This design comes from an exercise in tuning for small area, a short achievable clock period and few clock cycles on the open sky130 flow, not from production work.
At most, simulation tests tie the RTL to the original design; equivalence was not proved.
The series may have gaps, and a smaller design here may also do less where the tests do not look.
No functional check of the RTL was part of runs 2 to 4.

[flow/config.mk]
export PLATFORM = sky130hd
export DESIGN_NAME = CPU
export DESIGN_NICKNAME = CPU
export VERILOG_FILES = /design/flow/design.v
export SDC_FILE = /design/flow/constraint.sdc
export NUM_CORES = 8
export LEC_CHECK = 0
export CAP_MARGIN = 30
export CORE_MARGIN = 2
export CORE_UTILIZATION = 40
export SETUP_SLACK_MARGIN = 0.4
export SLEW_MARGIN = 30
[flow/constraint.sdc]
create_clock -name core_clock -period 20.0 [get_ports {clk}]
set_input_delay 4.0000 -clock core_clock [delete_from_list [all_inputs] [get_ports {clk}]]
set_output_delay 4.0000 -clock core_clock [all_outputs]
set_load 0.01 [all_outputs]
[flow/design.v]
module ALU(
	input [32 -1:0] in1      , 
	input [32 -1:0] in2      ,
	input [5 -1:0] ALUCtl    ,
	input Sign               ,
	output reg [32 -1:0] out ,
	output zero
);
	assign zero = (out==32'b0)?1:0;
	wire ss;
	assign ss = {in1[31], in2[31]};
	wire lt_31;
	assign lt_31 = (in1[30:0] < in2[30:0]);
	wire lt_signed;
	assign lt_signed = (in1[31] ^ in2[31])? 
		((ss == 2'b01)? 0: 1): lt_31;
	always @(*)
		case (ALUCtl)
			5'b00000: out <= in1 & in2;
			5'b00001: out <= in1 | in2;
			5'b00010: out <= in1 + in2;
			5'b00110: out <= in1 - in2;
			5'b00111: out <= {31'h00000000, Sign? lt_signed: (in1 < in2)};
			5'b01100: out <= ~(in1 | in2);
			5'b01101: out <= in1 ^ in2;
			5'b10000: out <= (in2 << in1[4:0]);
			5'b11000: out <= (in2 >> in1[4:0]);
			5'b11001: out <= ({{32{in2[31]}}, in2} >> in1[4:0]);
			5'b11010: out <= in1 * in2;
			default: out <= 32'h00000000;
		endcase
endmodule
module ALUControl(
	input  [4 -1:0] ALUOp      , 
	input  [6 -1:0] Funct      , 
	output reg [5 -1:0] ALUCtl , 
	output  Sign
);
	parameter aluAND = 5'b00000;
	parameter aluOR  = 5'b00001;
	parameter aluADD = 5'b00010;
	parameter aluSUB = 5'b00110;
	parameter aluSLT = 5'b00111;
	parameter aluNOR = 5'b01100;
	parameter aluXOR = 5'b01101;
	parameter aluSLL = 5'b10000;
	parameter aluSRL = 5'b11000;
	parameter aluSRA = 5'b11001;
	parameter aluMUL = 5'b11010;
	assign Sign = (ALUOp[2:0] == 3'b010)? ~Funct[0]: ~ALUOp[3];
	reg [4:0] aluFunct;
	always @(*)
		case (Funct)
			6'b00_0000: aluFunct <= aluSLL;
			6'b00_0010: aluFunct <= aluSRL;
			6'b00_0011: aluFunct <= aluSRA;
			6'b10_0000: aluFunct <= aluADD;
			6'b10_0001: aluFunct <= aluADD;
			6'b10_0010: aluFunct <= aluSUB;
			6'b10_0011: aluFunct <= aluSUB;
			6'b10_0100: aluFunct <= aluAND;
			6'b10_0101: aluFunct <= aluOR;
			6'b10_0110: aluFunct <= aluXOR;
			6'b10_0111: aluFunct <= aluNOR;
			6'b10_1010: aluFunct <= aluSLT;
			6'b10_1011: aluFunct <= aluSLT;
			default: aluFunct <= aluADD;
		endcase
	always @(*)
		case (ALUOp[2:0])
			3'b000: ALUCtl <= aluADD;
			3'b001: ALUCtl <= aluSUB;
			3'b100: ALUCtl <= aluAND;
			3'b101: ALUCtl <= aluSLT;
			3'b010: ALUCtl <= aluFunct;
			3'b110: ALUCtl <= aluMUL;
			default: ALUCtl <= aluADD;
		endcase
endmodule
module Control(
	input  [6 -1:0] OpCode   ,
	input  [6 -1:0] Funct    ,
	output [2 -1:0] PCSrc    ,
	output Branch            ,
	output RegWrite          ,
	output [2 -1:0] RegDst   ,
	output MemRead           ,
	output MemWrite          ,
	output [2 -1:0] MemtoReg ,
	output ALUSrc1           ,
	output ALUSrc2           ,
	output ExtOp             ,
	output LuOp              ,
	output [4 -1:0] ALUOp	 ,
	output [2 : 0] BranchType	
);
	assign PCSrc = (OpCode==6'h04||OpCode==6'h05||OpCode==6'h06||OpCode==6'h07)? 2'b01: (OpCode==6'h02||OpCode==6'h03)? 2'b10:(OpCode==6'h00&&(Funct==6'h08||Funct==6'h09))? 2'b11:2'b00;
	assign Branch = (OpCode == 6'h04||OpCode==6'h05||OpCode==6'h06||OpCode==6'h07)? 1'b1: 1'b0;
	assign RegWrite = ((OpCode == 6'h00 && Funct != 6'h08) || OpCode == 6'h23 || OpCode == 6'h0f || OpCode == 6'h08 || OpCode == 6'h09 || OpCode == 6'h0a || OpCode == 6'h0b || OpCode == 6'h0c || OpCode == 6'h03 || OpCode == 6'h1c)? 1'b1: 1'b0;
	assign RegDst = (OpCode == 6'h23 || OpCode == 6'h0f || OpCode == 6'h08 || OpCode == 6'h09 || OpCode == 6'h0a || OpCode == 6'h0b || OpCode == 6'h0c)? 2'b01: (OpCode == 6'h00 || OpCode == 6'h1c)? 2'b00: 2'b10;
	assign MemRead = (OpCode == 6'h23)? 1'b1: 1'b0;
	assign MemWrite = (OpCode == 6'h2b)? 1'b1: 1'b0;
	assign MemtoReg = (OpCode == 6'h03 || (OpCode == 6'h00 && Funct == 6'h09))? 2'b10: (OpCode == 6'h23)? 2'b01: 2'b00;
	assign ALUSrc1 = ((OpCode==6'h00&&Funct==6'h00)||(OpCode==6'h00&&Funct==6'h02)||(OpCode==6'h00&&Funct==6'h03))? 1'b1: 1'b0;
	assign ALUSrc2 = (OpCode == 6'h00 || OpCode == 6'h04 || OpCode == 6'h05 || OpCode == 6'h06 || OpCode == 6'h07 || OpCode == 6'h1c)? 1'b0: 1'b1;
	assign ExtOp = (OpCode == 6'h0c)? 1'b0: 1'b1;
	assign LuOp = (OpCode == 6'h0f)? 1'b1: 1'b0;
	assign ALUOp[2:0] = 
		(OpCode == 6'h00)? 3'b010: 
		(OpCode == 6'h04 || OpCode == 6'h05 || OpCode == 6'h06 || OpCode == 6'h07)? 3'b001: 
		(OpCode == 6'h0c)? 3'b100: 
		(OpCode == 6'h0a || OpCode == 6'h0b)? 3'b101:
		(OpCode == 6'h1c)? 3'b110:
		3'b000;
	assign ALUOp[3] = OpCode[0];
	assign BranchType=(OpCode==6'h04)? 3'b000:(OpCode==6'h05)? 3'b001:(OpCode==6'h06)? 3'b010:(OpCode==6'h07)? 3'b011:3'b100;
endmodule
module ImmProcess(ExtOp, LuiOp, Immediate, ImmExtOut); 
    input ExtOp;  
    input LuiOp;  
    input [15:0] Immediate;
    output [31:0] ImmExtOut;
    wire [31:0] ImmExt;
    assign ImmExt = {ExtOp? {16{Immediate[15]}}: 16'h0000, Immediate};
    assign ImmExtOut = LuiOp? {Immediate, 16'h0000}: ImmExt;
endmodule
module Forwarding(
    input EX_MEM_RegWrite,
    input MEM_WB_RegWrite,
    input [4:0] EX_MEM_Write_Address,
    input [4:0] MEM_WB_Write_Address,
    input [4:0] ID_EX_Rs,
    input [4:0] ID_EX_Rt,
    input [4:0] IF_ID_Rs,
    output [1:0] Forward_EXMEM_EX,
    output [1:0] Forward_MEMWB_EX,
    output  Forward_EXMEM_ID
);
    assign Forward_EXMEM_EX = (EX_MEM_RegWrite && (EX_MEM_Write_Address != 0) && (EX_MEM_Write_Address == ID_EX_Rs))?2'b10:
                               (MEM_WB_RegWrite && (MEM_WB_Write_Address != 0) && (MEM_WB_Write_Address == ID_EX_Rs))?2'b01:
                               2'b00;
    assign Forward_MEMWB_EX = (EX_MEM_RegWrite && (EX_MEM_Write_Address != 0) && (EX_MEM_Write_Address == ID_EX_Rt))?2'b10:
                                 (MEM_WB_RegWrite && (MEM_WB_Write_Address != 0) && (MEM_WB_Write_Address == ID_EX_Rt))?2'b01:
                                 2'b00;
    assign Forward_EXMEM_ID = (EX_MEM_RegWrite && (EX_MEM_Write_Address != 0) && (EX_MEM_Write_Address == IF_ID_Rs))?1'b1:1'b0;
endmodule
module Hazard_Detect(
    input ID_EX_MemRead,
    input [4:0] IF_ID_Rs,
    input [4:0] IF_ID_Rt,
    input [4:0] ID_EX_Rt,
    input ID_Jump_Reg,
    input ID_EX_RegWrite,
    input [4:0] ID_EX_Write_Address,
    input EX_MEM_MemRead,
    input [4:0] EX_MEM_Write_Address,
    input EX_zero,
    input EX_sign,
    input EX_Branch,
    input [2:0] EX_Branch_Type,
    input [1:0] ID_PCSrc,
    output load_use_hazard_stall,
    output branch_hazard_flush,
    output jump_flush
);
    wire load_use = (ID_EX_MemRead && ((IF_ID_Rs == ID_EX_Rt) || (IF_ID_Rt == ID_EX_Rt)))?1'b1:1'b0;
    wire jump_reg_use = ID_Jump_Reg && (IF_ID_Rs != 0) &&
                        ((ID_EX_RegWrite && ID_EX_Write_Address == IF_ID_Rs) ||
                         (EX_MEM_MemRead && EX_MEM_Write_Address == IF_ID_Rs));
    assign load_use_hazard_stall = load_use || jump_reg_use;
    wire taken = (EX_Branch_Type == 3'b000)? EX_zero:
                 (EX_Branch_Type == 3'b001)? ~EX_zero:
                 (EX_Branch_Type == 3'b010)? (EX_zero | EX_sign):
                 (EX_Branch_Type == 3'b011)? ~(EX_zero | EX_sign): 1'b0;
    assign branch_hazard_flush = (taken && EX_Branch==1)?1'b1:1'b0;
    assign jump_flush = (ID_PCSrc[1] && !load_use_hazard_stall)? 1'b1:1'b0;
endmodule
module PC(
    clk,reset,PC_i,PC_o
);
    input clk,reset;
    input [31:0] PC_i;
    output reg [31:0] PC_o;
    always @(posedge clk or posedge reset) begin
        if(reset) PC_o<=32'b0;
        else PC_o<=PC_i;
    end
endmodule
module RegisterFile(
	input  reset                    , 
	input  clk                      ,
	input  RegWrite                 ,
	input  [5 -1:0]  Read_register1 , 
	input  [5 -1:0]  Read_register2 , 
	input  [5 -1:0]  Write_register ,
	input  [32 -1:0] Write_data     ,
	output [32 -1:0] Read_data1     , 
	output [32 -1:0] Read_data2
);
	reg [31:0] RF_data[31:1];
	assign Read_data1 = (Read_register1 == 5'b00000)? 32'h00000000: RF_data[Read_register1];
	assign Read_data2 = (Read_register2 == 5'b00000)? 32'h00000000: RF_data[Read_register2];
	integer i;
	always @(posedge reset or posedge clk)
		if (reset)
			for (i = 1; i < 32; i = i + 1) begin
				if(i==29) RF_data[i]<=32'd256;
				else RF_data[i] <= 32'h00000000;
			end
		else if (RegWrite && (Write_register != 5'b00000))
			RF_data[Write_register] <= Write_data;
endmodule
module IF_ID(
    input clk,
    input rst,
    input Stall,
    input IF_Flush,
    input [31:0] IF_PC,
    input [31:0] IF_Instruction,
    output reg [31:0] ID_Instruction,
    output reg [31:0] ID_PC
);
    always@(posedge clk or posedge rst)
        if(rst)
        begin
            ID_Instruction <= 32'h00000000;
            ID_PC <= 32'h00000000;
        end
        else if(IF_Flush)
        begin
            ID_Instruction <= 32'h00000000;
            ID_PC <= 32'h00000000;
        end
        else if(Stall)
        begin
            ID_Instruction <= ID_Instruction;
            ID_PC <= ID_PC;
        end
        else 
        begin
            ID_Instruction <= IF_Instruction;
            ID_PC <= IF_PC;
        end
endmodule
module ID_EX(
    input clk,
    input rst,
    input ID_Flush,
    input [4:0] ID_Rs,
    input [4:0] ID_Rt,
    input [4:0] ID_Rd,
    input [4:0] ID_Shamt,
    input [31:0] ID_Imm,
    input [31:0] ID_ReadData_1,
    input [31:0] ID_ReadData_2,
    input [31:0] ID_PC,
    input [31:0] ID_PC_address,
    input [1:0] ID_PCSrc,
    input [5:0] ID_OPCode,
    input ID_ALUSrc_1,
    input ID_ALUSrc_2,
    input ID_MemWrite,
    input ID_MemRead,
    input ID_RegWrite,
    input ID_Branch,
    input ID_Sign,
    input ID_LuOp,
    input [1:0] ID_RegDst,
    input [1:0] ID_MemtoReg,
    input [4:0] ID_ALUCtl,
    input [2:0] ID_BranchType,
    output reg [31:0] EX_PC,
    output reg [31:0] EX_PC_address, 
    output reg [31:0] EX_Imm,
    output reg [31:0] EX_ReadData_1,
    output reg [31:0] EX_ReadData_2,
    output reg [1:0] EX_PCSrc,
    output reg [5:0] EX_OPCode,
    output reg [4:0] EX_Rs,
    output reg [4:0] EX_Rt,
    output reg [4:0] EX_Rd,
    output reg [4:0] EX_Shamt,
    output reg EX_ALUSrc_1,
    output reg EX_ALUSrc_2,
    output reg EX_MemWrite,
    output reg EX_MemRead,
    output reg EX_Branch,
    output reg EX_Sign,
    output reg EX_RegWrite,
    output reg EX_LuOp,
    output reg [1:0] EX_RegDst,
    output reg [1:0] EX_MemtoReg,
    output reg [4:0] EX_ALUCtl,
    output reg [2:0] EX_BranchType
);
always @ (posedge clk or posedge rst) begin
    if (rst) begin
        EX_PC <= 0;
        EX_PC_address <= 0;
        EX_Imm <= 0;
        EX_ReadData_1 <= 0;
        EX_ReadData_2 <= 0;
        EX_PCSrc <= 0;
        EX_OPCode <= 0;
        EX_Rs <= 0;
        EX_Rt <= 0;
        EX_Rd <= 0;
        EX_Shamt <= 0;
        EX_ALUSrc_1 <= 0;
        EX_ALUSrc_2 <= 0;
        EX_MemWrite <= 0;
        EX_MemRead <= 0;
        EX_Branch <= 0;
        EX_Sign <= 0;
        EX_RegWrite <= 0;
        EX_LuOp <= 0;
        EX_RegDst <= 0;
        EX_MemtoReg <= 0;
        EX_ALUCtl <= 0;
        EX_BranchType <= 0;
    end
    else if (ID_Flush) begin
        EX_PC <= 0;
        EX_PC_address <= 0;
        EX_Imm <= 0;
        EX_ReadData_1 <= 0;
        EX_ReadData_2 <= 0;
        EX_PCSrc <= 0;
        EX_OPCode <= 0;
        EX_Rs <= 0;
        EX_Rt <= 0;
        EX_Rd <= 0;
        EX_Shamt <= 0;
        EX_ALUSrc_1 <= 0;
        EX_ALUSrc_2 <= 0;
        EX_MemWrite <= 0;
        EX_MemRead <= 0;
        EX_Branch <= 0;
        EX_Sign <= 0;
        EX_RegWrite <= 0;
        EX_LuOp <= 0;
        EX_RegDst <= 0;
        EX_MemtoReg <= 0;
        EX_ALUCtl <= 0;
        EX_BranchType <= 0;
    end
    else begin
        EX_PC <= ID_PC;
        EX_PC_address <= ID_PC_address;
        EX_Imm <= ID_Imm;
        EX_ReadData_1 <= ID_ReadData_1;
        EX_ReadData_2 <= ID_ReadData_2;
        EX_PCSrc <= ID_PCSrc;
        EX_OPCode <= ID_OPCode;
        EX_Rs <= ID_Rs;
        EX_Rt <= ID_Rt;
        EX_Rd <= ID_Rd;
        EX_Shamt <= ID_Shamt;
        EX_ALUSrc_1 <= ID_ALUSrc_1;
        EX_ALUSrc_2 <= ID_ALUSrc_2;
        EX_MemWrite <= ID_MemWrite;
        EX_MemRead <= ID_MemRead;
        EX_Branch <= ID_Branch;
        EX_Sign <= ID_Sign;
        EX_RegWrite <= ID_RegWrite;
        EX_LuOp <= ID_LuOp;
        EX_RegDst <= ID_RegDst;
        EX_MemtoReg <= ID_MemtoReg;
        EX_ALUCtl <= ID_ALUCtl;
        EX_BranchType <= ID_BranchType;
        end
end
endmodule
module EX_MEM(
    input clk,
    input rst,
    input [31:0] EX_PC,
    input [31:0] EX_ALUOut,
    input [31:0] EX_ReadData_2,
    input [4:0] EX_Rs,
    input [4:0] EX_Rt,
    input [4:0] EX_Write_Address,
    input [1:0] EX_MemtoReg,
    input EX_MemWrite,
    input EX_RegWrite,
    input EX_MemRead,
    output reg [31:0] MEM_PC,
    output reg [31:0] MEM_ALUOut,
    output reg [31:0] MEM_ReadData_2,
    output reg [4:0] MEM_Rs,
    output reg [4:0] MEM_Rt,
    output reg [4:0] MEM_Write_Address,
    output reg [1:0] MEM_MemtoReg,
    output reg MEM_MemWrite,
    output reg MEM_RegWrite,
    output reg MEM_MemRead
);
always @(posedge clk or posedge rst) begin
    if (rst) begin
        MEM_PC <= 0;
        MEM_ALUOut <= 0;
        MEM_ReadData_2 <= 0;
        MEM_Rs <= 0;
        MEM_Rt <= 0;
        MEM_Write_Address <= 0;
        MEM_MemtoReg <= 0;
        MEM_MemWrite <= 0;
        MEM_RegWrite <= 0;
        MEM_MemRead <= 0;
    end
    else begin
        MEM_PC <= EX_PC;
        MEM_ALUOut <= EX_ALUOut;
        MEM_ReadData_2 <= EX_ReadData_2;
        MEM_Rs <= EX_Rs;
        MEM_Rt <= EX_Rt;
        MEM_Write_Address <= EX_Write_Address;
        MEM_MemtoReg <= EX_MemtoReg;
        MEM_MemWrite <= EX_MemWrite;
        MEM_RegWrite <= EX_RegWrite;
        MEM_MemRead <= EX_MemRead;
    end
end
endmodule
module MEM_WB(
    input clk,
    input rst,
    input [31:0] MEM_ALU_Out,
    input [1:0] MEM_MemtoReg,
    input [4:0] MEM_Write_Address,
    input MEM_RegWrite,
    output reg [31:0] WB_ALU_Out,
    output reg [1:0] WB_MemtoReg,
    output reg [4:0] WB_Write_Address,
    output reg WB_RegWrite
);
always @(posedge clk or posedge rst) begin
    if (rst) begin
        WB_ALU_Out <= 0;
        WB_MemtoReg <= 0;
        WB_Write_Address <= 0;
        WB_RegWrite <= 0;
    end
    else begin
        WB_ALU_Out <= MEM_ALU_Out;
        WB_MemtoReg <= MEM_MemtoReg;
        WB_Write_Address <= MEM_Write_Address;
        WB_RegWrite <= MEM_RegWrite;
    end
end
endmodule
module CPU(clk,reset,imem_addr,imem_rdata,dmem_addr,dmem_we,dmem_wdata,dmem_rdata);
	input clk,reset;
	output [31:0] imem_addr;
	input  [31:0] imem_rdata;
	output [31:0] dmem_addr;
	output dmem_we;
	output [31:0] dmem_wdata;
	input  [31:0] dmem_rdata;
	wire [31:0] IF_instruction;
	wire [31:0] ID_instruction;
	wire [31:0] PC_i;
	wire [31:0] PC_o;
	wire [31:0] IF_PC;
	wire [31:0] ID_PC;
	wire [1:0] ID_PC_Src;
	wire ID_Branch;
	wire ID_Reg_Write;
	wire [1:0] ID_Reg_Dst;
	wire ID_Mem_Read;
	wire ID_Mem_Write;
	wire [1:0] ID_Mem_To_Reg;
	wire ID_ALU_Src1;
	wire ID_ALU_Src2;
	wire ID_Ext_Op;
	wire ID_Lu_Op;
	wire [31:0] PCjump;
	wire [31:0] EX_PC;
	wire [31:0] ID_PC_Address;
	wire [31:0] EX_PC_Address;
	wire [1:0] EX_PC_Src;
	wire [31:0] ID_Imm;
	wire [31:0] ID_Read_Data1;
	wire [31:0] ID_Read_Data2;
	wire [4:0] ID_ALU_Ctl;
	wire [3:0] ID_ALU_Op;
	wire [2:0] ID_Branch_Type;
	wire ID_Sign;
	wire [4:0] EX_Rs;
	wire [4:0] EX_Rt;
	wire [4:0] EX_Rd;
	wire [4:0] EX_Shamt;
	wire [31:0] EX_Imm;
	wire [31:0] EX_Read_Data1;
	wire [31:0] EX_Read_Data2;
	wire [5:0] EX_OP_Code;
	wire EX_ALU_Src1;
	wire EX_ALU_Src2;
	wire [1:0] EX_Reg_Dst;
	wire EX_Mem_Write;
	wire EX_Branch;
	wire EX_Mem_Read;
	wire [1:0] EX_Mem_To_Reg;
	wire EX_Reg_Write;
	wire EX_Sign;
	wire [4:0] EX_ALU_Op; 
	wire EX_Lu_Op;
	wire [2:0] EX_Branch_Type;
	wire [31:0] MEM_PC;
	wire [4:0] EX_Write_Address;
	wire [31:0] ALU_Out;
	wire [31:0] EX_ALU_Out;
	wire EX_zero;
	wire [4:0] MEM_Rs;
	wire [4:0] MEM_Rt;
	wire MEM_Mem_Write;
	wire [1:0] MEM_Mem_To_Reg;
	wire MEM_Reg_Write;
	wire [4:0] MEM_Write_Address;
	wire MEM_Mem_Read;
	wire [31:0] MEM_ALU_Out;
	wire [31:0] MEM_Read_Data_2;
	wire [1:0]WB_Mem_To_Reg;
	wire WB_Reg_Write;
	wire [4:0] WB_Write_Address;
	wire [31:0] WB_ALU_Out;
	wire [31:0] Reg_Write_Data;
	wire [1:0] Forwarding1;
	wire [1:0] Forwarding2;
	wire Forwarding3;
	wire [31:0] PC_Reg;
	wire [31:0] EX_in1;
	wire [31:0] EX_in2;
	wire [31:0] EX_fwd1;
	wire [31:0] EX_fwd2;
	wire Load_Use_Hazard_Stall;
	wire Branch_Hazard_Flush;
	wire Jump_Flush;
	wire [31:0] Refresh_ID_Read_Data1;
	wire [31:0] Refresh_ID_Read_Data2;
	wire [31:0] Refresh_EX_Read_Data;
	assign IF_PC=PC_o+32'h4;
	assign PC_i=(Branch_Hazard_Flush==1'b1)?EX_PC_Address:
	(Load_Use_Hazard_Stall==1'b1)?PC_o:
	(ID_PC_Src==2'b10)?PCjump:
	(ID_PC_Src==2'b11)?PC_Reg:
	IF_PC;
	PC PC_Counter(
		.clk(clk),
		.reset(reset),
		.PC_i(PC_i),
		.PC_o(PC_o)
	);
	assign imem_addr=PC_i;
	assign IF_instruction=imem_rdata;
	IF_ID IF_ID_test(
		.clk(clk),
		.rst(reset),
		.Stall(Load_Use_Hazard_Stall),
		.IF_Flush(Jump_Flush||Branch_Hazard_Flush),
		.IF_PC(IF_PC),
		.IF_Instruction(IF_instruction),
		.ID_PC(ID_PC),
		.ID_Instruction(ID_instruction)
	);
	Control Control_test(
		.OpCode(ID_instruction[31:26]),
		.Funct(ID_instruction[5:0]),
		.PCSrc(ID_PC_Src),
		.Branch(ID_Branch),
		.RegWrite(ID_Reg_Write),
		.RegDst(ID_Reg_Dst),
		.MemRead(ID_Mem_Read),
		.MemWrite(ID_Mem_Write),
		.MemtoReg(ID_Mem_To_Reg),
		.ALUSrc1(ID_ALU_Src1),
		.ALUSrc2(ID_ALU_Src2),
		.ExtOp(ID_Ext_Op),
		.LuOp(ID_Lu_Op),
		.ALUOp(ID_ALU_Op),
		.BranchType(ID_Branch_Type)
	);
	ID_EX ID_EX_test(
		.clk(clk),
		.rst(reset),
		.ID_Flush(Load_Use_Hazard_Stall||Branch_Hazard_Flush),
		.ID_ReadData_1(Refresh_ID_Read_Data1),
		.ID_ReadData_2(Refresh_ID_Read_Data2),
		.ID_Sign(ID_Sign),
		.ID_PC(ID_PC),
		.ID_PC_address(ID_PC_Address),
		.ID_PCSrc(ID_PC_Src),
		.ID_Rs(ID_instruction[25:21]),
		.ID_Rt(ID_instruction[20:16]),
		.ID_Rd(ID_instruction[15:11]),
		.ID_Shamt(ID_instruction[10:6]),
		.ID_Imm(ID_Imm),
		.ID_OPCode(ID_instruction[31:26]),
		.ID_ALUSrc_1(ID_ALU_Src1),
		.ID_ALUSrc_2(ID_ALU_Src2),
		.ID_RegDst(ID_Reg_Dst),
		.ID_MemWrite(ID_Mem_Write),
		.ID_Branch(ID_Branch),
		.ID_MemRead(ID_Mem_Read),
		.ID_MemtoReg(ID_Mem_To_Reg),
		.ID_RegWrite(ID_Reg_Write),
		.ID_ALUCtl(ID_ALU_Ctl),
		.ID_LuOp(ID_Lu_Op),
		.ID_BranchType(ID_Branch_Type),
		.EX_PC(EX_PC),
		.EX_PC_address(EX_PC_Address),
		.EX_Imm(EX_Imm),
		.EX_ReadData_1(EX_Read_Data1),
		.EX_ReadData_2(EX_Read_Data2),
		.EX_PCSrc(EX_PC_Src),
		.EX_OPCode(EX_OP_Code),
		.EX_Rs(EX_Rs),
		.EX_Rt(EX_Rt),
		.EX_Rd(EX_Rd),
		.EX_Shamt(EX_Shamt),
		.EX_ALUSrc_1(EX_ALU_Src1),
		.EX_ALUSrc_2(EX_ALU_Src2),
		.EX_MemWrite(EX_Mem_Write),
		.EX_MemRead(EX_Mem_Read),
		.EX_Branch(EX_Branch),
		.EX_Sign(EX_Sign),
		.EX_RegWrite(EX_Reg_Write),
		.EX_LuOp(EX_Lu_Op),
		.EX_RegDst(EX_Reg_Dst),
		.EX_MemtoReg(EX_Mem_To_Reg),
		.EX_ALUCtl(EX_ALU_Op),
		.EX_BranchType(EX_Branch_Type)
	);
	ImmProcess ImmProcess_test(
		.ExtOp(ID_Ext_Op),
		.LuiOp(ID_Lu_Op),
		.Immediate(ID_instruction[15:0]),
		.ImmExtOut(ID_Imm)
	);
	RegisterFile RegisterFile_test(
		.clk(clk),
		.reset(reset),
		.RegWrite(WB_Reg_Write),
		.Read_register1(ID_instruction[25:21]),
		.Read_register2(ID_instruction[20:16]),
		.Write_register(WB_Write_Address),
		.Write_data(Reg_Write_Data),
		.Read_data1(ID_Read_Data1),
		.Read_data2(ID_Read_Data2)
	);
	ALUControl ALUControl_test(
		.ALUOp(ID_ALU_Op),
		.Funct(ID_instruction[5:0]),
		.ALUCtl(ID_ALU_Ctl),
		.Sign(ID_Sign)
	);
	assign PCjump={ID_PC[31:28],ID_instruction[25:0],2'b00};
	assign ID_PC_Address=ID_PC+{{14{ID_instruction[15]}},ID_instruction[15:0],2'b00};
	assign PC_Reg=(Forwarding3==1'b1)?MEM_ALU_Out:Refresh_ID_Read_Data1;
	assign Refresh_ID_Read_Data1=(WB_Reg_Write&&WB_Write_Address!=0&&WB_Write_Address==ID_instruction[25:21])?Reg_Write_Data:ID_Read_Data1;
	assign Refresh_ID_Read_Data2=(WB_Reg_Write&&WB_Write_Address!=0&&WB_Write_Address==ID_instruction[20:16])?Reg_Write_Data:ID_Read_Data2;
	ALU ALU_test(
		.in1(EX_in1),
		.in2(EX_in2),
		.ALUCtl(EX_ALU_Op),
		.Sign(EX_Sign),
		.out(ALU_Out),
		.zero(EX_zero)
	);
	EX_MEM EX_MEM_test(
		.clk(clk),
		.rst(reset),
		.EX_PC(EX_PC),
		.EX_ALUOut(EX_ALU_Out),
		.EX_ReadData_2(Refresh_EX_Read_Data),
		.EX_Rs(EX_Rs),
		.EX_Rt(EX_Rt),
		.EX_Write_Address(EX_Write_Address),
		.EX_MemtoReg(EX_Mem_To_Reg),
		.EX_MemWrite(EX_Mem_Write),
		.EX_MemRead(EX_Mem_Read),
		.EX_RegWrite(EX_Reg_Write),
		.MEM_PC(MEM_PC),
		.MEM_ALUOut(MEM_ALU_Out),
		.MEM_ReadData_2(MEM_Read_Data_2),
		.MEM_Rs(MEM_Rs),
		.MEM_Rt(MEM_Rt),
		.MEM_Write_Address(MEM_Write_Address),
		.MEM_MemtoReg(MEM_Mem_To_Reg),
		.MEM_MemWrite(MEM_Mem_Write),
		.MEM_MemRead(MEM_Mem_Read),
		.MEM_RegWrite(MEM_Reg_Write)
	);
	assign EX_Write_Address=(EX_Reg_Dst==2'b00)?EX_Rd:(EX_Reg_Dst==2'b01)?EX_Rt:5'b11111;
	assign EX_fwd1=(Forwarding1==2'b10)?MEM_ALU_Out:(Forwarding1==2'b01)?Reg_Write_Data:EX_Read_Data1;
	assign EX_fwd2=(Forwarding2==2'b10)?MEM_ALU_Out:(Forwarding2==2'b01)?Reg_Write_Data:EX_Read_Data2;
	assign EX_in1=(EX_ALU_Src1==1'b0)?EX_fwd1:{27'b0,EX_Shamt};
	assign EX_in2=(EX_ALU_Src2==1'b0)?EX_fwd2:EX_Imm;
	assign EX_ALU_Out=(EX_Mem_To_Reg==2'b10)?EX_PC:(EX_Lu_Op==1'b0)?ALU_Out:EX_Imm;
	assign Refresh_EX_Read_Data=EX_fwd2;
	assign dmem_addr=MEM_ALU_Out;
	assign dmem_we=MEM_Mem_Write;
	assign dmem_wdata=MEM_Read_Data_2;
	MEM_WB MEM_WB_test(
		.clk(clk),
		.rst(reset),
		.MEM_ALU_Out(MEM_ALU_Out),
		.MEM_MemtoReg(MEM_Mem_To_Reg),
		.MEM_Write_Address(MEM_Write_Address),
		.MEM_RegWrite(MEM_Reg_Write),
		.WB_ALU_Out(WB_ALU_Out),
		.WB_MemtoReg(WB_Mem_To_Reg),
		.WB_Write_Address(WB_Write_Address),
		.WB_RegWrite(WB_Reg_Write)
	);
	assign Reg_Write_Data=(WB_Mem_To_Reg==2'b01)?dmem_rdata:WB_ALU_Out;
	Forwarding Forwarding_test(
		.EX_MEM_RegWrite(MEM_Reg_Write),
		.MEM_WB_RegWrite(WB_Reg_Write),
		.EX_MEM_Write_Address(MEM_Write_Address),
		.MEM_WB_Write_Address(WB_Write_Address),
		.ID_EX_Rs(EX_Rs),
		.ID_EX_Rt(EX_Rt),
		.IF_ID_Rs(ID_instruction[25:21]),
		.Forward_EXMEM_EX(Forwarding1),
		.Forward_MEMWB_EX(Forwarding2),
		.Forward_EXMEM_ID(Forwarding3)
	);
	Hazard_Detect Hazard_Detect_test(
		.ID_EX_MemRead(EX_Mem_Read),
		.IF_ID_Rs(ID_instruction[25:21]),
		.IF_ID_Rt(ID_instruction[20:16]),
		.ID_EX_Rt(EX_Rt),
		.ID_Jump_Reg(ID_PC_Src==2'b11),
		.ID_EX_RegWrite(EX_Reg_Write),
		.ID_EX_Write_Address(EX_Write_Address),
		.EX_MEM_MemRead(MEM_Mem_Read),
		.EX_MEM_Write_Address(MEM_Write_Address),
		.EX_zero(EX_zero),
		.EX_sign(ALU_Out[31]),
		.EX_Branch(EX_Branch),
		.EX_Branch_Type(EX_Branch_Type),
		.ID_PCSrc(ID_PC_Src),
		.load_use_hazard_stall(Load_Use_Hazard_Stall),
		.branch_hazard_flush(Branch_Hazard_Flush),
		.jump_flush(Jump_Flush)
	);
endmodule
[flow/run.sh]
#!/bin/bash
# synth_recipe.tcl (not shown) runs the flow's synth.tcl, then flattens the netlist and writes it again
# the make line also repeats each setting of config.mk as NAME=value (left out here)
make -C /OpenROAD-flow-scripts/flow DESIGN_CONFIG=/design/flow/config.mk WORK_HOME=/design/flow/orfs CLKGATE_MAP_FILE= SYNTH_SCRIPT=/design/flow/synth_recipe.tcl finish
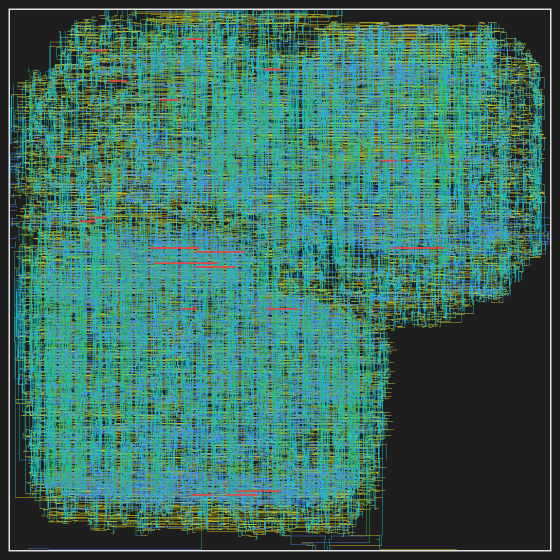
Fig. 1. Metal layers overlaid (run 1).
Key: metal 5 = red [wire length 463 µm]; metal 2 = cyan [wire length 194 mm]; metal 3 = blue [wire length 75.1 mm]; metal 1 = yellow [wire length 177 mm]; metal 4 = green [wire length 46.6 mm]
vias post-DR: 93.1k
Detailed Route WL: 493 mm
post-DR wirelength/cell: 36.9 µm

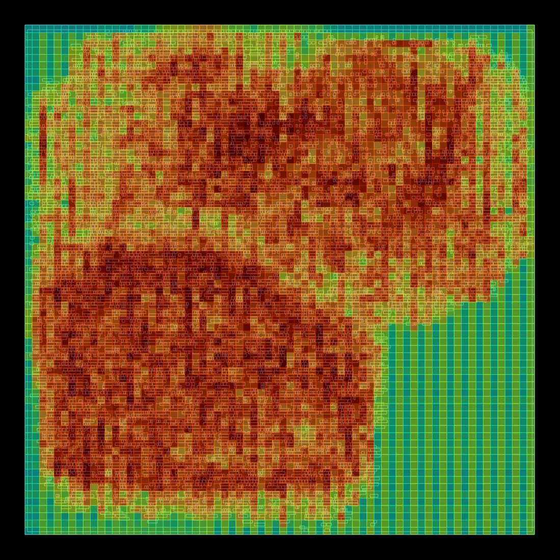
Fig. 2. Track usage over the die (run 1).
Final Core Density: 45.5%
GR met1 Demand/Resource: 51.2%
met2 Use GR: 55.8%
Total GRT Usage: 40.9%
busiest layer in global routing: met2

==> flow_metrics.env, run 1 <==
export IMPL_status="complete, no violations"
export IMPL_fmax_mhz=51.2
export IMPL_critical_path_slowest_cell="clkdlybuf4s50_1"
export IMPL_tap_cells=3009
export IMPL_ys_ff_latch=1400
export IMPL_fin_skew_ns=0.0449
export IMPL_seq_area_frac_synth_pct=38.1
export IMPL_cts_repair_resized=1
export IMPL_path_buf_inv=6
export IMPL_synth_top_area_share_pct=38.1
export IMPL_nets=10900
export IMPL_io_pin_count=163
export IMPL_startpoint_type="primary input"
export IMPL_gp_congestion=1.07
export IMPL_final_cell_mix="dfrtp_1, nand2_1, nor2_1"
export IMPL_synth_most_common_cell="dfrtp_1"
export IMPL_yosys_top_cells_count="dfrtp_1, nand2_1, nor2_1"
export IMPL_area_delta_synth_final_pct=12.8
export IMPL_inverters=457
export IMPL_fin_crit_ns=19.53
export IMPL_end_kind="output pin"
export IMPL_cp_arrival_ns=15.53
export IMPL_clockBufferDepth=3
export IMPL_dp_cells=13000
export IMPL_grt_setup_unrepaired="no"
export IMPL_grt_antenna_before_repair=42
export IMPL_dr_pass1_iters=15
export IMPL_slowest_delay_ns=0.93
export IMPL_die_height_um=483
export IMPL_htreeDepth=4
export IMPL_cts_hold_repair_buffers=0
export IMPL_final_max_slew_viol_count=0
export IMPL_wl_met1_mm=177
export IMPL_top_area_cell_class="multi-input gates"
export IMPL_via_per_inst=6.96
export IMPL_rows=175
export IMPL_dieWidth_um=483
export IMPL_setup_violations=0
export IMPL_clk_latency_ns=0.86
export IMPL_synth_warnings=9
export IMPL_crit_top_cell="fa_1"
export IMPL_regArea_mm2=0.0350
export IMPL_cts_tree="built"
export IMPL_syn_area_mm2=0.0919
export IMPL_fill_cells=21900
export IMPL_drtIter0Drc=16100
export IMPL_gr_total_overflow=0
export IMPL_top_layer_used="met5"
export IMPL_hp_class="register to register"
export IMPL_dp_slack_ns=0.187
export IMPL_dp_hpwl_mm=329
export IMPL_fin_setup_tns_ns=0
export IMPL_maxCapViolCount=0
export IMPL_clk_share_pct=4.74
export IMPL_sh_seq_area_pct=33.8
export IMPL_slew_limit_headroom_pct=11.8
export IMPL_grt_first_pass_wirelength_mm=687
export IMPL_syn_area_per_cell_um2=8.86
export IMPL_finalHoldViolCount=0
export IMPL_numSequentialCells=1400
export IMPL_drive_above_1_share_pct=9.89
export IMPL_netlist_top_cells_area="dfrtp_1, fa_1, a21oi_1"
export IMPL_worst_pin_slew_ns=1.32
export IMPL_multi_input_area_share_pct=50.9
export IMPL_dieArea_mm2=0.234
export IMPL_met3_usage_pct=17.3
export IMPL_path_class="primary input to output pin"
export IMPL_synth_area_leader_cell="dfrtp_1"
export IMPL_critPathTopFamily="adder cells"
export IMPL_crit_fanout=21
export IMPL_numCtsBuffers=146
export IMPL_finalCritPeriodShare_pct=97.7
export IMPL_buffers=590
export IMPL_stdcell_count=13400
export IMPL_critPathRequiredTime_ns=16.00
export IMPL_antenna_left=0
export IMPL_num_multi_input_gates=7605
Testbench counts for the RTL of run 1, summed over its fixed seeds: cycles 105,245.
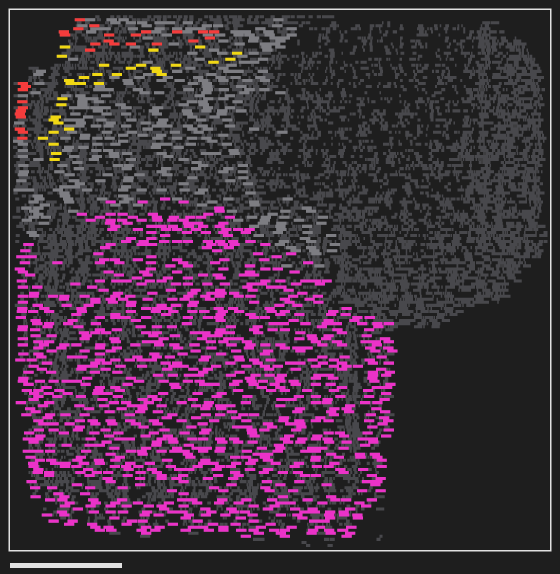
Fig. 3. Where the registers sit (run 1).
The bar under the picture is 100 µm long. Other sequential cells in the stronger gray, the rest of the logic in the fainter gray.
Key: `ID_EX_test.EX_PC_address` = red [flops 30, where top left]; `IF_ID_test.ID_PC` = yellow [flops 32, where top left]; `RegisterFile_test.RF_data` = magenta [flops 992]
Another 346 sequential cells are not colored.

-- run 1: cells by family after synthesis --
family / count (synthesis) / share of synthesized area [%]
and+or+nand+nor: 3271 / 15.7
AOI/OAI and AO/OA: 3249 / 23.4
DFF: 1400 / 38.1
buffers and inverters: 1364 / 5.86
adders and majority gates: 665 / 12.4
muxes: 222 / 2.59
xor gates and xnor gates: 197 / 1.98
-- run 1: final timing paths --
| kind | start | endpoint | slack [ns] | cells past startpoint |
|---|---|---|---|---|
| max reg2reg | EX_MEM_test.MEM_Write_Address[3] | ID_EX_test.EX_ALUCtl[3] | 5.92 | 39 |
| min in group asynchronous | reset | RegisterFile_test.RF_data[15][8] | 3.64 | 2 |
| max | dmem_rdata[15] | imem_addr[3] | 0.47 | 33 |
| min | EX_MEM_test.MEM_MemtoReg[1] | MEM_WB_test.WB_MemtoReg[1] | 0.35 | 0 |
| max in group asynchronous | reset | ID_EX_test.EX_ALUCtl[0] | 12.81 | 6 |
| min reg2reg | EX_MEM_test.MEM_MemtoReg[1] | MEM_WB_test.WB_MemtoReg[1] | 0.35 | 0 |
--- run 2: outline of the changes from run 1 ---
flow/design.v: 748 -> 1847 lines; modules unchanged: 0
  MulTree: new, 1616 lines
  CPU: edited, 297 -> 231 lines
  removed: ALU, ALUControl, Control, ImmProcess, Forwarding, Hazard_Detect, PC, RegisterFile, IF_ID, ID_EX, EX_MEM, MEM_WB
==> module CPU as of run 2 <==
module CPU(clk,reset,imem_addr,imem_rdata,dmem_addr,dmem_we,dmem_wdata,dmem_rdata);
	input clk,reset;
	output [31:0] imem_addr;
	input  [31:0] imem_rdata;
	output [31:0] dmem_addr;
	output dmem_we;
	output [31:0] dmem_wdata;
	input  [31:0] dmem_rdata;
	reg [31:2] fpc;         
	reg        f2v;         
	reg [31:0] sk;          
	reg        skv;
	reg [31:0] ir;          
	reg        irv;
	reg [31:2] ipc4;        
	reg        jdone;       
	reg [31:0] opa, opb;    
	reg [4:0]  e_dst;       
	reg        e_ld, e_mul;
	reg [3:0]  e_fn;        
	reg        e_br;        
	reg [1:0]  e_bt;        
	reg [31:2] e_tgt;       
	reg [31:0] m_res;       
	reg [31:0] m_s, m_c;    
	reg [4:0]  m_dst;
	reg        m_ld, m_mul;
	reg [31:0] daddr, dwdata;
	reg        dwe;
	reg [31:0] rf [1:31];
	reg [31:1] rfv;         
	assign imem_addr  = {fpc, 2'b00};
	assign dmem_addr  = daddr;
	assign dmem_we    = dwe;
	assign dmem_wdata = dwdata;
	wire [5:0] op = ir[31:26];
	wire [4:0] rs = ir[25:21];
	wire [4:0] rt = ir[20:16];
	wire [4:0] rd = ir[15:11];
	wire [5:0] fn = ir[5:0];
	wire [15:0] imm = ir[15:0];
	wire c_mem   = op[5];                                   
	wire c_sw    = op[5] & op[3];
	wire c_lw    = op[5] & ~op[3];
	wire c_mul   = ~op[5] & op[4];                           
	wire c_imm   = ~op[5] & ~op[4] & op[3];                  
	wire c_br    = ~op[5] & ~op[4] & ~op[3] & op[2];         
	wire c_j     = ~op[5] & ~op[4] & ~op[3] & ~op[2] & op[1];  
	wire c_r     = op == 6'd0;
	wire c_jr    = c_r & ~fn[5] & fn[3];                     
	wire c_shift = c_r & ~fn[5] & ~fn[3];
	wire c_lui   = c_imm & op[2] & op[1];                    
	wire c_link  = (c_j & op[0]) | (c_jr & fn[0]);            
	wire [4:0] dst = (c_r | c_mul) ? ((c_jr & ~fn[0]) ? 5'd0 : rd) :
	                 (c_imm | c_lw) ? rt :
	                 (c_j & op[0]) ? 5'd31 : 5'd0;
	wire use_rs  = ~c_j & ~c_lui;
	wire use_rt  = c_r | c_mul | c_br | c_sw;
	wire rs_dneed = c_mem | c_jr;    
	localparam F_ADD = 4'd0, F_SUB = 4'd1, F_SLT = 4'd2, F_SLTU = 4'd3,
	           F_AND = 4'd4, F_OR = 4'd5, F_XOR = 4'd6, F_NOR = 4'd7,
	           F_SLL = 4'd8, F_SRL = 4'd9, F_SRA = 4'd10;
	reg [3:0] d_fn;
	always @(*) begin
		d_fn = F_ADD;
		if (c_r & ~c_jr) begin
			if (c_shift) d_fn = (fn[1:0] == 2'b00) ? F_SLL : fn[0] ? F_SRA : F_SRL;
			else case (fn[3:0])
				4'h2, 4'h3: d_fn = F_SUB;
				4'h4: d_fn = F_AND;
				4'h5: d_fn = F_OR;
				4'h6: d_fn = F_XOR;
				4'h7: d_fn = F_NOR;
				4'ha: d_fn = F_SLT;
				4'hb: d_fn = F_SLTU;
				default: d_fn = F_ADD;
			endcase
		end else if (c_imm) begin
			case (op[2:0])
				3'h2: d_fn = F_SLT;
				3'h3: d_fn = F_SLTU;
				3'h4: d_fn = F_AND;
				default: d_fn = F_ADD;
			endcase
		end else if (c_br) d_fn = F_SUB;
	end
	wire [31:0] rf_a = rf[rs];
	wire [31:0] rf_b = rf[rt];
	wire va = (rs != 5'd0) & rfv[rs];
	wire vb = (rt != 5'd0) & rfv[rt];
	wire [31:0] rs_rf = va ? rf_a : {23'd0, rs == 5'd29, 8'd0};
	wire [31:0] rt_rf = vb ? rf_b : {23'd0, rt == 5'd29, 8'd0};
	wire [31:0] m_prod = m_s + m_c;
	wire [31:0] m_out = m_ld ? dmem_rdata : m_mul ? m_prod : m_res;
	wire [31:0] e_out;
	wire rs_e = (rs != 5'd0) & (rs == e_dst);
	wire rt_e = (rt != 5'd0) & (rt == e_dst);
	wire rs_m = (rs != 5'd0) & (rs == m_dst);
	wire rt_m = (rt != 5'd0) & (rt == m_dst);
	wire e_late = e_ld | e_mul;
	wire m_late = m_ld | m_mul;
	wire [31:0] rs_val = rs_e ? e_out : rs_m ? m_out : rs_rf;    
	wire [31:0] rt_val = rt_e ? e_out : rt_m ? m_out : rt_rf;
	wire [31:0] rs_early = rs_m ? m_res : rs_rf;                 
	wire stall = irv & ((use_rs & rs_e & (e_late | rs_dneed)) |
	                    (use_rt & rt_e & e_late) |
	                    (rs_dneed & rs_m & m_late));
	wire e_sub = (e_fn == F_SUB) | (e_fn == F_SLT) | (e_fn == F_SLTU);
	wire [32:0] e_sum = {1'b0, opa} + {1'b0, opb ^ {32{e_sub}}} + {32'd0, e_sub};
	wire e_zero = e_sum[31:0] == 32'd0;
	wire e_lt  = (opa[31] ^ opb[31]) ? opa[31] : e_sum[31];
	wire e_ltu = ~e_sum[32];
	wire e_left = e_fn == F_SLL;
	wire [31:0] sh_in;
	wire [31:0] sh_r;
	wire [31:0] sh_out;
	genvar g;
	generate for (g = 0; g < 32; g = g + 1) begin : rev
		assign sh_in[g]  = e_left ? opb[31-g] : opb[g];
		assign sh_out[g] = e_left ? sh_r[31-g] : sh_r[g];
	end endgenerate
	wire sh_fill = (e_fn == F_SRA) & opb[31];
	assign sh_r = $signed({sh_fill, sh_in}) >>> opa[4:0];
	reg [31:0] e_alu;
	always @(*) begin
		case (e_fn)
			F_ADD, F_SUB: e_alu = e_sum[31:0];
			F_SLT:  e_alu = {31'd0, e_lt};
			F_SLTU: e_alu = {31'd0, e_ltu};
			F_AND:  e_alu = opa & opb;
			F_OR:   e_alu = opa | opb;
			F_XOR:  e_alu = opa ^ opb;
			F_NOR:  e_alu = ~(opa | opb);
			default: e_alu = sh_out;
		endcase
	end
	assign e_out = e_alu;
	wire [31:0] mt_s, mt_c;
	MulTree mul_tree(.a(opa), .b(opb), .s(mt_s), .c(mt_c));
	wire e_taken = e_br & (e_bt == 2'd0 ?  e_zero :
	                       e_bt == 2'd1 ? ~e_zero :
	                       e_bt == 2'd2 ?  (e_zero | opa[31]) :
	                                      ~(e_zero | opa[31]));
	wire d_free  = ~irv | ~stall;                  
	wire d_go    = irv & ~stall & ~e_taken;         
	wire d_redir = d_go & (c_jr | (c_j & ~jdone));
	wire [31:2] d_tgt = c_jr ? rs_early[31:2] : {ipc4[31:28], ir[25:0]};
	wire aw_j    = imem_rdata[31:27] == 5'b00001;
	wire f2j     = f2v & aw_j & d_free & ~skv & ~e_taken & ~d_redir;
	wire hold    = ~d_free & (skv | f2v);
	always @(posedge clk or posedge reset) begin
		if (reset) begin
			fpc <= 30'd1;
			f2v <= 1'b1;
			skv <= 1'b0;
			irv <= 1'b0;
		end else begin
			if (e_taken)      fpc <= e_tgt;
			else if (d_redir) fpc <= d_tgt;
			else if (f2j)     fpc <= {fpc[31:28], imem_rdata[25:0]};
			else if (!hold)   fpc <= fpc + 30'd1;
			f2v <= ~(e_taken | d_redir | f2j | hold);
			if (e_taken | d_redir) begin
				irv <= 1'b0;
				skv <= 1'b0;
			end else if (d_free) begin
				irv <= skv | f2v;
				skv <= 1'b0;
			end else if (f2v & ~skv) begin
				skv <= 1'b1;
			end
		end
	end
	always @(posedge clk) begin
		if (d_free) begin
			ir    <= skv ? sk : imem_rdata;
			ipc4  <= fpc;
			jdone <= ~skv & f2j;
		end
		if (~d_free & ~skv) sk <= imem_rdata;
	end
	always @(posedge clk or posedge reset) begin
		if (reset) begin
			e_dst <= 5'd0;
			e_ld  <= 1'b0;
			e_mul <= 1'b0;
			e_br  <= 1'b0;
			dwe   <= 1'b0;
		end else begin
			e_dst <= d_go ? dst : 5'd0;
			e_ld  <= d_go & c_lw;
			e_mul <= d_go & c_mul;
			e_br  <= d_go & c_br;
			dwe   <= d_go & c_sw;
		end
	end
	always @(posedge clk) begin
		e_fn   <= d_fn;
		e_bt   <= op[1:0];
		e_tgt  <= ipc4 + {{14{imm[15]}}, imm};
		opa    <= c_link ? {ipc4, 2'b00} : c_shift ? {27'd0, ir[10:6]} : c_lui ? 32'd0 : rs_val;
		opb    <= c_link ? 32'd0 :
		          c_imm ? (c_lui ? {imm, 16'd0} : (op[2:0] == 3'h4) ? {16'd0, imm} : {{16{imm[15]}}, imm}) :
		          rt_val;
		daddr  <= rs_early + {{16{imm[15]}}, imm};
		dwdata <= rt_val;
	end
	always @(posedge clk or posedge reset) begin
		if (reset) begin
			m_dst <= 5'd0;
			m_ld  <= 1'b0;
			m_mul <= 1'b0;
		end else begin
			m_dst <= e_dst;
			m_ld  <= e_ld;
			m_mul <= e_mul;
		end
	end
	always @(posedge clk) begin
		m_res <= e_out;
		m_s   <= mt_s;
		m_c   <= mt_c;
	end
	always @(posedge clk or posedge reset) begin
		if (reset) rfv <= 31'd0;
		else if (m_dst != 5'd0) rfv[m_dst] <= 1'b1;
	end
	always @(posedge clk) begin
		if (m_dst != 5'd0) rf[m_dst] <= m_out;
	end
endmodule
==> run 2 against run 1 <==
Compared with the run above:
- critical path depth fell by 12
- worst setup slack improved by 12 ns
- sequential share of layout area rose by 6.9 points
- wire length fell by 35%
- critical endpoint is now daddr[30]
- critical path type is now register to register
- via count fell by 34%
==> flow_metrics.env, run 2 <==
export IMPL_status="complete, no violations"
export IMPL_fin_setup_tns_ns=0
export IMPL_end_kind="register"
export IMPL_critPathRequiredTime_ns=20.77
export IMPL_synth_fa_ha_area_share_pct=12.6
export IMPL_routed_wl_mm=318
export IMPL_clockBufferDepth=3
export IMPL_wl_met1_mm=120
export IMPL_grt_first_pass_wirelength_mm=451
export IMPL_finalCritPeriodShare_pct=38.1
export IMPL_drtIter0Drc=8065
export IMPL_multi_input_area_share_pct=45.0
export IMPL_via_per_inst=6.26
export IMPL_top_layer_used="met5"
export IMPL_met1_usage_pct=36.7
export IMPL_slew_limit_headroom_pct=23.2
export IMPL_min_from="e_mul"
export IMPL_synth_warnings=1
export IMPL_final_max_slew_viol_count=0
export IMPL_synth_top_area_share_pct=37.2
export IMPL_path_buf_inv=2
export IMPL_syn_area_mm2=0.0877
export IMPL_crit_top_cell="a21oi_1"
export IMPL_cts_hold_repair_buffers=0
export IMPL_critical_path_slowest_cell="dfxtp_4"
export IMPL_slowest_delay_ns=0.85
export IMPL_syn_area_per_cell_um2=12.9
export IMPL_num_multi_input_gates=4365
export IMPL_clk_share_pct=5.28
export IMPL_yosys_top_cells_count="edfxtp_1, nor2_1, mux4_2"
export IMPL_area_delta_synth_final_pct=12.4
export IMPL_fin_skew_ns=0.0631
export IMPL_sh_seq_area_pct=40.7
export IMPL_antenna_left=0
export IMPL_inverters=557
export IMPL_synthSimpleGateAreaFrac_pct=7.35
export IMPL_final_cell_mix="edfxtp_1, nor2_1, mux4_2"
export IMPL_clk_latency_ns=0.84
export IMPL_gp_congestion=1.02
export IMPL_dieArea_mm2=0.223
export IMPL_routedWlPerCell_um=32.2
export IMPL_tap_cells=2854
export IMPL_fill_cells=19200
export IMPL_regArea_mm2=0.0401
export IMPL_grt_util_met2_pct=44.3
export IMPL_synth_compound_area_share_pct=7.73
export IMPL_finalHoldViolCount=0
export IMPL_synth_most_common_cell="edfxtp_1"
[run 2: cell types whose count changed after synthesis, sizes merged, moves of 419 or more]
cell,change
a21oi,-630
clkbuf,-419
nand2,-812
dfrtp,-1321
mux4,+611
edfxtp,+1087
o21ai,-499
a22oi,-432
[run 2: metrics by stage]
step                hold slack, ns  worst slack, ns  instance area [µm²]  instances
CTS                          0.374            12.34                98500       9846
global placement             0.358            12.46                93100       9554
floorplan                    0.346            13.77                87700       6804
detailed placement           0.360            12.38                93200       9559
global route                 0.378            11.92                98600       9854
finish                       0.373            12.38                98600       9862
[run 2: final timing paths]
check	slack, ns	cells past startpoint	end
max	12.38	21	daddr[30]
min	0.37	0	m_mul
max reg2reg	12.38	21	daddr[30]
min reg2reg	0.37	0	m_mul
max in group asynchronous	15.19	3	m_ld
min in group asynchronous	3.58	2	fpc[28]
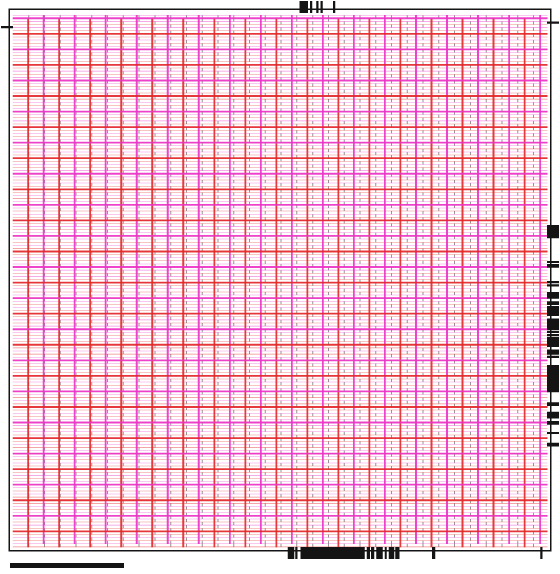
Fig. 4. Power grid (run 2).
The bar under the picture is 100 µm long. Pins as bars on the die edge. Tap cells in gray.
Key: VSS = red; VDD = magenta
163 signal pins sit on the boundary. 2854 tap cells.
chip height: 472 µm
Die W: 472 µm
core area: 0.218 mm²

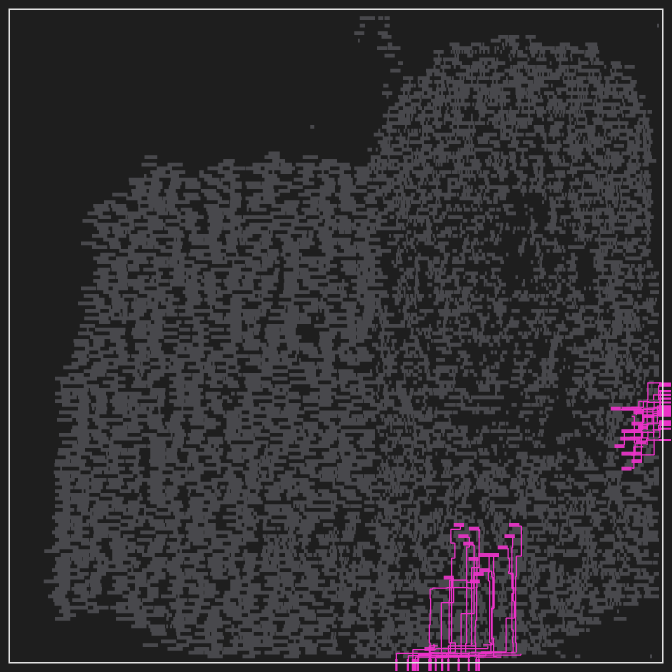
Fig. 5. Nets reached from selected ports (run 2).
Key: `dmem_addr` = magenta [bits 32, direction output, edge 17 right, 15 bottom, end cells 32, buffers 32, wire 2270 µm]
Port Buf Inserts: 160
IO Pins: 163

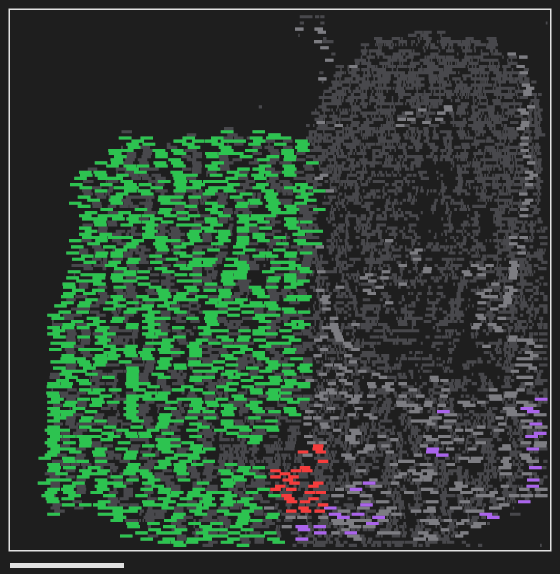
Fig. 6. Where the registers sit (run 2).
The bar under the picture is 100 µm long. Other sequential cells in the stronger gray, the rest of the logic in the fainter gray.
Key: `rf` = green [flops 992]; `sk` = purple [flops 32]; `rfv` = red [flops 31, where bottom middle]
Another 384 sequential cells are not colored.

==> run 3, diff against run 2 <==
--- a/flow/design.v
+++ b/flow/design.v
@@ -1635,7 +1635,4 @@
 	reg        e_ld, e_mul;
 	reg [3:0]  e_fn;        
-	reg        e_br;        
-	reg [1:0]  e_bt;        
-	reg [31:2] e_tgt;       
 	reg [31:0] m_res;       
 	reg [31:0] m_s, m_c;    
@@ -1673,5 +1670,5 @@
 	wire use_rs  = ~c_j & ~c_lui;
 	wire use_rt  = c_r | c_mul | c_br | c_sw;
-	wire rs_dneed = c_mem | c_jr;    
+	wire c_bj     = c_br | c_jr;     
 	localparam F_ADD = 4'd0, F_SUB = 4'd1, F_SLT = 4'd2, F_SLTU = 4'd3,
 	           F_AND = 4'd4, F_OR = 4'd5, F_XOR = 4'd6, F_NOR = 4'd7,
@@ -1699,12 +1696,16 @@
 				default: d_fn = F_ADD;
 			endcase
-		end else if (c_br) d_fn = F_SUB;
+		end
+	end
+	reg [31:0] rs_rf, rt_rf;
+	integer i;
+	always @(*) begin
+		rs_rf = {23'd0, (rs == 5'd29) & ~rfv[29], 8'd0};
+		rt_rf = {23'd0, (rt == 5'd29) & ~rfv[29], 8'd0};
+		for (i = 1; i < 32; i = i + 1) begin
+			rs_rf = rs_rf | ({32{(rs == i) & rfv[i]}} & rf[i]);
+			rt_rf = rt_rf | ({32{(rt == i) & rfv[i]}} & rf[i]);
+		end
 	end
-	wire [31:0] rf_a = rf[rs];
-	wire [31:0] rf_b = rf[rt];
-	wire va = (rs != 5'd0) & rfv[rs];
-	wire vb = (rt != 5'd0) & rfv[rt];
-	wire [31:0] rs_rf = va ? rf_a : {23'd0, rs == 5'd29, 8'd0};
-	wire [31:0] rt_rf = vb ? rf_b : {23'd0, rt == 5'd29, 8'd0};
 	wire [31:0] m_prod = m_s + m_c;
 	wire [31:0] m_out = m_ld ? dmem_rdata : m_mul ? m_prod : m_res;
@@ -1719,10 +1720,17 @@
 	wire [31:0] rt_val = rt_e ? e_out : rt_m ? m_out : rt_rf;
 	wire [31:0] rs_early = rs_m ? m_res : rs_rf;                 
-	wire stall = irv & ((use_rs & rs_e & (e_late | rs_dneed)) |
+	wire [31:0] rt_early = rt_m ? m_res : rt_rf;
+	wire [31:0] rs_mid = rs_e ? e_out : rs_early;                
+	wire [31:0] rt_mid = rt_e ? e_out : rt_early;
+	wire stall = irv & ((use_rs & rs_e & (e_late | c_mem)) |
 	                    (use_rt & rt_e & e_late) |
-	                    (rs_dneed & rs_m & m_late));
+	                    ((c_mem | c_bj) & rs_m & m_late) |
+	                    (c_br & rt_m & m_late));
+	wire br_eq = rs_mid == rt_mid;
+	wire br_le = rs_mid[31] | (rs_mid == 32'd0);
+	wire br_taken = op[1] ? (op[0] ^ br_le) : (op[0] ^ br_eq);
+	wire [31:2] br_tgt = ipc4 + {{14{imm[15]}}, imm};
 	wire e_sub = (e_fn == F_SUB) | (e_fn == F_SLT) | (e_fn == F_SLTU);
 	wire [32:0] e_sum = {1'b0, opa} + {1'b0, opb ^ {32{e_sub}}} + {32'd0, e_sub};
-	wire e_zero = e_sum[31:0] == 32'd0;
 	wire e_lt  = (opa[31] ^ opb[31]) ? opa[31] : e_sum[31];
 	wire e_ltu = ~e_sum[32];
@@ -1754,14 +1762,10 @@
 	wire [31:0] mt_s, mt_c;
 	MulTree mul_tree(.a(opa), .b(opb), .s(mt_s), .c(mt_c));
-	wire e_taken = e_br & (e_bt == 2'd0 ?  e_zero :
-	                       e_bt == 2'd1 ? ~e_zero :
-	                       e_bt == 2'd2 ?  (e_zero | opa[31]) :
-	                                      ~(e_zero | opa[31]));
 	wire d_free  = ~irv | ~stall;                  
-	wire d_go    = irv & ~stall & ~e_taken;         
-	wire d_redir = d_go & (c_jr | (c_j & ~jdone));
-	wire [31:2] d_tgt = c_jr ? rs_early[31:2] : {ipc4[31:28], ir[25:0]};
+	wire d_go    = irv & ~stall;                    
+	wire d_redir = d_go & (c_jr | (c_j & ~jdone) | (c_br & br_taken));
+	wire [31:2] d_tgt = c_br ? br_tgt : c_jr ? rs_mid[31:2] : {ipc4[31:28], ir[25:0]};
 	wire aw_j    = imem_rdata[31:27] == 5'b00001;
-	wire f2j     = f2v & aw_j & d_free & ~skv & ~e_taken & ~d_redir;
+	wire f2j     = f2v & aw_j & d_free & ~skv;       
 	wire hold    = ~d_free & (skv | f2v);
 	always @(posedge clk or posedge reset) begin
@@ -1772,10 +1776,9 @@
 			irv <= 1'b0;
 		end else begin
-			if (e_taken)      fpc <= e_tgt;
-			else if (d_redir) fpc <= d_tgt;
+			if (d_redir)      fpc <= d_tgt;
 			else if (f2j)     fpc <= {fpc[31:28], imem_rdata[25:0]};
 			else if (!hold)   fpc <= fpc + 30'd1;
-			f2v <= ~(e_taken | d_redir | f2j | hold);
-			if (e_taken | d_redir) begin
+			f2v <= ~(d_redir | f2j | hold);
+			if (d_redir) begin
 				irv <= 1'b0;
 				skv <= 1'b0;
@@ -1792,5 +1795,5 @@
 			ir    <= skv ? sk : imem_rdata;
 			ipc4  <= fpc;
-			jdone <= ~skv & f2j;
+			jdone <= f2j;
 		end
 		if (~d_free & ~skv) sk <= imem_rdata;
@@ -1801,5 +1804,4 @@
 			e_ld  <= 1'b0;
 			e_mul <= 1'b0;
-			e_br  <= 1'b0;
 			dwe   <= 1'b0;
 		end else begin
@@ -1807,5 +1809,4 @@
 			e_ld  <= d_go & c_lw;
 			e_mul <= d_go & c_mul;
-			e_br  <= d_go & c_br;
 			dwe   <= d_go & c_sw;
 		end
@@ -1813,6 +1814,4 @@
 	always @(posedge clk) begin
 		e_fn   <= d_fn;
-		e_bt   <= op[1:0];
-		e_tgt  <= ipc4 + {{14{imm[15]}}, imm};
 		opa    <= c_link ? {ipc4, 2'b00} : c_shift ? {27'd0, ir[10:6]} : c_lui ? 32'd0 : rs_val;
 		opb    <= c_link ? 32'd0 :
==> flow/flow/run.sh (new file) <==
#!/bin/bash
# Standard synthesis and layout, with repair_timing aimed at a short clock period: the
# setup margin asks every path for this much slack at the design's period, so the
# resizer works on the paths that set the period the layout achieves.
set -euo pipefail
bash standard.sh SETUP_SLACK_MARGIN=14.6 finish > make_finish.log 2>&1
==> flow/standard.sh (new file) <==
#!/bin/bash
# synth_recipe.tcl (not shown) runs the flow's synth.tcl, then flattens the netlist and writes it again
# the make line also repeats each setting of config.mk as NAME=value (left out here)
make -C /OpenROAD-flow-scripts/flow DESIGN_CONFIG=/design/flow/config.mk WORK_HOME=/design/flow/orfs CLKGATE_MAP_FILE= SYNTH_SCRIPT=/design/flow/synth_recipe.tcl "${@:-finish}"
--- a/flow/config.mk
+++ b/flow/config.mk
@@ -6,4 +6,5 @@
 export NUM_CORES = 8
 export LEC_CHECK = 0
+export ABC_CLOCK_PERIOD_IN_PS = 4500
 export CAP_MARGIN = 30
 export CORE_MARGIN = 2
removed: flow/run.sh
==> run 3 against run 2 <==
Compared with the run above:
- still clean on timing, DRC and antenna
- design area up 11%
- synthesized cell count is 27% higher
- count of clock-buffer cells in the layout increased by 3
- first-iteration DRC count grew 130%
- wire length is 95% higher
==> flow_metrics.env, run 3 <==
export IMPL_fin_skew_ns=0.0783
export IMPL_end_kind="register"
export IMPL_dpl_cell_area_mm2=0.0955
export IMPL_met3_usage_pct=21.9
export IMPL_cp_depth=23
export IMPL_wl_met2_mm=255
export IMPL_dp_cells=11500
export IMPL_regArea_mm2=0.0394
export IMPL_cts_tree="built"
export IMPL_cts_hold_repair_buffers=0
export IMPL_grt_setup_unrepaired="yes"
export IMPL_final_max_slew_viol_count=0
export IMPL_start_util_pct=40.3
export IMPL_crit_fanout=12
export IMPL_grt_pass1_vias=84700
export IMPL_critPathTopFamily="compound AO/OA/AOI/OAI gates"
export IMPL_synth_edf_count=1087
export IMPL_dp_slack_ns=11.73
export IMPL_multi_input_area_mm2=0.0476
export IMPL_via_per_inst=7.43
export IMPL_seq_area_frac_synth_pct=44.2
export IMPL_area_delta_synth_final_pct=23.2
export IMPL_crit_chain="buf_12 -> buf_16 -> and4bb_4 -> buf_4 -> nand3_1 -> o2111ai_1 -> nor3_1 -> nand4_1 -> o21ai_2 -> inv_1 -> ha_1 -> nand3_1 -> nand2_1 -> a41o_1 -> o41a_1 -> a41o_1 -> o41ai_4 -> o21ai_2 -> o41ai_4 -> nor2_2 -> a2111oi_4 -> a21oi_2 -> xnor2_1"
export IMPL_core_mm2=0.220
export IMPL_dp_hpwl_mm=406
export IMPL_dr_total_vias=91300
export IMPL_cp_arrival_ns=7.47
export IMPL_ys_types=111
export IMPL_top_layer_used="met5"
export IMPL_layout_commonest_cell="edfxtp_1"
export IMPL_die_height_um=475
export IMPL_path_class="register to register"
export IMPL_critical_path_slowest_cell="nor3_1"
export IMPL_min_from="e_ld"
export IMPL_r2r_end="daddr[31]"
export IMPL_wl_met1_mm=203
export IMPL_status="complete, no violations"
export IMPL_largest_register_ff_count=992
export IMPL_finalCritPeriodShare_pct=33.7
export IMPL_rrSetupSlack_ns=13.26
export IMPL_min_to="m_ld"
export IMPL_crit_start="ir[25]"
export IMPL_fin_ws_ns=13.26
export IMPL_dr_pass1_iters=8
export IMPL_grt_util_met2_pct=76.3
export IMPL_clk_latency_ns=0.92
export IMPL_design_area_mm2=0.109
export IMPL_maxCapViolCount=0
export IMPL_synth_warnings=1
export IMPL_grt_antenna_before_repair=80
export IMPL_dieWidth_um=475
export IMPL_antenna_left=0
export IMPL_ys_flop_type="edfxtp_1"
export IMPL_reg2reg_depth=23
export IMPL_synth_area_leader_cell="edfxtp_1"
export IMPL_crit_end="daddr[31]"
export IMPL_synth_most_common_cell="edfxtp_1"
export IMPL_rows=172
export IMPL_fmax_mhz=148
export IMPL_grt_first_pass_wirelength_mm=806
export IMPL_critPathRequiredTime_ns=20.73
export IMPL_drtIter0Drc=18300
export IMPL_ys_ff_latch=1396
export IMPL_io_pin_count=163
export IMPL_worst_pin_slew_ns=1.31
export IMPL_syn_area_per_cell_um2=10.3
export IMPL_numCtsBuffers=158
export IMPL_hp_class="register to register"
export IMPL_startpoint_type="register"
export IMPL_routed_wl_mm=621
export IMPL_htreeDepth=4
export IMPL_slowest_delay_ns=0.61
export IMPL_dieArea_mm2=0.225
export IMPL_slew_limit_headroom_pct=11.5
export IMPL_track_usage_pct=54.0
export IMPL_routedWlPerCell_um=50.5
export IMPL_fin_crit_ns=6.74
export IMPL_yosys_top_cells_count="edfxtp_1, nor2_1, nand2_1"
export IMPL_met1_usage_pct=60.9
export IMPL_synth_top_area_share_pct=36.8
export IMPL_io_buffers=160
export IMPL_busiest_layer="met2"
export IMPL_final_cell_mix="edfxtp_1, nor2_1, nand2_1"
export IMPL_setup_violations=0
export IMPL_hold_depth=0
export IMPL_utilization_pct=49.7
export IMPL_fill_cells=19900
export IMPL_fin_setup_tns_ns=0
export IMPL_drt_drc_violations_left=0
export IMPL_largest_register="rf"
export IMPL_clockBufferDepth=3
export IMPL_gp_congestion=1.10
export IMPL_path_clk_slew_ns=0.06
export IMPL_path_buf_inv=4
export IMPL_syn_area_mm2=0.0887
export IMPL_drive_above_1_share_pct=20.4
export IMPL_netlist_top_cells_area="edfxtp_1, fa_1, dfxtp_1"
export IMPL_grt_max_degree=56
export IMPL_hold_slack_ns=0.408
export IMPL_reg2reg_from="ir[25]"
export IMPL_cts_repair_resized=1254
export IMPL_finalHoldViolCount=0
export IMPL_nets=9813
export IMPL_stdcell_count=12300
export IMPL_gr_total_overflow=0
export IMPL_dr_wl_met3_mm=85.7
## run 3: cell types whose count changed in the layout (fill, tap and decap cells not counted), sizes merged, moves of 95 or more
cell           delta
and3            +157
nand3           +218
nor3             +98
mux4            -580
nand2           +312
nand4           +215
mux2i           -145
buf             +688
clkdlybuf4s50    -95
a22oi           +383
## run 3: area by class of cell
type,count,share of cell area (%)
multi-input cells,5996,43.5
flip-flops and latches,1396,36.0
repair buffers,978,9.60
clock buffers,191,3.86
well taps,2958,3.39
inverters,580,2.07
clock inverters,102,1.29
diodes,88,0.202
## run 3: cells by family after synthesis
kind of cell             share of synthesized area, %
buffers and inverters                            5.38
adder cells (fa/ha/maj)                          12.5
XOR/XNOR                                         2.42
AO/OA/AOI/OAI                                    16.6
other                                         0.00423
flip-flops                                       44.2
AND/OR/NAND/NOR                                  16.3
multiplexers                                     2.67
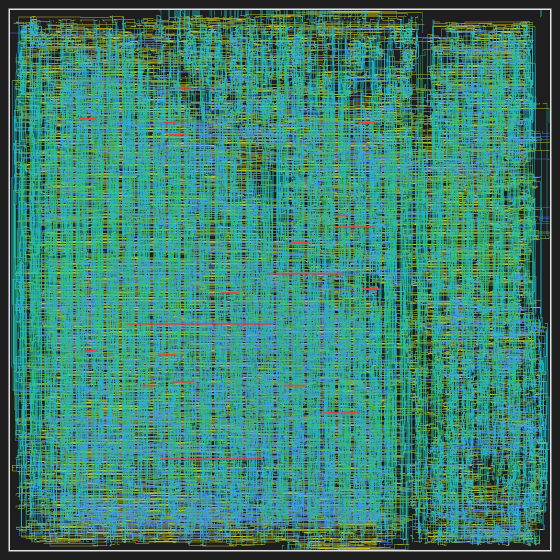
Fig. 7. Metal layers overlaid (run 3).
Key: metal 3 = blue [wire length 85.7 mm]; metal 1 = yellow [wire length 203 mm]; metal 2 = cyan [wire length 255 mm]; metal 5 = red [wire length 516 µm]; metal 4 = green [wire length 76.9 mm]

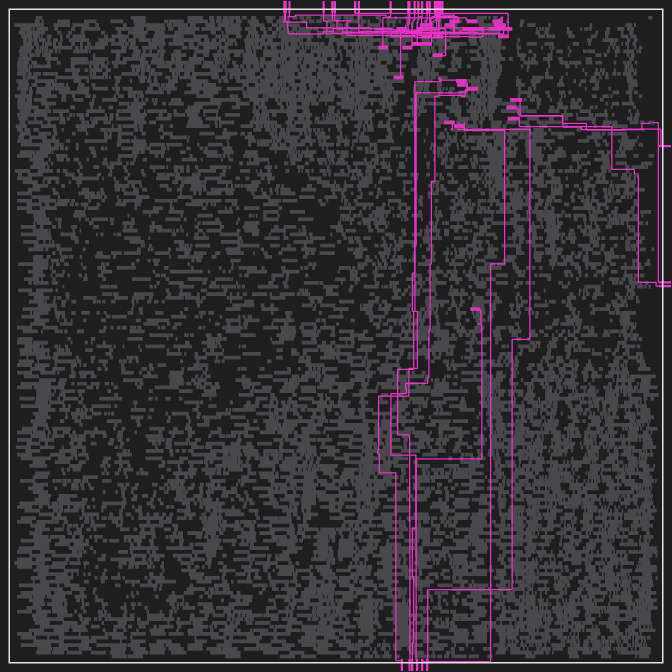
Fig. 8. Nets reached from selected ports (run 3).
Key: `dmem_addr` = magenta [bits 32, direction output, edge 23 top, 6 bottom, 3 right, end cells 32, buffers 32, wire 5010 µm]

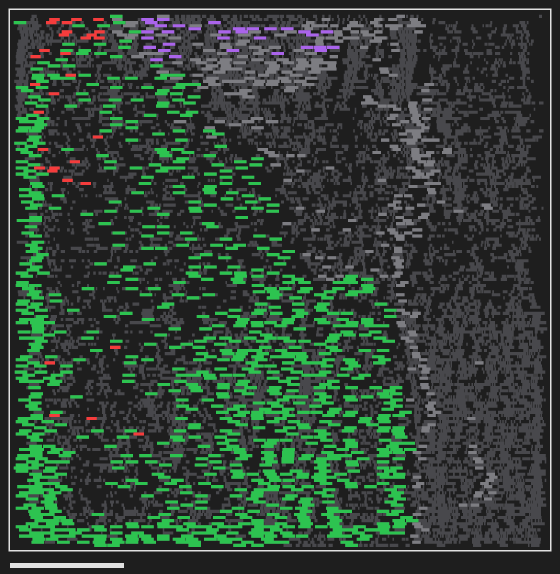
Fig. 9. Where the registers sit (run 3).
The bar under the picture is 100 µm long. Other sequential cells in the stronger gray, the rest of the logic in the fainter gray.
Key: `sk` = purple [flops 32]; `rf` = green [flops 992]; `rfv` = red [flops 31, where a vertical strip on the left]
Another 341 sequential cells are not colored.

==> run 4, diff against run 3 <==
--- a/flow/design.v
+++ b/flow/design.v
@@ -1615,4 +1615,74 @@
   assign c[31] = s464;
 endmodule
+module ALU(
+	input  [31:0] opa,
+	input  [31:0] opb,
+	input         sub,
+	input  [7:0]  sel,
+	input         left,
+	input         sra,
+	output [31:0] out
+);
+	wire [32:0] sum = {1'b0, opa} + {1'b0, opb ^ {32{sub}}} + {32'd0, sub};
+	wire lt  = (opa[31] ^ opb[31]) ? opa[31] : sum[31];
+	wire ltu = ~sum[32];
+	wire [31:0] sh_in, sh_r, sh_out;
+	genvar g;
+	generate for (g = 0; g < 32; g = g + 1) begin : rev
+		assign sh_in[g]  = left ? opb[31-g] : opb[g];
+		assign sh_out[g] = left ? sh_r[31-g] : sh_r[g];
+	end endgenerate
+	assign sh_r = $signed({sra & opb[31], sh_in}) >>> opa[4:0];
+	assign out = ({32{sel[0]}} & sum[31:0]) |
+	             {31'd0, sel[1] & lt} |
+	             {31'd0, sel[2] & ltu} |
+	             ({32{sel[3]}} & (opa & opb)) |
+	             ({32{sel[4]}} & (opa | opb)) |
+	             ({32{sel[5]}} & (opa ^ opb)) |
+	             ({32{sel[6]}} & ~(opa | opb)) |
+	             ({32{sel[7]}} & sh_out);
+endmodule
+module Add32(
+	input  [31:0] a,
+	input  [31:0] b,
+	output [31:0] s
+);
+	assign s = a + b;
+endmodule
+module AddImm #(parameter W = 32) (
+	input  [W-1:0]  a,
+	input  [15:0]   imm,
+	output [W-1:0]  s
+);
+	assign s = a + {{(W-16){imm[15]}}, imm};
+endmodule
+module BrCmp(
+	input  [31:0] e_out,
+	input  [31:0] rs_early,
+	input  [31:0] rt_early,
+	input         rs_e,
+	input         rt_e,
+	input  [1:0]  bt,
+	output        taken
+);
+	wire [31:0] a = rs_e ? e_out : rs_early;
+	wire [31:0] b = rt_e ? e_out : rt_early;
+	wire eq = a == b;
+	wire le = a[31] | (a == 32'd0);
+	assign taken = bt[1] ? (bt[0] ^ le) : (bt[0] ^ eq);
+endmodule
+module RegRead(
+	input  [4:0]        sel,
+	input  [32*31-1:0]  rf,      
+	input  [31:1]       rfv,
+	output reg [31:0]   q
+);
+	integer i;
+	always @(*) begin
+		q = {23'd0, (sel == 5'd29) & ~rfv[29], 8'd0};
+		for (i = 1; i < 32; i = i + 1)
+			q = q | ({32{(sel == i) & rfv[i]}} & rf[32*i-1 -: 32]);
+	end
+endmodule
 module CPU(clk,reset,imem_addr,imem_rdata,dmem_addr,dmem_we,dmem_wdata,dmem_rdata);
 	input clk,reset;
@@ -1634,5 +1704,7 @@
 	reg [4:0]  e_dst;       
 	reg        e_ld, e_mul;
-	reg [3:0]  e_fn;        
+	reg        e_sub;       
+	reg [7:0]  e_sel;
+	reg        e_left, e_sra;
 	reg [31:0] m_res;       
 	reg [31:0] m_s, m_c;    
@@ -1663,4 +1735,5 @@
 	wire c_jr    = c_r & ~fn[5] & fn[3];                     
 	wire c_shift = c_r & ~fn[5] & ~fn[3];
+	wire c_alur  = c_r & fn[5];                              
 	wire c_lui   = c_imm & op[2] & op[1];                    
 	wire c_link  = (c_j & op[0]) | (c_jr & fn[0]);            
@@ -1670,43 +1743,27 @@
 	wire use_rs  = ~c_j & ~c_lui;
 	wire use_rt  = c_r | c_mul | c_br | c_sw;
-	wire c_bj     = c_br | c_jr;     
-	localparam F_ADD = 4'd0, F_SUB = 4'd1, F_SLT = 4'd2, F_SLTU = 4'd3,
-	           F_AND = 4'd4, F_OR = 4'd5, F_XOR = 4'd6, F_NOR = 4'd7,
-	           F_SLL = 4'd8, F_SRL = 4'd9, F_SRA = 4'd10;
-	reg [3:0] d_fn;
-	always @(*) begin
-		d_fn = F_ADD;
-		if (c_r & ~c_jr) begin
-			if (c_shift) d_fn = (fn[1:0] == 2'b00) ? F_SLL : fn[0] ? F_SRA : F_SRL;
-			else case (fn[3:0])
-				4'h2, 4'h3: d_fn = F_SUB;
-				4'h4: d_fn = F_AND;
-				4'h5: d_fn = F_OR;
-				4'h6: d_fn = F_XOR;
-				4'h7: d_fn = F_NOR;
-				4'ha: d_fn = F_SLT;
-				4'hb: d_fn = F_SLTU;
-				default: d_fn = F_ADD;
-			endcase
-		end else if (c_imm) begin
-			case (op[2:0])
-				3'h2: d_fn = F_SLT;
-				3'h3: d_fn = F_SLTU;
-				3'h4: d_fn = F_AND;
-				default: d_fn = F_ADD;
-			endcase
-		end
-	end
-	reg [31:0] rs_rf, rt_rf;
-	integer i;
-	always @(*) begin
-		rs_rf = {23'd0, (rs == 5'd29) & ~rfv[29], 8'd0};
-		rt_rf = {23'd0, (rt == 5'd29) & ~rfv[29], 8'd0};
-		for (i = 1; i < 32; i = i + 1) begin
-			rs_rf = rs_rf | ({32{(rs == i) & rfv[i]}} & rf[i]);
-			rt_rf = rt_rf | ({32{(rt == i) & rfv[i]}} & rf[i]);
-		end
-	end
-	wire [31:0] m_prod = m_s + m_c;
+	wire c_bj    = c_br | c_jr;      
+	wire [3:0] afn = c_alur ? fn[3:0] : {1'b0, op[2:0]};
+	wire a_arith = c_alur | c_imm;                   
+	wire d_sub  = c_alur & (fn[3:1] == 3'b001 | fn[3:1] == 3'b101) |
+	              c_imm & (op[2:1] == 2'b01);         
+	wire d_slt  = a_arith & (c_alur ? fn[3:0] == 4'ha : op[2:0] == 3'h2);
+	wire d_sltu = a_arith & (c_alur ? fn[3:0] == 4'hb : op[2:0] == 3'h3);
+	wire d_and  = a_arith & (c_alur ? fn[3:0] == 4'h4 : op[2:0] == 3'h4);
+	wire d_or   = c_alur & (fn[3:0] == 4'h5);
+	wire d_xor  = c_alur & (fn[3:0] == 4'h6);
+	wire d_nor  = c_alur & (fn[3:0] == 4'h7);
+	wire d_shl  = c_shift;
+	wire d_sum  = ~(d_slt | d_sltu | d_and | d_or | d_xor | d_nor | d_shl);
+	wire [32*31-1:0] rf_flat;
+	genvar q;
+	generate for (q = 1; q < 32; q = q + 1) begin : rff
+		assign rf_flat[32*q-1 -: 32] = rf[q];
+	end endgenerate
+	wire [31:0] rs_rf, rt_rf;
+	RegRead read_rs(.sel(rs), .rf(rf_flat), .rfv(rfv), .q(rs_rf));
+	RegRead read_rt(.sel(rt), .rf(rf_flat), .rfv(rfv), .q(rt_rf));
+	wire [31:0] m_prod;
+	Add32 cpa(.a(m_s), .b(m_c), .s(m_prod));
 	wire [31:0] m_out = m_ld ? dmem_rdata : m_mul ? m_prod : m_res;
 	wire [31:0] e_out;
@@ -1722,63 +1779,41 @@
 	wire [31:0] rt_early = rt_m ? m_res : rt_rf;
 	wire [31:0] rs_mid = rs_e ? e_out : rs_early;                
-	wire [31:0] rt_mid = rt_e ? e_out : rt_early;
 	wire stall = irv & ((use_rs & rs_e & (e_late | c_mem)) |
 	                    (use_rt & rt_e & e_late) |
 	                    ((c_mem | c_bj) & rs_m & m_late) |
 	                    (c_br & rt_m & m_late));
-	wire br_eq = rs_mid == rt_mid;
-	wire br_le = rs_mid[31] | (rs_mid == 32'd0);
-	wire br_taken = op[1] ? (op[0] ^ br_le) : (op[0] ^ br_eq);
-	wire [31:2] br_tgt = ipc4 + {{14{imm[15]}}, imm};
-	wire e_sub = (e_fn == F_SUB) | (e_fn == F_SLT) | (e_fn == F_SLTU);
-	wire [32:0] e_sum = {1'b0, opa} + {1'b0, opb ^ {32{e_sub}}} + {32'd0, e_sub};
-	wire e_lt  = (opa[31] ^ opb[31]) ? opa[31] : e_sum[31];
-	wire e_ltu = ~e_sum[32];
-	wire e_left = e_fn == F_SLL;
-	wire [31:0] sh_in;
-	wire [31:0] sh_r;
-	wire [31:0] sh_out;
-	genvar g;
-	generate for (g = 0; g < 32; g = g + 1) begin : rev
-		assign sh_in[g]  = e_left ? opb[31-g] : opb[g];
-		assign sh_out[g] = e_left ? sh_r[31-g] : sh_r[g];
-	end endgenerate
-	wire sh_fill = (e_fn == F_SRA) & opb[31];
-	assign sh_r = $signed({sh_fill, sh_in}) >>> opa[4:0];
-	reg [31:0] e_alu;
-	always @(*) begin
-		case (e_fn)
-			F_ADD, F_SUB: e_alu = e_sum[31:0];
-			F_SLT:  e_alu = {31'd0, e_lt};
-			F_SLTU: e_alu = {31'd0, e_ltu};
-			F_AND:  e_alu = opa & opb;
-			F_OR:   e_alu = opa | opb;
-			F_XOR:  e_alu = opa ^ opb;
-			F_NOR:  e_alu = ~(opa | opb);
-			default: e_alu = sh_out;
-		endcase
-	end
-	assign e_out = e_alu;
+	wire br_taken;
+	BrCmp brcmp(.e_out(e_out), .rs_early(rs_early), .rt_early(rt_early), .rs_e(rs_e), .rt_e(rt_e),
+	            .bt(op[1:0]), .taken(br_taken));
+	wire [31:2] br_tgt;
+	AddImm #(30) btgt(.a(ipc4), .imm(imm), .s(br_tgt));
+	wire [31:0] agu_sum;
+	AddImm #(32) agu(.a(rs_early), .imm(imm), .s(agu_sum));
+	ALU alu(.opa(opa), .opb(opb), .sub(e_sub), .sel(e_sel), .left(e_left), .sra(e_sra), .out(e_out));
 	wire [31:0] mt_s, mt_c;
 	MulTree mul_tree(.a(opa), .b(opb), .s(mt_s), .c(mt_c));
 	wire d_free  = ~irv | ~stall;                  
 	wire d_go    = irv & ~stall;                    
-	wire d_redir = d_go & (c_jr | (c_j & ~jdone) | (c_br & br_taken));
-	wire [31:2] d_tgt = c_br ? br_tgt : c_jr ? rs_mid[31:2] : {ipc4[31:28], ir[25:0]};
+	wire d_gobr  = d_go & c_br;
+	wire d_jump  = d_go & (c_jr | (c_j & ~jdone));  
+	wire [31:2] d_jtgt = c_jr ? rs_mid[31:2] : {ipc4[31:28], ir[25:0]};
 	wire aw_j    = imem_rdata[31:27] == 5'b00001;
-	wire f2j     = f2v & aw_j & d_free & ~skv;       
+	wire f2j     = f2v & aw_j & d_free & ~skv;
 	wire hold    = ~d_free & (skv | f2v);
+	wire [31:2] fpc_nb = d_jump ? d_jtgt :
+	                     f2j    ? {fpc[31:28], imem_rdata[25:0]} :
+	                     hold   ? fpc : fpc + 30'd1;
+	wire nb_redir = d_jump | f2j | hold;            
+	wire br_redir = d_gobr & br_taken;
 	always @(posedge clk or posedge reset) begin
 		if (reset) begin
-			fpc <= 30'd1;
-			f2v <= 1'b1;
+			fpc <= 30'd0;         
+			f2v <= 1'b0;          
 			skv <= 1'b0;
 			irv <= 1'b0;
 		end else begin
-			if (d_redir)      fpc <= d_tgt;
-			else if (f2j)     fpc <= {fpc[31:28], imem_rdata[25:0]};
-			else if (!hold)   fpc <= fpc + 30'd1;
-			f2v <= ~(d_redir | f2j | hold);
-			if (d_redir) begin
+			fpc <= br_redir ? br_tgt : fpc_nb;
+			f2v <= ~(br_redir | nb_redir);
+			if (br_redir | d_jump) begin
 				irv <= 1'b0;
 				skv <= 1'b0;
@@ -1813,10 +1848,13 @@
 	end
 	always @(posedge clk) begin
-		e_fn   <= d_fn;
+		e_sub  <= d_sub;
+		e_sel  <= {d_shl, d_nor, d_xor, d_or, d_and, d_sltu, d_slt, d_sum};
+		e_left <= ~fn[1];
+		e_sra  <= fn[0];
 		opa    <= c_link ? {ipc4, 2'b00} : c_shift ? {27'd0, ir[10:6]} : c_lui ? 32'd0 : rs_val;
 		opb    <= c_link ? 32'd0 :
 		          c_imm ? (c_lui ? {imm, 16'd0} : (op[2:0] == 3'h4) ? {16'd0, imm} : {{16{imm[15]}}, imm}) :
 		          rt_val;
-		daddr  <= rs_early + {{16{imm[15]}}, imm};
+		daddr  <= agu_sum;
 		dwdata <= rt_val;
 	end
==> flow/flow/run.sh (replaced) <==
#!/bin/bash
# Standard synthesis and layout (standard.sh), with:
#  - repair_timing aimed at a short clock period: the setup margin asks every path for this
#    much slack at the design's period, so the resizer works on the paths that set the
#    period the layout achieves;
#  - sizing free to change a cell's footprint;
#  - clock tree synthesis without dummy loads.
# make's full output goes to make_finish.log here; each step's log is under orfs/logs/.
set -euo pipefail
bash standard.sh \
  SETUP_SLACK_MARGIN=14.5 \
  MATCH_CELL_FOOTPRINT=0 \
  CTS_ARGS="-sink_clustering_enable -repair_clock_nets -dont_use_dummy_load" \
  finish > make_finish.log 2>&1
--- a/flow/config.mk
+++ b/flow/config.mk
@@ -6,5 +6,4 @@
 export NUM_CORES = 8
 export LEC_CHECK = 0
-export ABC_CLOCK_PERIOD_IN_PS = 4500
 export CAP_MARGIN = 30
 export CORE_MARGIN = 2
@@ -12,2 +11,3 @@
 export SETUP_SLACK_MARGIN = 0.4
 export SLEW_MARGIN = 30
+export SYNTH_HIERARCHICAL = 1
==> run 4 against run 3 <==
Compared with the run above:
- utilization is 2.9 points lower
- global-route usage is 15 points lower
- area after synthesis is 0.80% lower
- critical path depth is 2 lower
- non-clock buffer count is 344 lower
- die area is 0.79% lower
- first-iteration DRC count is 15% lower
- critical path type unchanged
- worst hold slack worse by 0.0070 ns
- wire length is 26% lower
==> flow_metrics.env, run 4 <==
export IMPL_final_cell_mix="edfxtp_1, a22oi_1, nand2_1"
export IMPL_seq_area_frac_synth_pct=44.7
export IMPL_finalCritPeriodShare_pct=31.1
export IMPL_netlist_top_cells_area="edfxtp_1, fa_1, a22oi_1"
export IMPL_crit_end="fpc[30]"
export IMPL_reg2reg_depth=21
export IMPL_largest_register="rf"
export IMPL_dr_total_vias=79100
export IMPL_antenna_left=0
export IMPL_area_delta_synth_final_pct=16.5
export IMPL_fill_cells=19800
export IMPL_grt_util_met2_pct=54.2
export IMPL_syn_area_mm2=0.0880
export IMPL_reg2reg_from="ir[20]"
export IMPL_critical_path_slowest_cell="a2111oi_0"
export IMPL_fin_setup_tns_ns=0
export IMPL_grt_pass1_vias=75200
export IMPL_yosys_top_cells_count="edfxtp_1, a22oi_1, nand2_1"
export IMPL_die_height_um=473
export IMPL_design_area_mm2=0.102
export IMPL_grt_antenna_before_repair=46
export IMPL_layout_commonest_cell="edfxtp_1"
export IMPL_fin_skew_ns=0.117
export IMPL_end_kind="register"
export IMPL_grt_first_pass_wirelength_mm=613
export IMPL_routed_wl_mm=456
export IMPL_ys_types=134
export IMPL_dieArea_mm2=0.224
export IMPL_stdcell_count=11000
export IMPL_dp_slack_ns=12.20
export IMPL_synth_warnings=8
export IMPL_grt_setup_unrepaired="yes"
export IMPL_path_buf_inv=4
export IMPL_start_util_pct=40.2
export IMPL_status="complete, no violations"
export IMPL_ys_ff_latch=1401
export IMPL_drive_above_1_share_pct=17.7
run 4: cell types whose count changed in the layout (fill, tap and decap cells not counted), sizes merged, moves of 66 or more:
cell and change:
a2111oi +77, a22o -96, dlymetal6s2s +97, inv -111, and2 +225, clkinv -71
nand4 -110, nor2 -617, buf -428, a22oi +324, and3 +165, nor3 -127
a21o +66, o21ai -79
run 4: cells by family after synthesis:
| kind of cell | share of synthesized area, % |
|---|---|
| and+or+nand+nor | 13.8 |
| AOI/OAI and AO/OA | 16.4 |
| DFF | 44.7 |
| buffers and inverters | 5.43 |
| adders and majority gates | 12.6 |
| muxes | 4.17 |
| xor gates and xnor gates | 2.90 |
| other | 0.00854 |
run 4: routing by layer:
| metal | share of wire, % | vias up |
|---|---|---|
| met2 | 40 | 7805 |
| met4 | 9.3 | 28 |
| met1 | 35 | 39200 |
| met5 | 0.10 | - |
| met3 | 16 | 2030 |
| li1 | - | 30000 |
run 4: area by class of cell:
cell class              count  area share [%]
inverters                 461            1.71
repair inverters            1         0.00488
clock buffers             152            3.71
flip-flops and latches   1401            38.5
diodes                     28          0.0684
repair buffers            634            6.65
well taps                2871            3.51
multi-input cells        5449            45.9
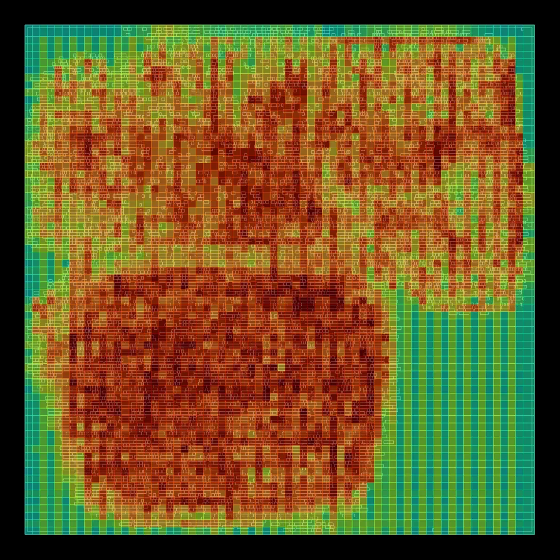
Fig. 10. Track usage over the die (run 4).
Final Core Density: 46.8%
met3 usage: 16.1%

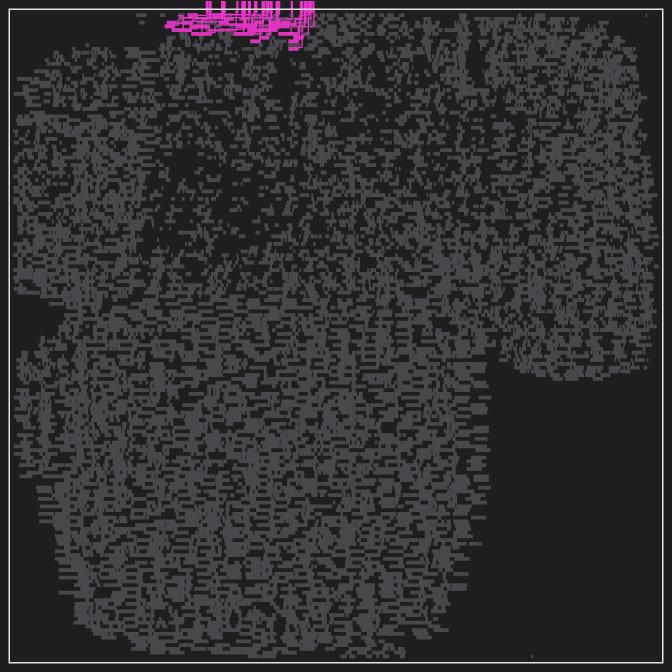
Fig. 11. Nets reached from selected ports (run 4).
Key: `dmem_addr` = magenta [bits 32, direction output, edge top, end cells 32, buffers 32, wire 901 µm]

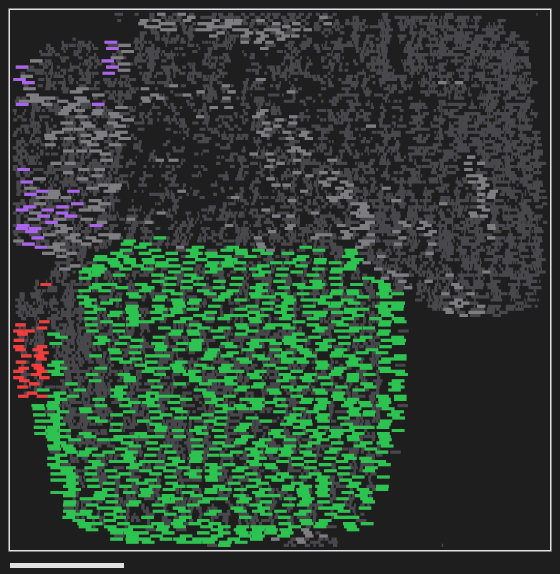
Fig. 12. Where the registers sit (run 4).
The bar under the picture is 100 µm long. Other sequential cells in the stronger gray, the rest of the logic in the fainter gray.
Key: `rf` = green [flops 992]; `rfv` = red [flops 31]; `sk` = purple [flops 32]
Another 346 sequential cells are not colored.

==> run 5, diff against run 4 <==
--- a/flow/design.v
+++ b/flow/design.v
@@ -1633,5 +1633,10 @@
 		assign sh_out[g] = left ? sh_r[31-g] : sh_r[g];
 	end endgenerate
-	assign sh_r = $signed({sra & opb[31], sh_in}) >>> opa[4:0];
+	wire fill = sra & opb[31];
+	wire [31:0] s1 = opa[0] ? {fill, sh_in[31:1]} : sh_in;
+	wire [31:0] s2 = opa[1] ? {{2{fill}}, s1[31:2]} : s1;
+	wire [31:0] s3 = opa[2] ? {{4{fill}}, s2[31:4]} : s2;
+	wire [31:0] s4 = opa[3] ? {{8{fill}}, s3[31:8]} : s3;
+	assign sh_r = opa[4] ? {{16{fill}}, s4[31:16]} : s4;
 	assign out = ({32{sel[0]}} & sum[31:0]) |
 	             {31'd0, sel[1] & lt} |
@@ -1666,22 +1671,43 @@
 	output        taken
 );
-	wire [31:0] a = rs_e ? e_out : rs_early;
-	wire [31:0] b = rt_e ? e_out : rt_early;
-	wire eq = a == b;
-	wire le = a[31] | (a == 32'd0);
+	wire eq_rr = rs_early == rt_early;
+	wire eq_er = e_out == rt_early;
+	wire eq_re = rs_early == e_out;
+	wire le_r = rs_early[31] | (rs_early == 32'd0);
+	wire le_e = e_out[31] | (e_out == 32'd0);
+	wire eq = rs_e ? (rt_e | eq_er) : (rt_e ? eq_re : eq_rr);
+	wire le = rs_e ? le_e : le_r;
 	assign taken = bt[1] ? (bt[0] ^ le) : (bt[0] ^ eq);
 endmodule
 module RegRead(
-	input  [4:0]        sel,
+	input  [7:0]        lo,
+	input  [3:0]        hi,
 	input  [32*31-1:0]  rf,      
 	input  [31:1]       rfv,
-	output reg [31:0]   q
+	output [31:0]       q
 );
-	integer i;
+	wire [32*32-1:0] r = {rf, 32'd0};
+	wire [31:0] v = {rfv, 1'b0};
+	reg [31:0] grp;
+	reg [31:0] acc;
+	integer a, b;
 	always @(*) begin
-		q = {23'd0, (sel == 5'd29) & ~rfv[29], 8'd0};
-		for (i = 1; i < 32; i = i + 1)
-			q = q | ({32{(sel == i) & rfv[i]}} & rf[32*i-1 -: 32]);
+		acc = {23'd0, hi[3] & lo[5] & ~rfv[29], 8'd0};
+		for (a = 0; a < 4; a = a + 1) begin
+			grp = 32'd0;
+			for (b = 0; b < 8; b = b + 1)
+				grp = grp | ({32{lo[b] & v[8*a+b]}} & r[32*(8*a+b) +: 32]);
+			acc = acc | ({32{hi[a]}} & grp);
+		end
 	end
+	assign q = acc;
+endmodule
+module LMux #(parameter W = 32) (
+	input          s,
+	input  [W-1:0] a,
+	input  [W-1:0] b,
+	output [W-1:0] y
+);
+	assign y = s ? a : b;
 endmodule
 module CPU(clk,reset,imem_addr,imem_rdata,dmem_addr,dmem_we,dmem_wdata,dmem_rdata);
@@ -1701,4 +1727,6 @@
 	reg [31:2] ipc4;        
 	reg        jdone;       
+	reg [7:0]  rs_lo, rt_lo;  
+	reg [3:0]  rs_hi, rt_hi;  
 	reg [31:0] opa, opb;    
 	reg [4:0]  e_dst;       
@@ -1762,9 +1790,11 @@
 	end endgenerate
 	wire [31:0] rs_rf, rt_rf;
-	RegRead read_rs(.sel(rs), .rf(rf_flat), .rfv(rfv), .q(rs_rf));
-	RegRead read_rt(.sel(rt), .rf(rf_flat), .rfv(rfv), .q(rt_rf));
+	RegRead read_rs(.lo(rs_lo), .hi(rs_hi), .rf(rf_flat), .rfv(rfv), .q(rs_rf));
+	RegRead read_rt(.lo(rt_lo), .hi(rt_hi), .rf(rf_flat), .rfv(rfv), .q(rt_rf));
 	wire [31:0] m_prod;
 	Add32 cpa(.a(m_s), .b(m_c), .s(m_prod));
-	wire [31:0] m_out = m_ld ? dmem_rdata : m_mul ? m_prod : m_res;
+	wire [31:0] m_alu = m_mul ? m_prod : m_res;
+	wire [31:0] m_out;
+	LMux #(32) m_out_mux(.s(m_ld), .a(dmem_rdata), .b(m_alu), .y(m_out));
 	wire [31:0] e_out;
 	wire rs_e = (rs != 5'd0) & (rs == e_dst);
@@ -1774,9 +1804,11 @@
 	wire e_late = e_ld | e_mul;
 	wire m_late = m_ld | m_mul;
-	wire [31:0] rs_val = rs_e ? e_out : rs_m ? m_out : rs_rf;    
-	wire [31:0] rt_val = rt_e ? e_out : rt_m ? m_out : rt_rf;
 	wire [31:0] rs_early = rs_m ? m_res : rs_rf;                 
 	wire [31:0] rt_early = rt_m ? m_res : rt_rf;
 	wire [31:0] rs_mid = rs_e ? e_out : rs_early;                
+	wire rs_ld = ~rs_e & rs_m & m_ld;
+	wire rt_ld = ~rt_e & rt_m & m_ld;
+	wire [31:0] rs_nold = rs_m ? m_alu : rs_rf;
+	wire [31:0] rt_nold = rt_m ? m_alu : rt_rf;
 	wire stall = irv & ((use_rs & rs_e & (e_late | c_mem)) |
 	                    (use_rt & rt_e & e_late) |
@@ -1801,9 +1833,10 @@
 	wire f2j     = f2v & aw_j & d_free & ~skv;
 	wire hold    = ~d_free & (skv | f2v);
-	wire [31:2] fpc_nb = d_jump ? d_jtgt :
-	                     f2j    ? {fpc[31:28], imem_rdata[25:0]} :
-	                     hold   ? fpc : fpc + 30'd1;
+	wire [31:2] fpc_rest = d_jump ? d_jtgt : hold ? fpc : fpc + 30'd1;
+	wire [31:2] fpc_nb, fpc_next;
+	LMux #(30) fpc_j_mux(.s(f2j & ~d_jump), .a({fpc[31:28], imem_rdata[25:0]}), .b(fpc_rest), .y(fpc_nb));
 	wire nb_redir = d_jump | f2j | hold;            
 	wire br_redir = d_gobr & br_taken;
+	LMux #(30) fpc_br_mux(.s(br_redir), .a(br_tgt), .b(fpc_nb), .y(fpc_next));
 	always @(posedge clk or posedge reset) begin
 		if (reset) begin
@@ -1813,5 +1846,5 @@
 			irv <= 1'b0;
 		end else begin
-			fpc <= br_redir ? br_tgt : fpc_nb;
+			fpc <= fpc_next;
 			f2v <= ~(br_redir | nb_redir);
 			if (br_redir | d_jump) begin
@@ -1826,12 +1859,29 @@
 		end
 	end
+	wire [31:0] ir_next = skv ? sk : imem_rdata;
 	always @(posedge clk) begin
 		if (d_free) begin
-			ir    <= skv ? sk : imem_rdata;
+			ir    <= ir_next;
 			ipc4  <= fpc;
 			jdone <= f2j;
+			rs_lo <= 8'd1 << ir_next[23:21];
+			rs_hi <= 4'd1 << ir_next[25:24];
+			rt_lo <= 8'd1 << ir_next[18:16];
+			rt_hi <= 4'd1 << ir_next[20:19];
 		end
 		if (~d_free & ~skv) sk <= imem_rdata;
 	end
+	wire a_const = c_link | c_shift | c_lui;
+	wire b_const = c_link | c_imm;
+	wire [31:0] a_fix = c_link ? {ipc4, 2'b00} : c_shift ? {27'd0, ir[10:6]} : 32'd0;
+	wire [31:0] b_fix = c_link ? 32'd0 : c_lui ? {imm, 16'd0} :
+	                    (op[2:0] == 3'h4) ? {16'd0, imm} : {{16{imm[15]}}, imm};
+	wire [31:0] opa_e, opa_next, opb_e, opb_next, dwdata_e, dwdata_next;
+	LMux #(32) opa_e_mux(.s(~a_const & rs_e), .a(e_out), .b(a_const ? a_fix : rs_nold), .y(opa_e));
+	LMux #(32) opa_l_mux(.s(~a_const & rs_ld), .a(dmem_rdata), .b(opa_e), .y(opa_next));
+	LMux #(32) opb_e_mux(.s(~b_const & rt_e), .a(e_out), .b(b_const ? b_fix : rt_nold), .y(opb_e));
+	LMux #(32) opb_l_mux(.s(~b_const & rt_ld), .a(dmem_rdata), .b(opb_e), .y(opb_next));
+	LMux #(32) dwd_e_mux(.s(rt_e), .a(e_out), .b(rt_nold), .y(dwdata_e));
+	LMux #(32) dwd_l_mux(.s(rt_ld), .a(dmem_rdata), .b(dwdata_e), .y(dwdata_next));
 	always @(posedge clk or posedge reset) begin
 		if (reset) begin
@@ -1852,10 +1902,8 @@
 		e_left <= ~fn[1];
 		e_sra  <= fn[0];
-		opa    <= c_link ? {ipc4, 2'b00} : c_shift ? {27'd0, ir[10:6]} : c_lui ? 32'd0 : rs_val;
-		opb    <= c_link ? 32'd0 :
-		          c_imm ? (c_lui ? {imm, 16'd0} : (op[2:0] == 3'h4) ? {16'd0, imm} : {{16{imm[15]}}, imm}) :
-		          rt_val;
+		opa    <= opa_next;
+		opb    <= opb_next;
 		daddr  <= agu_sum;
-		dwdata <= rt_val;
+		dwdata <= dwdata_next;
 	end
 	always @(posedge clk or posedge reset) begin
--- a/flow/flow/run.sh
+++ b/flow/flow/run.sh
@@ -5,10 +5,10 @@
 #    period the layout achieves;
 #  - sizing free to change a cell's footprint;
-#  - clock tree synthesis without dummy loads.
+#  - clock tree synthesis without dummy loads, with larger sink clusters.
 # make's full output goes to make_finish.log here; each step's log is under orfs/logs/.
 set -euo pipefail
 bash standard.sh \
-  SETUP_SLACK_MARGIN=14.5 \
+  SETUP_SLACK_MARGIN=14.8 \
   MATCH_CELL_FOOTPRINT=0 \
-  CTS_ARGS="-sink_clustering_enable -repair_clock_nets -dont_use_dummy_load" \
+  CTS_ARGS="-sink_clustering_enable -repair_clock_nets -dont_use_dummy_load -sink_clustering_size 25 -sink_clustering_max_diameter 70" \
   finish > make_finish.log 2>&1
--- a/flow/config.mk
+++ b/flow/config.mk
@@ -8,5 +8,6 @@
 export CAP_MARGIN = 30
 export CORE_MARGIN = 2
-export CORE_UTILIZATION = 40
+export CORE_UTILIZATION = 55
+export PLACE_DENSITY = 0.7
 export SETUP_SLACK_MARGIN = 0.4
 export SLEW_MARGIN = 30
==> run 5 against run 4 <==
Compared with the run above:
- still clean
- utilization is 14 points higher
- cell count shrank 9.0%
- worst setup slack better by 0.48 ns
- via count down 5.1%
- register-to-register slack better by 0.48 ns
- largest cell class unchanged
- highest routed layer unchanged
==> flow_metrics.env, run 5 <==
export IMPL_busiest_layer="met2"
export IMPL_synth_top_area_share_pct=36.9
export IMPL_dr_total_vias=75100
export IMPL_crit_chain="and2_1 -> buf_4 -> a22oi_1 -> a41oi_1 -> or4_1 -> nand2_1 -> nand2_1 -> mux2i_1 -> xnor2_1 -> nor4_2 -> nand4_1 -> nor4b_2 -> nand4bb_4 -> nand2_4 -> nor2_4 -> buf_12 -> clkbuf_16 -> mux2_4"
export IMPL_stdcell_count=10000
export IMPL_yosys_top_cells_count="edfxtp_1, a22oi_1, nand2_1"
export IMPL_start_util_pct=55.4
export IMPL_io_buffers=160
export IMPL_maxCapViolCount=0
export IMPL_utilization_pct=60.8
export IMPL_layout_commonest_cell="edfxtp_1"
export IMPL_hp_class="register to register"
export IMPL_critical_path_slowest_cell="a41oi_1"
export IMPL_dpl_cell_area_mm2=0.0933
export IMPL_synth_compound_area_share_pct=17.7
export IMPL_via_per_inst=7.51
export IMPL_critPathTopFamily="simple AND/OR/NAND/NOR gates"
export IMPL_critPathRequiredTime_ns=20.60
export IMPL_cp_depth=18
export IMPL_wl_met2_mm=167
export IMPL_antenna_left=0
export IMPL_crit_top_cell="nand2_1"
export IMPL_end_kind="register"
export IMPL_fmax_mhz=174
export IMPL_synth_area_leader_cell="edfxtp_1"
export IMPL_path_clk_slew_ns=0.08
export IMPL_synthSimpleGateAreaFrac_pct=9.30
export IMPL_area_delta_synth_final_pct=9.59
export IMPL_setup_violations=0
export IMPL_slowest_delay_ns=0.91
export IMPL_track_usage_pct=46.2
export IMPL_cp_arrival_ns=6.33
export IMPL_status="complete, no violations"
export IMPL_drtIter0Drc=14100
export IMPL_numCtsBuffers=95
export IMPL_netlist_top_cells_area="edfxtp_1, fa_1, a22oi_1"
export IMPL_design_area_mm2=0.0990
export IMPL_fin_skew_ns=0.133
export IMPL_gr_total_overflow=0
export IMPL_dr_pass1_iters=13
export IMPL_drt_drc_violations_left=0
export IMPL_grt_first_pass_wirelength_mm=547
export IMPL_fin_ws_ns=14.26
export IMPL_finalHoldViolCount=0
export IMPL_final_cell_mix="edfxtp_1, a22oi_1, nand2_1"
export IMPL_largest_register="rf"
export IMPL_final_max_slew_viol_count=0
export IMPL_top_layer_used="met5"
export IMPL_htreeDepth=3
export IMPL_reg2reg_depth=18
export IMPL_seq_area_frac_synth_pct=44.3
export IMPL_syn_area_per_cell_um2=11.6
export IMPL_crit_fanout=32
export IMPL_syn_area_mm2=0.0903
export IMPL_dp_hpwl_mm=257
export IMPL_synth_fa_ha_area_share_pct=12.2
export IMPL_clk_latency_ns=0.78
export IMPL_grt_pass1_vias=70400
export IMPL_slew_limit_headroom_pct=14.1
export IMPL_path_class="register to register"
Testbench counts for the RTL of run 5, summed over its fixed seeds: cycles 109,020.
run 5: timing repair:
item                       4_1_cts  5_1_grt
pin swaps                       47       38
cloned                          19        4
setup endpoints to repair      147      133
buffers inserted               110       44
gates resized for setup        475      123
hold buffers                     0        0
run 5: final timing paths:
kind	endpoint	startpoint	slack, ns
min reg2reg	m_mul	e_mul	0.41
max reg2reg	fpc[2]	rt_lo[5]	14.26
min in group asynchronous	fpc[17]	reset	3.75
max in group asynchronous	fpc[22]	reset	15.04
max	fpc[2]	rt_lo[5]	14.26
min	m_mul	e_mul	0.41
run 5: area by class of cell:
type	count	area [µm²]	share of cell area, %
Inverter	479	1810	1.83
Timing Repair Buffer	557	5350	5.41
Multi-Input combinational cell	5237	46500	46.9
Sequential cell	1425	40200	40.6
Clock buffer	95	2380	2.40
Tap cell	2175	2720	2.75
Antenna cell	34	85.1	0.0859
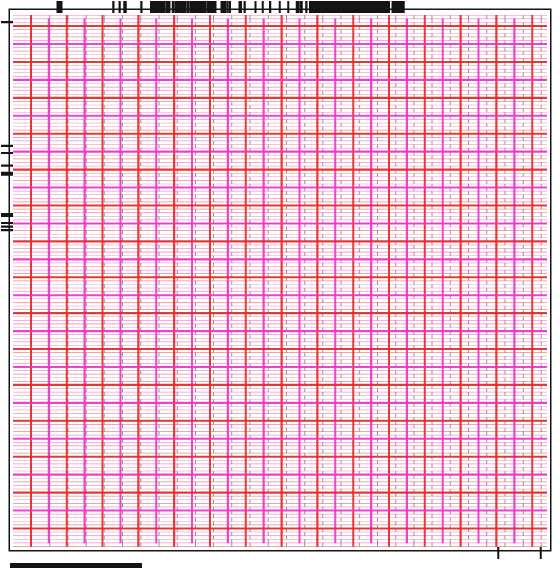
Fig. 13. Power grid (run 5).
The bar under the picture is 100 µm long. Pins as bars on the die edge. Tap cells in gray.
Key: VSS = red; VDD = magenta
29 straps on met5. 29 straps on met4. 163 signal pins sit on the boundary. 149 met1 rails follow the rows.
Die W: 409 µm
chip height: 409 µm

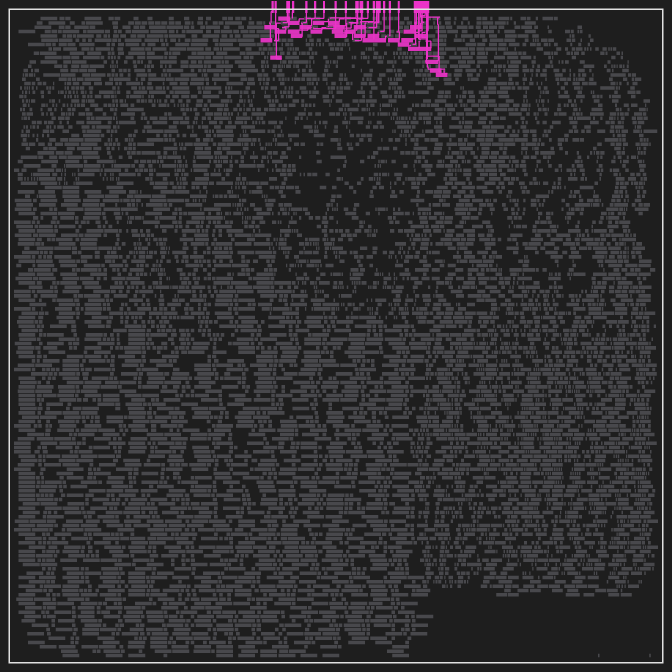
Fig. 14. Nets reached from selected ports (run 5).
Key: `dmem_addr` = magenta [bits 32, direction output, edge top, end cells 32, buffers 32, wire 795 µm]

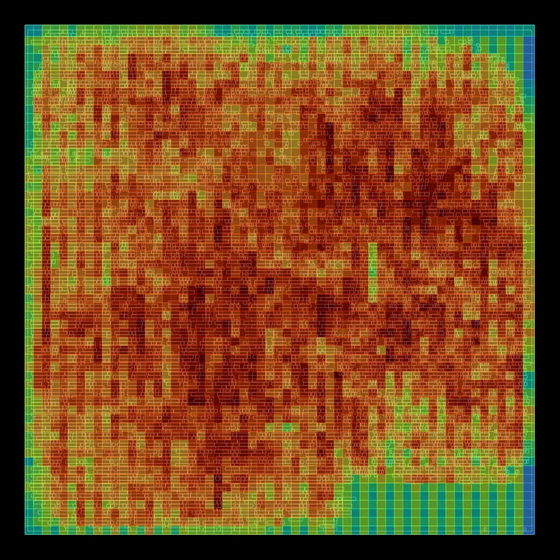
Fig. 15. Track usage over the die (run 5).
met3 usage: 17.2%
GR met1 Demand/Resource: 57.5%
post-DR wirelength/cell: 39.8 µm
met2 Use GR: 66.7%

==> run 6, diff against run 5 <==
--- a/flow/design.v
+++ b/flow/design.v
@@ -1624,5 +1624,6 @@
 	output [31:0] out
 );
-	wire [32:0] sum = {1'b0, opa} + {1'b0, opb ^ {32{sub}}} + {32'd0, sub};
+	wire [33:0] sum_x = {1'b0, opa, 1'b1} + {1'b0, opb ^ {32{sub}}, sub};
+	wire [32:0] sum = sum_x[33:1];
 	wire lt  = (opa[31] ^ opb[31]) ? opa[31] : sum[31];
 	wire ltu = ~sum[32];
@@ -1830,8 +1831,9 @@
 	wire d_jump  = d_go & (c_jr | (c_j & ~jdone));  
 	wire [31:2] d_jtgt = c_jr ? rs_mid[31:2] : {ipc4[31:28], ir[25:0]};
-	wire aw_j    = imem_rdata[31:27] == 5'b00001;
-	wire f2j     = f2v & aw_j & d_free & ~skv;
+	wire aw_j    = ~(imem_rdata[31] | imem_rdata[30] | imem_rdata[29] | imem_rdata[28]) & imem_rdata[27];
+	wire f2ok    = f2v & d_free & ~skv;              
+	wire f2j     = f2ok & aw_j;
 	wire hold    = ~d_free & (skv | f2v);
-	wire [31:2] fpc_rest = d_jump ? d_jtgt : hold ? fpc : fpc + 30'd1;
+	wire [31:2] fpc_rest = reset ? 30'd0 : d_jump ? d_jtgt : hold ? fpc : fpc + 30'd1;
 	wire [31:2] fpc_nb, fpc_next;
 	LMux #(30) fpc_j_mux(.s(f2j & ~d_jump), .a({fpc[31:28], imem_rdata[25:0]}), .b(fpc_rest), .y(fpc_nb));
@@ -1839,12 +1841,11 @@
 	wire br_redir = d_gobr & br_taken;
 	LMux #(30) fpc_br_mux(.s(br_redir), .a(br_tgt), .b(fpc_nb), .y(fpc_next));
+	always @(posedge clk) fpc <= fpc_next;
 	always @(posedge clk or posedge reset) begin
 		if (reset) begin
-			fpc <= 30'd0;         
 			f2v <= 1'b0;          
-			skv <= 1'b0;
+			skv <= 1'b0;          
 			irv <= 1'b0;
 		end else begin
-			fpc <= fpc_next;
 			f2v <= ~(br_redir | nb_redir);
 			if (br_redir | d_jump) begin
@@ -1878,9 +1879,9 @@
 	                    (op[2:0] == 3'h4) ? {16'd0, imm} : {{16{imm[15]}}, imm};
 	wire [31:0] opa_e, opa_next, opb_e, opb_next, dwdata_e, dwdata_next;
-	LMux #(32) opa_e_mux(.s(~a_const & rs_e), .a(e_out), .b(a_const ? a_fix : rs_nold), .y(opa_e));
+	assign opa_e = (~a_const & rs_e) ? e_out : a_const ? a_fix : rs_nold;
 	LMux #(32) opa_l_mux(.s(~a_const & rs_ld), .a(dmem_rdata), .b(opa_e), .y(opa_next));
-	LMux #(32) opb_e_mux(.s(~b_const & rt_e), .a(e_out), .b(b_const ? b_fix : rt_nold), .y(opb_e));
+	assign opb_e = (~b_const & rt_e) ? e_out : b_const ? b_fix : rt_nold;
 	LMux #(32) opb_l_mux(.s(~b_const & rt_ld), .a(dmem_rdata), .b(opb_e), .y(opb_next));
-	LMux #(32) dwd_e_mux(.s(rt_e), .a(e_out), .b(rt_nold), .y(dwdata_e));
+	assign dwdata_e = rt_e ? e_out : rt_nold;
 	LMux #(32) dwd_l_mux(.s(rt_ld), .a(dmem_rdata), .b(dwdata_e), .y(dwdata_next));
 	always @(posedge clk or posedge reset) begin
@@ -1889,12 +1890,11 @@
 			e_ld  <= 1'b0;
 			e_mul <= 1'b0;
-			dwe   <= 1'b0;
 		end else begin
 			e_dst <= d_go ? dst : 5'd0;
 			e_ld  <= d_go & c_lw;
 			e_mul <= d_go & c_mul;
-			dwe   <= d_go & c_sw;
 		end
 	end
+	always @(posedge clk) dwe <= ~reset & d_go & c_sw;
 	always @(posedge clk) begin
 		e_sub  <= d_sub;
--- a/flow/flow/run.sh
+++ b/flow/flow/run.sh
@@ -4,5 +4,5 @@
 #    much slack at the design's period, so the resizer works on the paths that set the
 #    period the layout achieves;
-#  - sizing free to change a cell's footprint;
+#  - sizing free to change a cell's footprint; port buffers start as buf_4;
 #  - clock tree synthesis without dummy loads, with larger sink clusters.
 # make's full output goes to make_finish.log here; each step's log is under orfs/logs/.
@@ -11,4 +11,5 @@
   SETUP_SLACK_MARGIN=14.8 \
   MATCH_CELL_FOOTPRINT=0 \
+  BUFFER_PORTS_ARGS="-buffer_cell sky130_fd_sc_hd__buf_4" \
   CTS_ARGS="-sink_clustering_enable -repair_clock_nets -dont_use_dummy_load -sink_clustering_size 25 -sink_clustering_max_diameter 70" \
   finish > make_finish.log 2>&1
==> run 6 against run 5 <==
Compared with the run above:
- global-route usage decreased by 0.95 points
- maximum frequency increased by 4.8%
- design area decreased by 1.4%
- clock skew increased by 0.021 ns
- die area decreased by 1.0%
- non-clock buffer count decreased by 77
- worst hold slack improved by 0.0078 ns
- sequential share of layout area increased by 0.55 points
- synthesized cell count about the same
- count of clock-buffer cells in the layout increased by 3
==> flow_metrics.env, run 6 <==
export IMPL_status="complete, no violations"
export IMPL_synth_fa_ha_area_share_pct=12.4
export IMPL_dieArea_mm2=0.166
export IMPL_hp_class="register to register"
export IMPL_routed_wl_mm=385
export IMPL_gp_congestion=1.04
export IMPL_cp_depth=18
export IMPL_area_delta_synth_final_pct=9.20
export IMPL_gr_total_overflow=0
export IMPL_grt_first_pass_wirelength_mm=533
export IMPL_crit_fanout=32
export IMPL_fin_setup_tns_ns=0
export IMPL_seq_area_frac_synth_pct=44.6
export IMPL_ys_flop_type="edfxtp_1"
export IMPL_rrSetupSlack_ns=14.53
export IMPL_slew_limit_headroom_pct=15.9
export IMPL_num_multi_input_gates=5263
export IMPL_dp_cells=9660
export IMPL_buf_share_pct=4.82
export IMPL_netlist_top_cells_area="edfxtp_1, fa_1, a22oi_1"
export IMPL_synthSimpleGateAreaFrac_pct=9.53
export IMPL_routedWlPerCell_um=38.9
export IMPL_clockBufferDepth=3
export IMPL_numCtsBuffers=98
export IMPL_crit_chain="and2_1 -> buf_4 -> a22oi_1 -> a41oi_1 -> or4_1 -> nand2_1 -> nand2_2 -> nor4_1 -> nand4_1 -> nor2_2 -> o31ai_1 -> mux2i_1 -> nand4bb_4 -> nand2_4 -> nor2_4 -> buf_12 -> clkbuf_16 -> mux2_4"
export IMPL_ys_ff_latch=1425
export IMPL_reg2reg_depth=18
export IMPL_cts_tree="built"
export IMPL_buffers=480
export IMPL_finalHoldViolCount=0
export IMPL_syn_area_per_cell_um2=11.5
export IMPL_maxCapViolCount=0
export IMPL_io_buffers=160
export IMPL_clk_share_pct=2.51
export IMPL_layout_commonest_cell="edfxtp_1"
export IMPL_grt_util_met2_pct=66.6
export IMPL_wl_met2_mm=163
export IMPL_grt_max_degree=63
export IMPL_path_clk_slew_ns=0.08
export IMPL_met3_usage_pct=15.5
export IMPL_diodes=23
export IMPL_synth_most_common_cell="edfxtp_1"
export IMPL_startpoint_type="register"
export IMPL_busiest_layer="met2"
export IMPL_antenna_left=0
export IMPL_grt_setup_unrepaired="yes"
export IMPL_drive_above_1_share_pct=17.3
export IMPL_wl_met1_mm=133
export IMPL_ys_types=119
export IMPL_htreeDepth=3
export IMPL_end_kind="register"
export IMPL_regArea_mm2=0.0402
Testbench counts for the RTL of run 6, summed over its fixed seeds: cycles 109,020.
[run 6: cell count changes after synthesis, sizes merged, moves of 29 or more]
cell / change
xnor2: +29
dfxtp: +31
mux2: -46
o21bai: +31
inv: -32
nor2: +50
dfrtp: -31
mux2i: +36
[run 6: through the flow]
step                setup WS, ns  cell area (µm²)  util, %  hold WS [ns]
floorplan                  14.59            89500        -         0.376
global placement           13.37            91900     57.1         0.387
detailed placement         13.13            91900     57.1         0.397
CTS                        14.72            96700     60.1         0.414
global route               14.57            97600     60.6         0.429
finish                     14.53            97600     60.7         0.417
[run 6: logic make-up after synthesis]
family | count (synthesis)
compound gates | 2118
simple gates | 1698
xor+xnor | 307
fa+ha+maj | 639
mux | 498
flops | 1425
buf+inv | 1081
other cells | 2
[run 6: timing repair]
item                                    CTS  global route
cloned                                   19             4
pin swaps                                43            39
endpoints found under the setup margin  112           122
resized for setup                       425           127
buffers inserted                         68            21
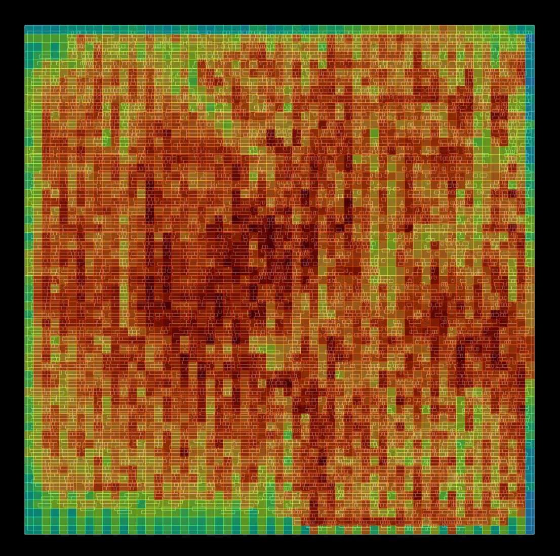
Fig. 16. Track usage over the die (run 6).
GR met1 Demand/Resource: 57.0%
Final Core Density: 60.7%

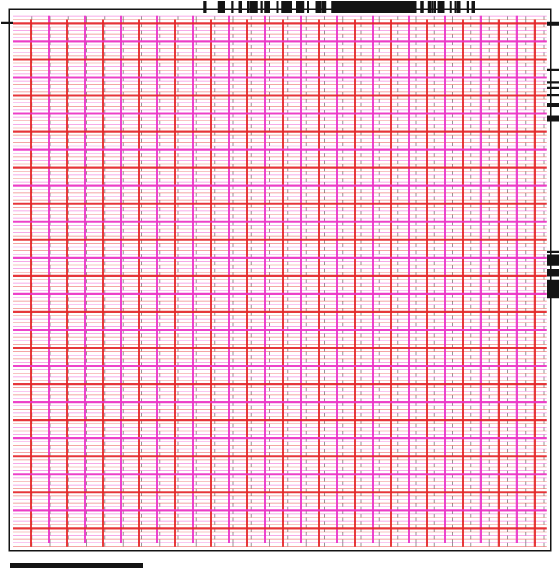
Fig. 17. Power grid (run 6).
The bar under the picture is 100 µm long. Pins as bars on the die edge. Tap cells in gray.
Key: VDD = magenta; VSS = red
29 straps on met5. The core has 147 rows.
chip height: 407 µm
Die W: 407 µm

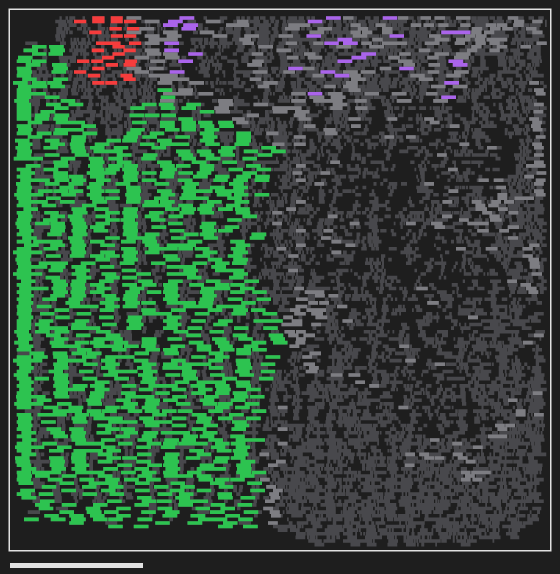
Fig. 18. Where the registers sit (run 6).
The bar under the picture is 100 µm long. Other sequential cells in the stronger gray, the rest of the logic in the fainter gray.
Key: `sk` = purple [flops 32]; `rfv` = red [flops 31, where top left]; `rf` = green [flops 992]
Another 370 sequential cells are not colored.


==> screenshots <==
Metal layers overlaid.
picture 1
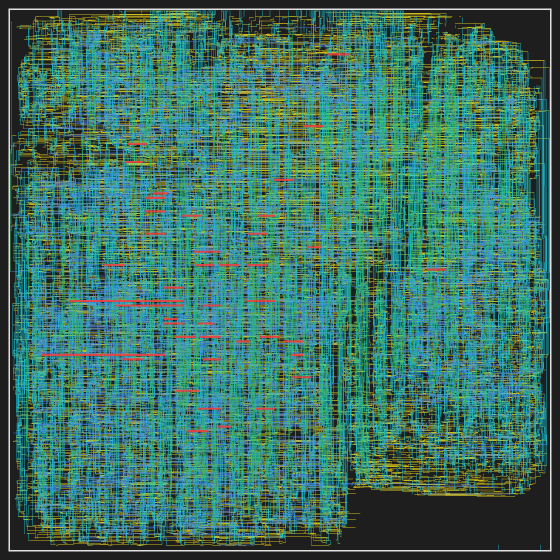
picture 2
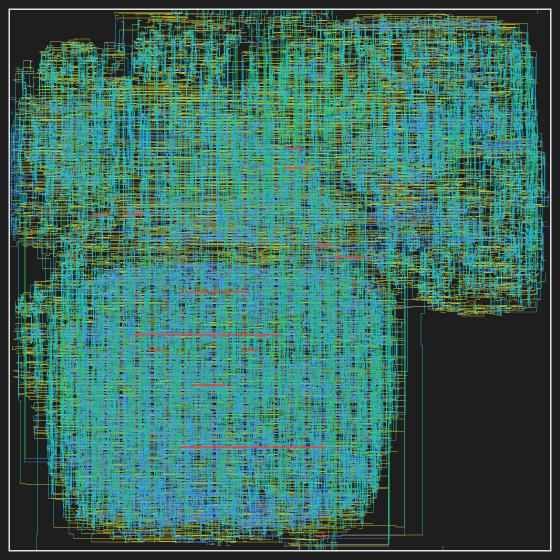
picture 3
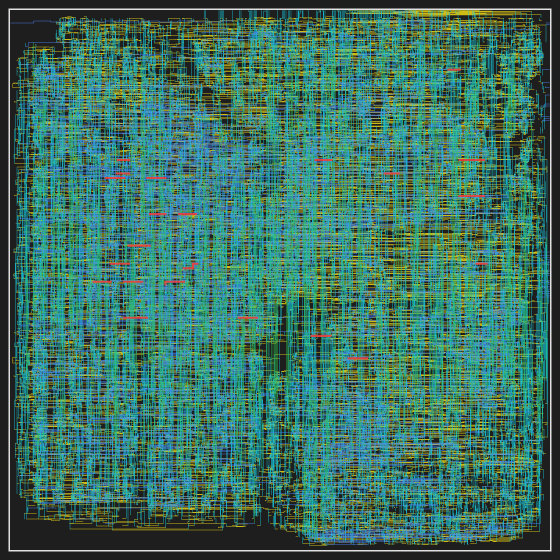
picture 4
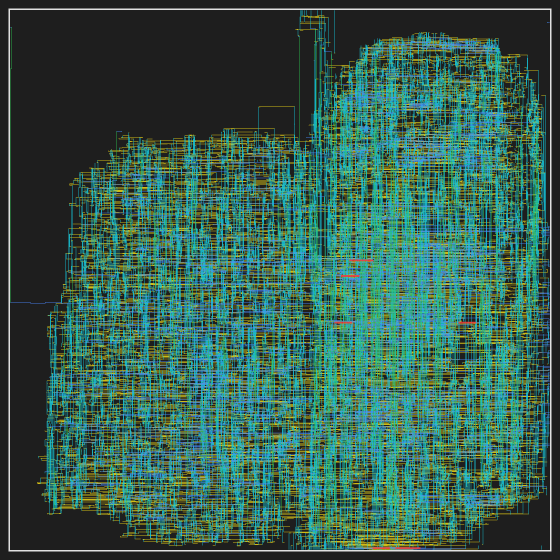
run 4 -> picture 2
run 6 -> picture 3
run 5 -> picture 1
run 2 -> picture 4

==> re-timing with driven ports <==
No port has a modelled driver above. Below, the same layouts with a new extraction and two added sets of constraints.
Step 1 sets driving cells, clkbuf_16 on the clock port and buf_2 on the other inputs (assumed; they add their load-dependent delay and slew).
Step 2 moves the port delays by t, midway between the first and last clock arrival at a register: inputs arrive t later, outputs are due t later. That takes back most of the time a late clock gives input paths.
Three values: no drivers, after step 1, after step 2; two values: the first two.
| run | t, ns | slack for setup (ns) | worst register clock-pin slew, ns | worst data-port slew with drivers (ns) |
|---|---|---|---|---|
| run 1 | 0.923 | 0.467 / 0.293 / 0.293 | 0.07 / 0.07 | 0.21 |
| run 2 | 0.898 | 12.383 / 12.383 / 12.355 | 0.07 / 0.07 | 0.11 |
| run 3 | 0.990 | 13.262 / 13.262 / 13.262 | 0.08 / 0.08 | 0.11 |
| run 4 | 0.945 | 13.785 / 13.785 / 13.360 | 0.07 / 0.07 | 0.11 |
| run 5 | 0.793 | 14.263 / 14.263 / 13.801 | 0.10 / 0.10 | 0.18 |
| run 6 | 0.858 | 14.527 / 14.527 / 14.062 | 0.10 / 0.10 | 0.11 |
After both steps every run listed still meets setup and hold. The setup slack of run 6, which loses most, moves by 0.000 ns with the drivers and by -0.465 ns with both steps.
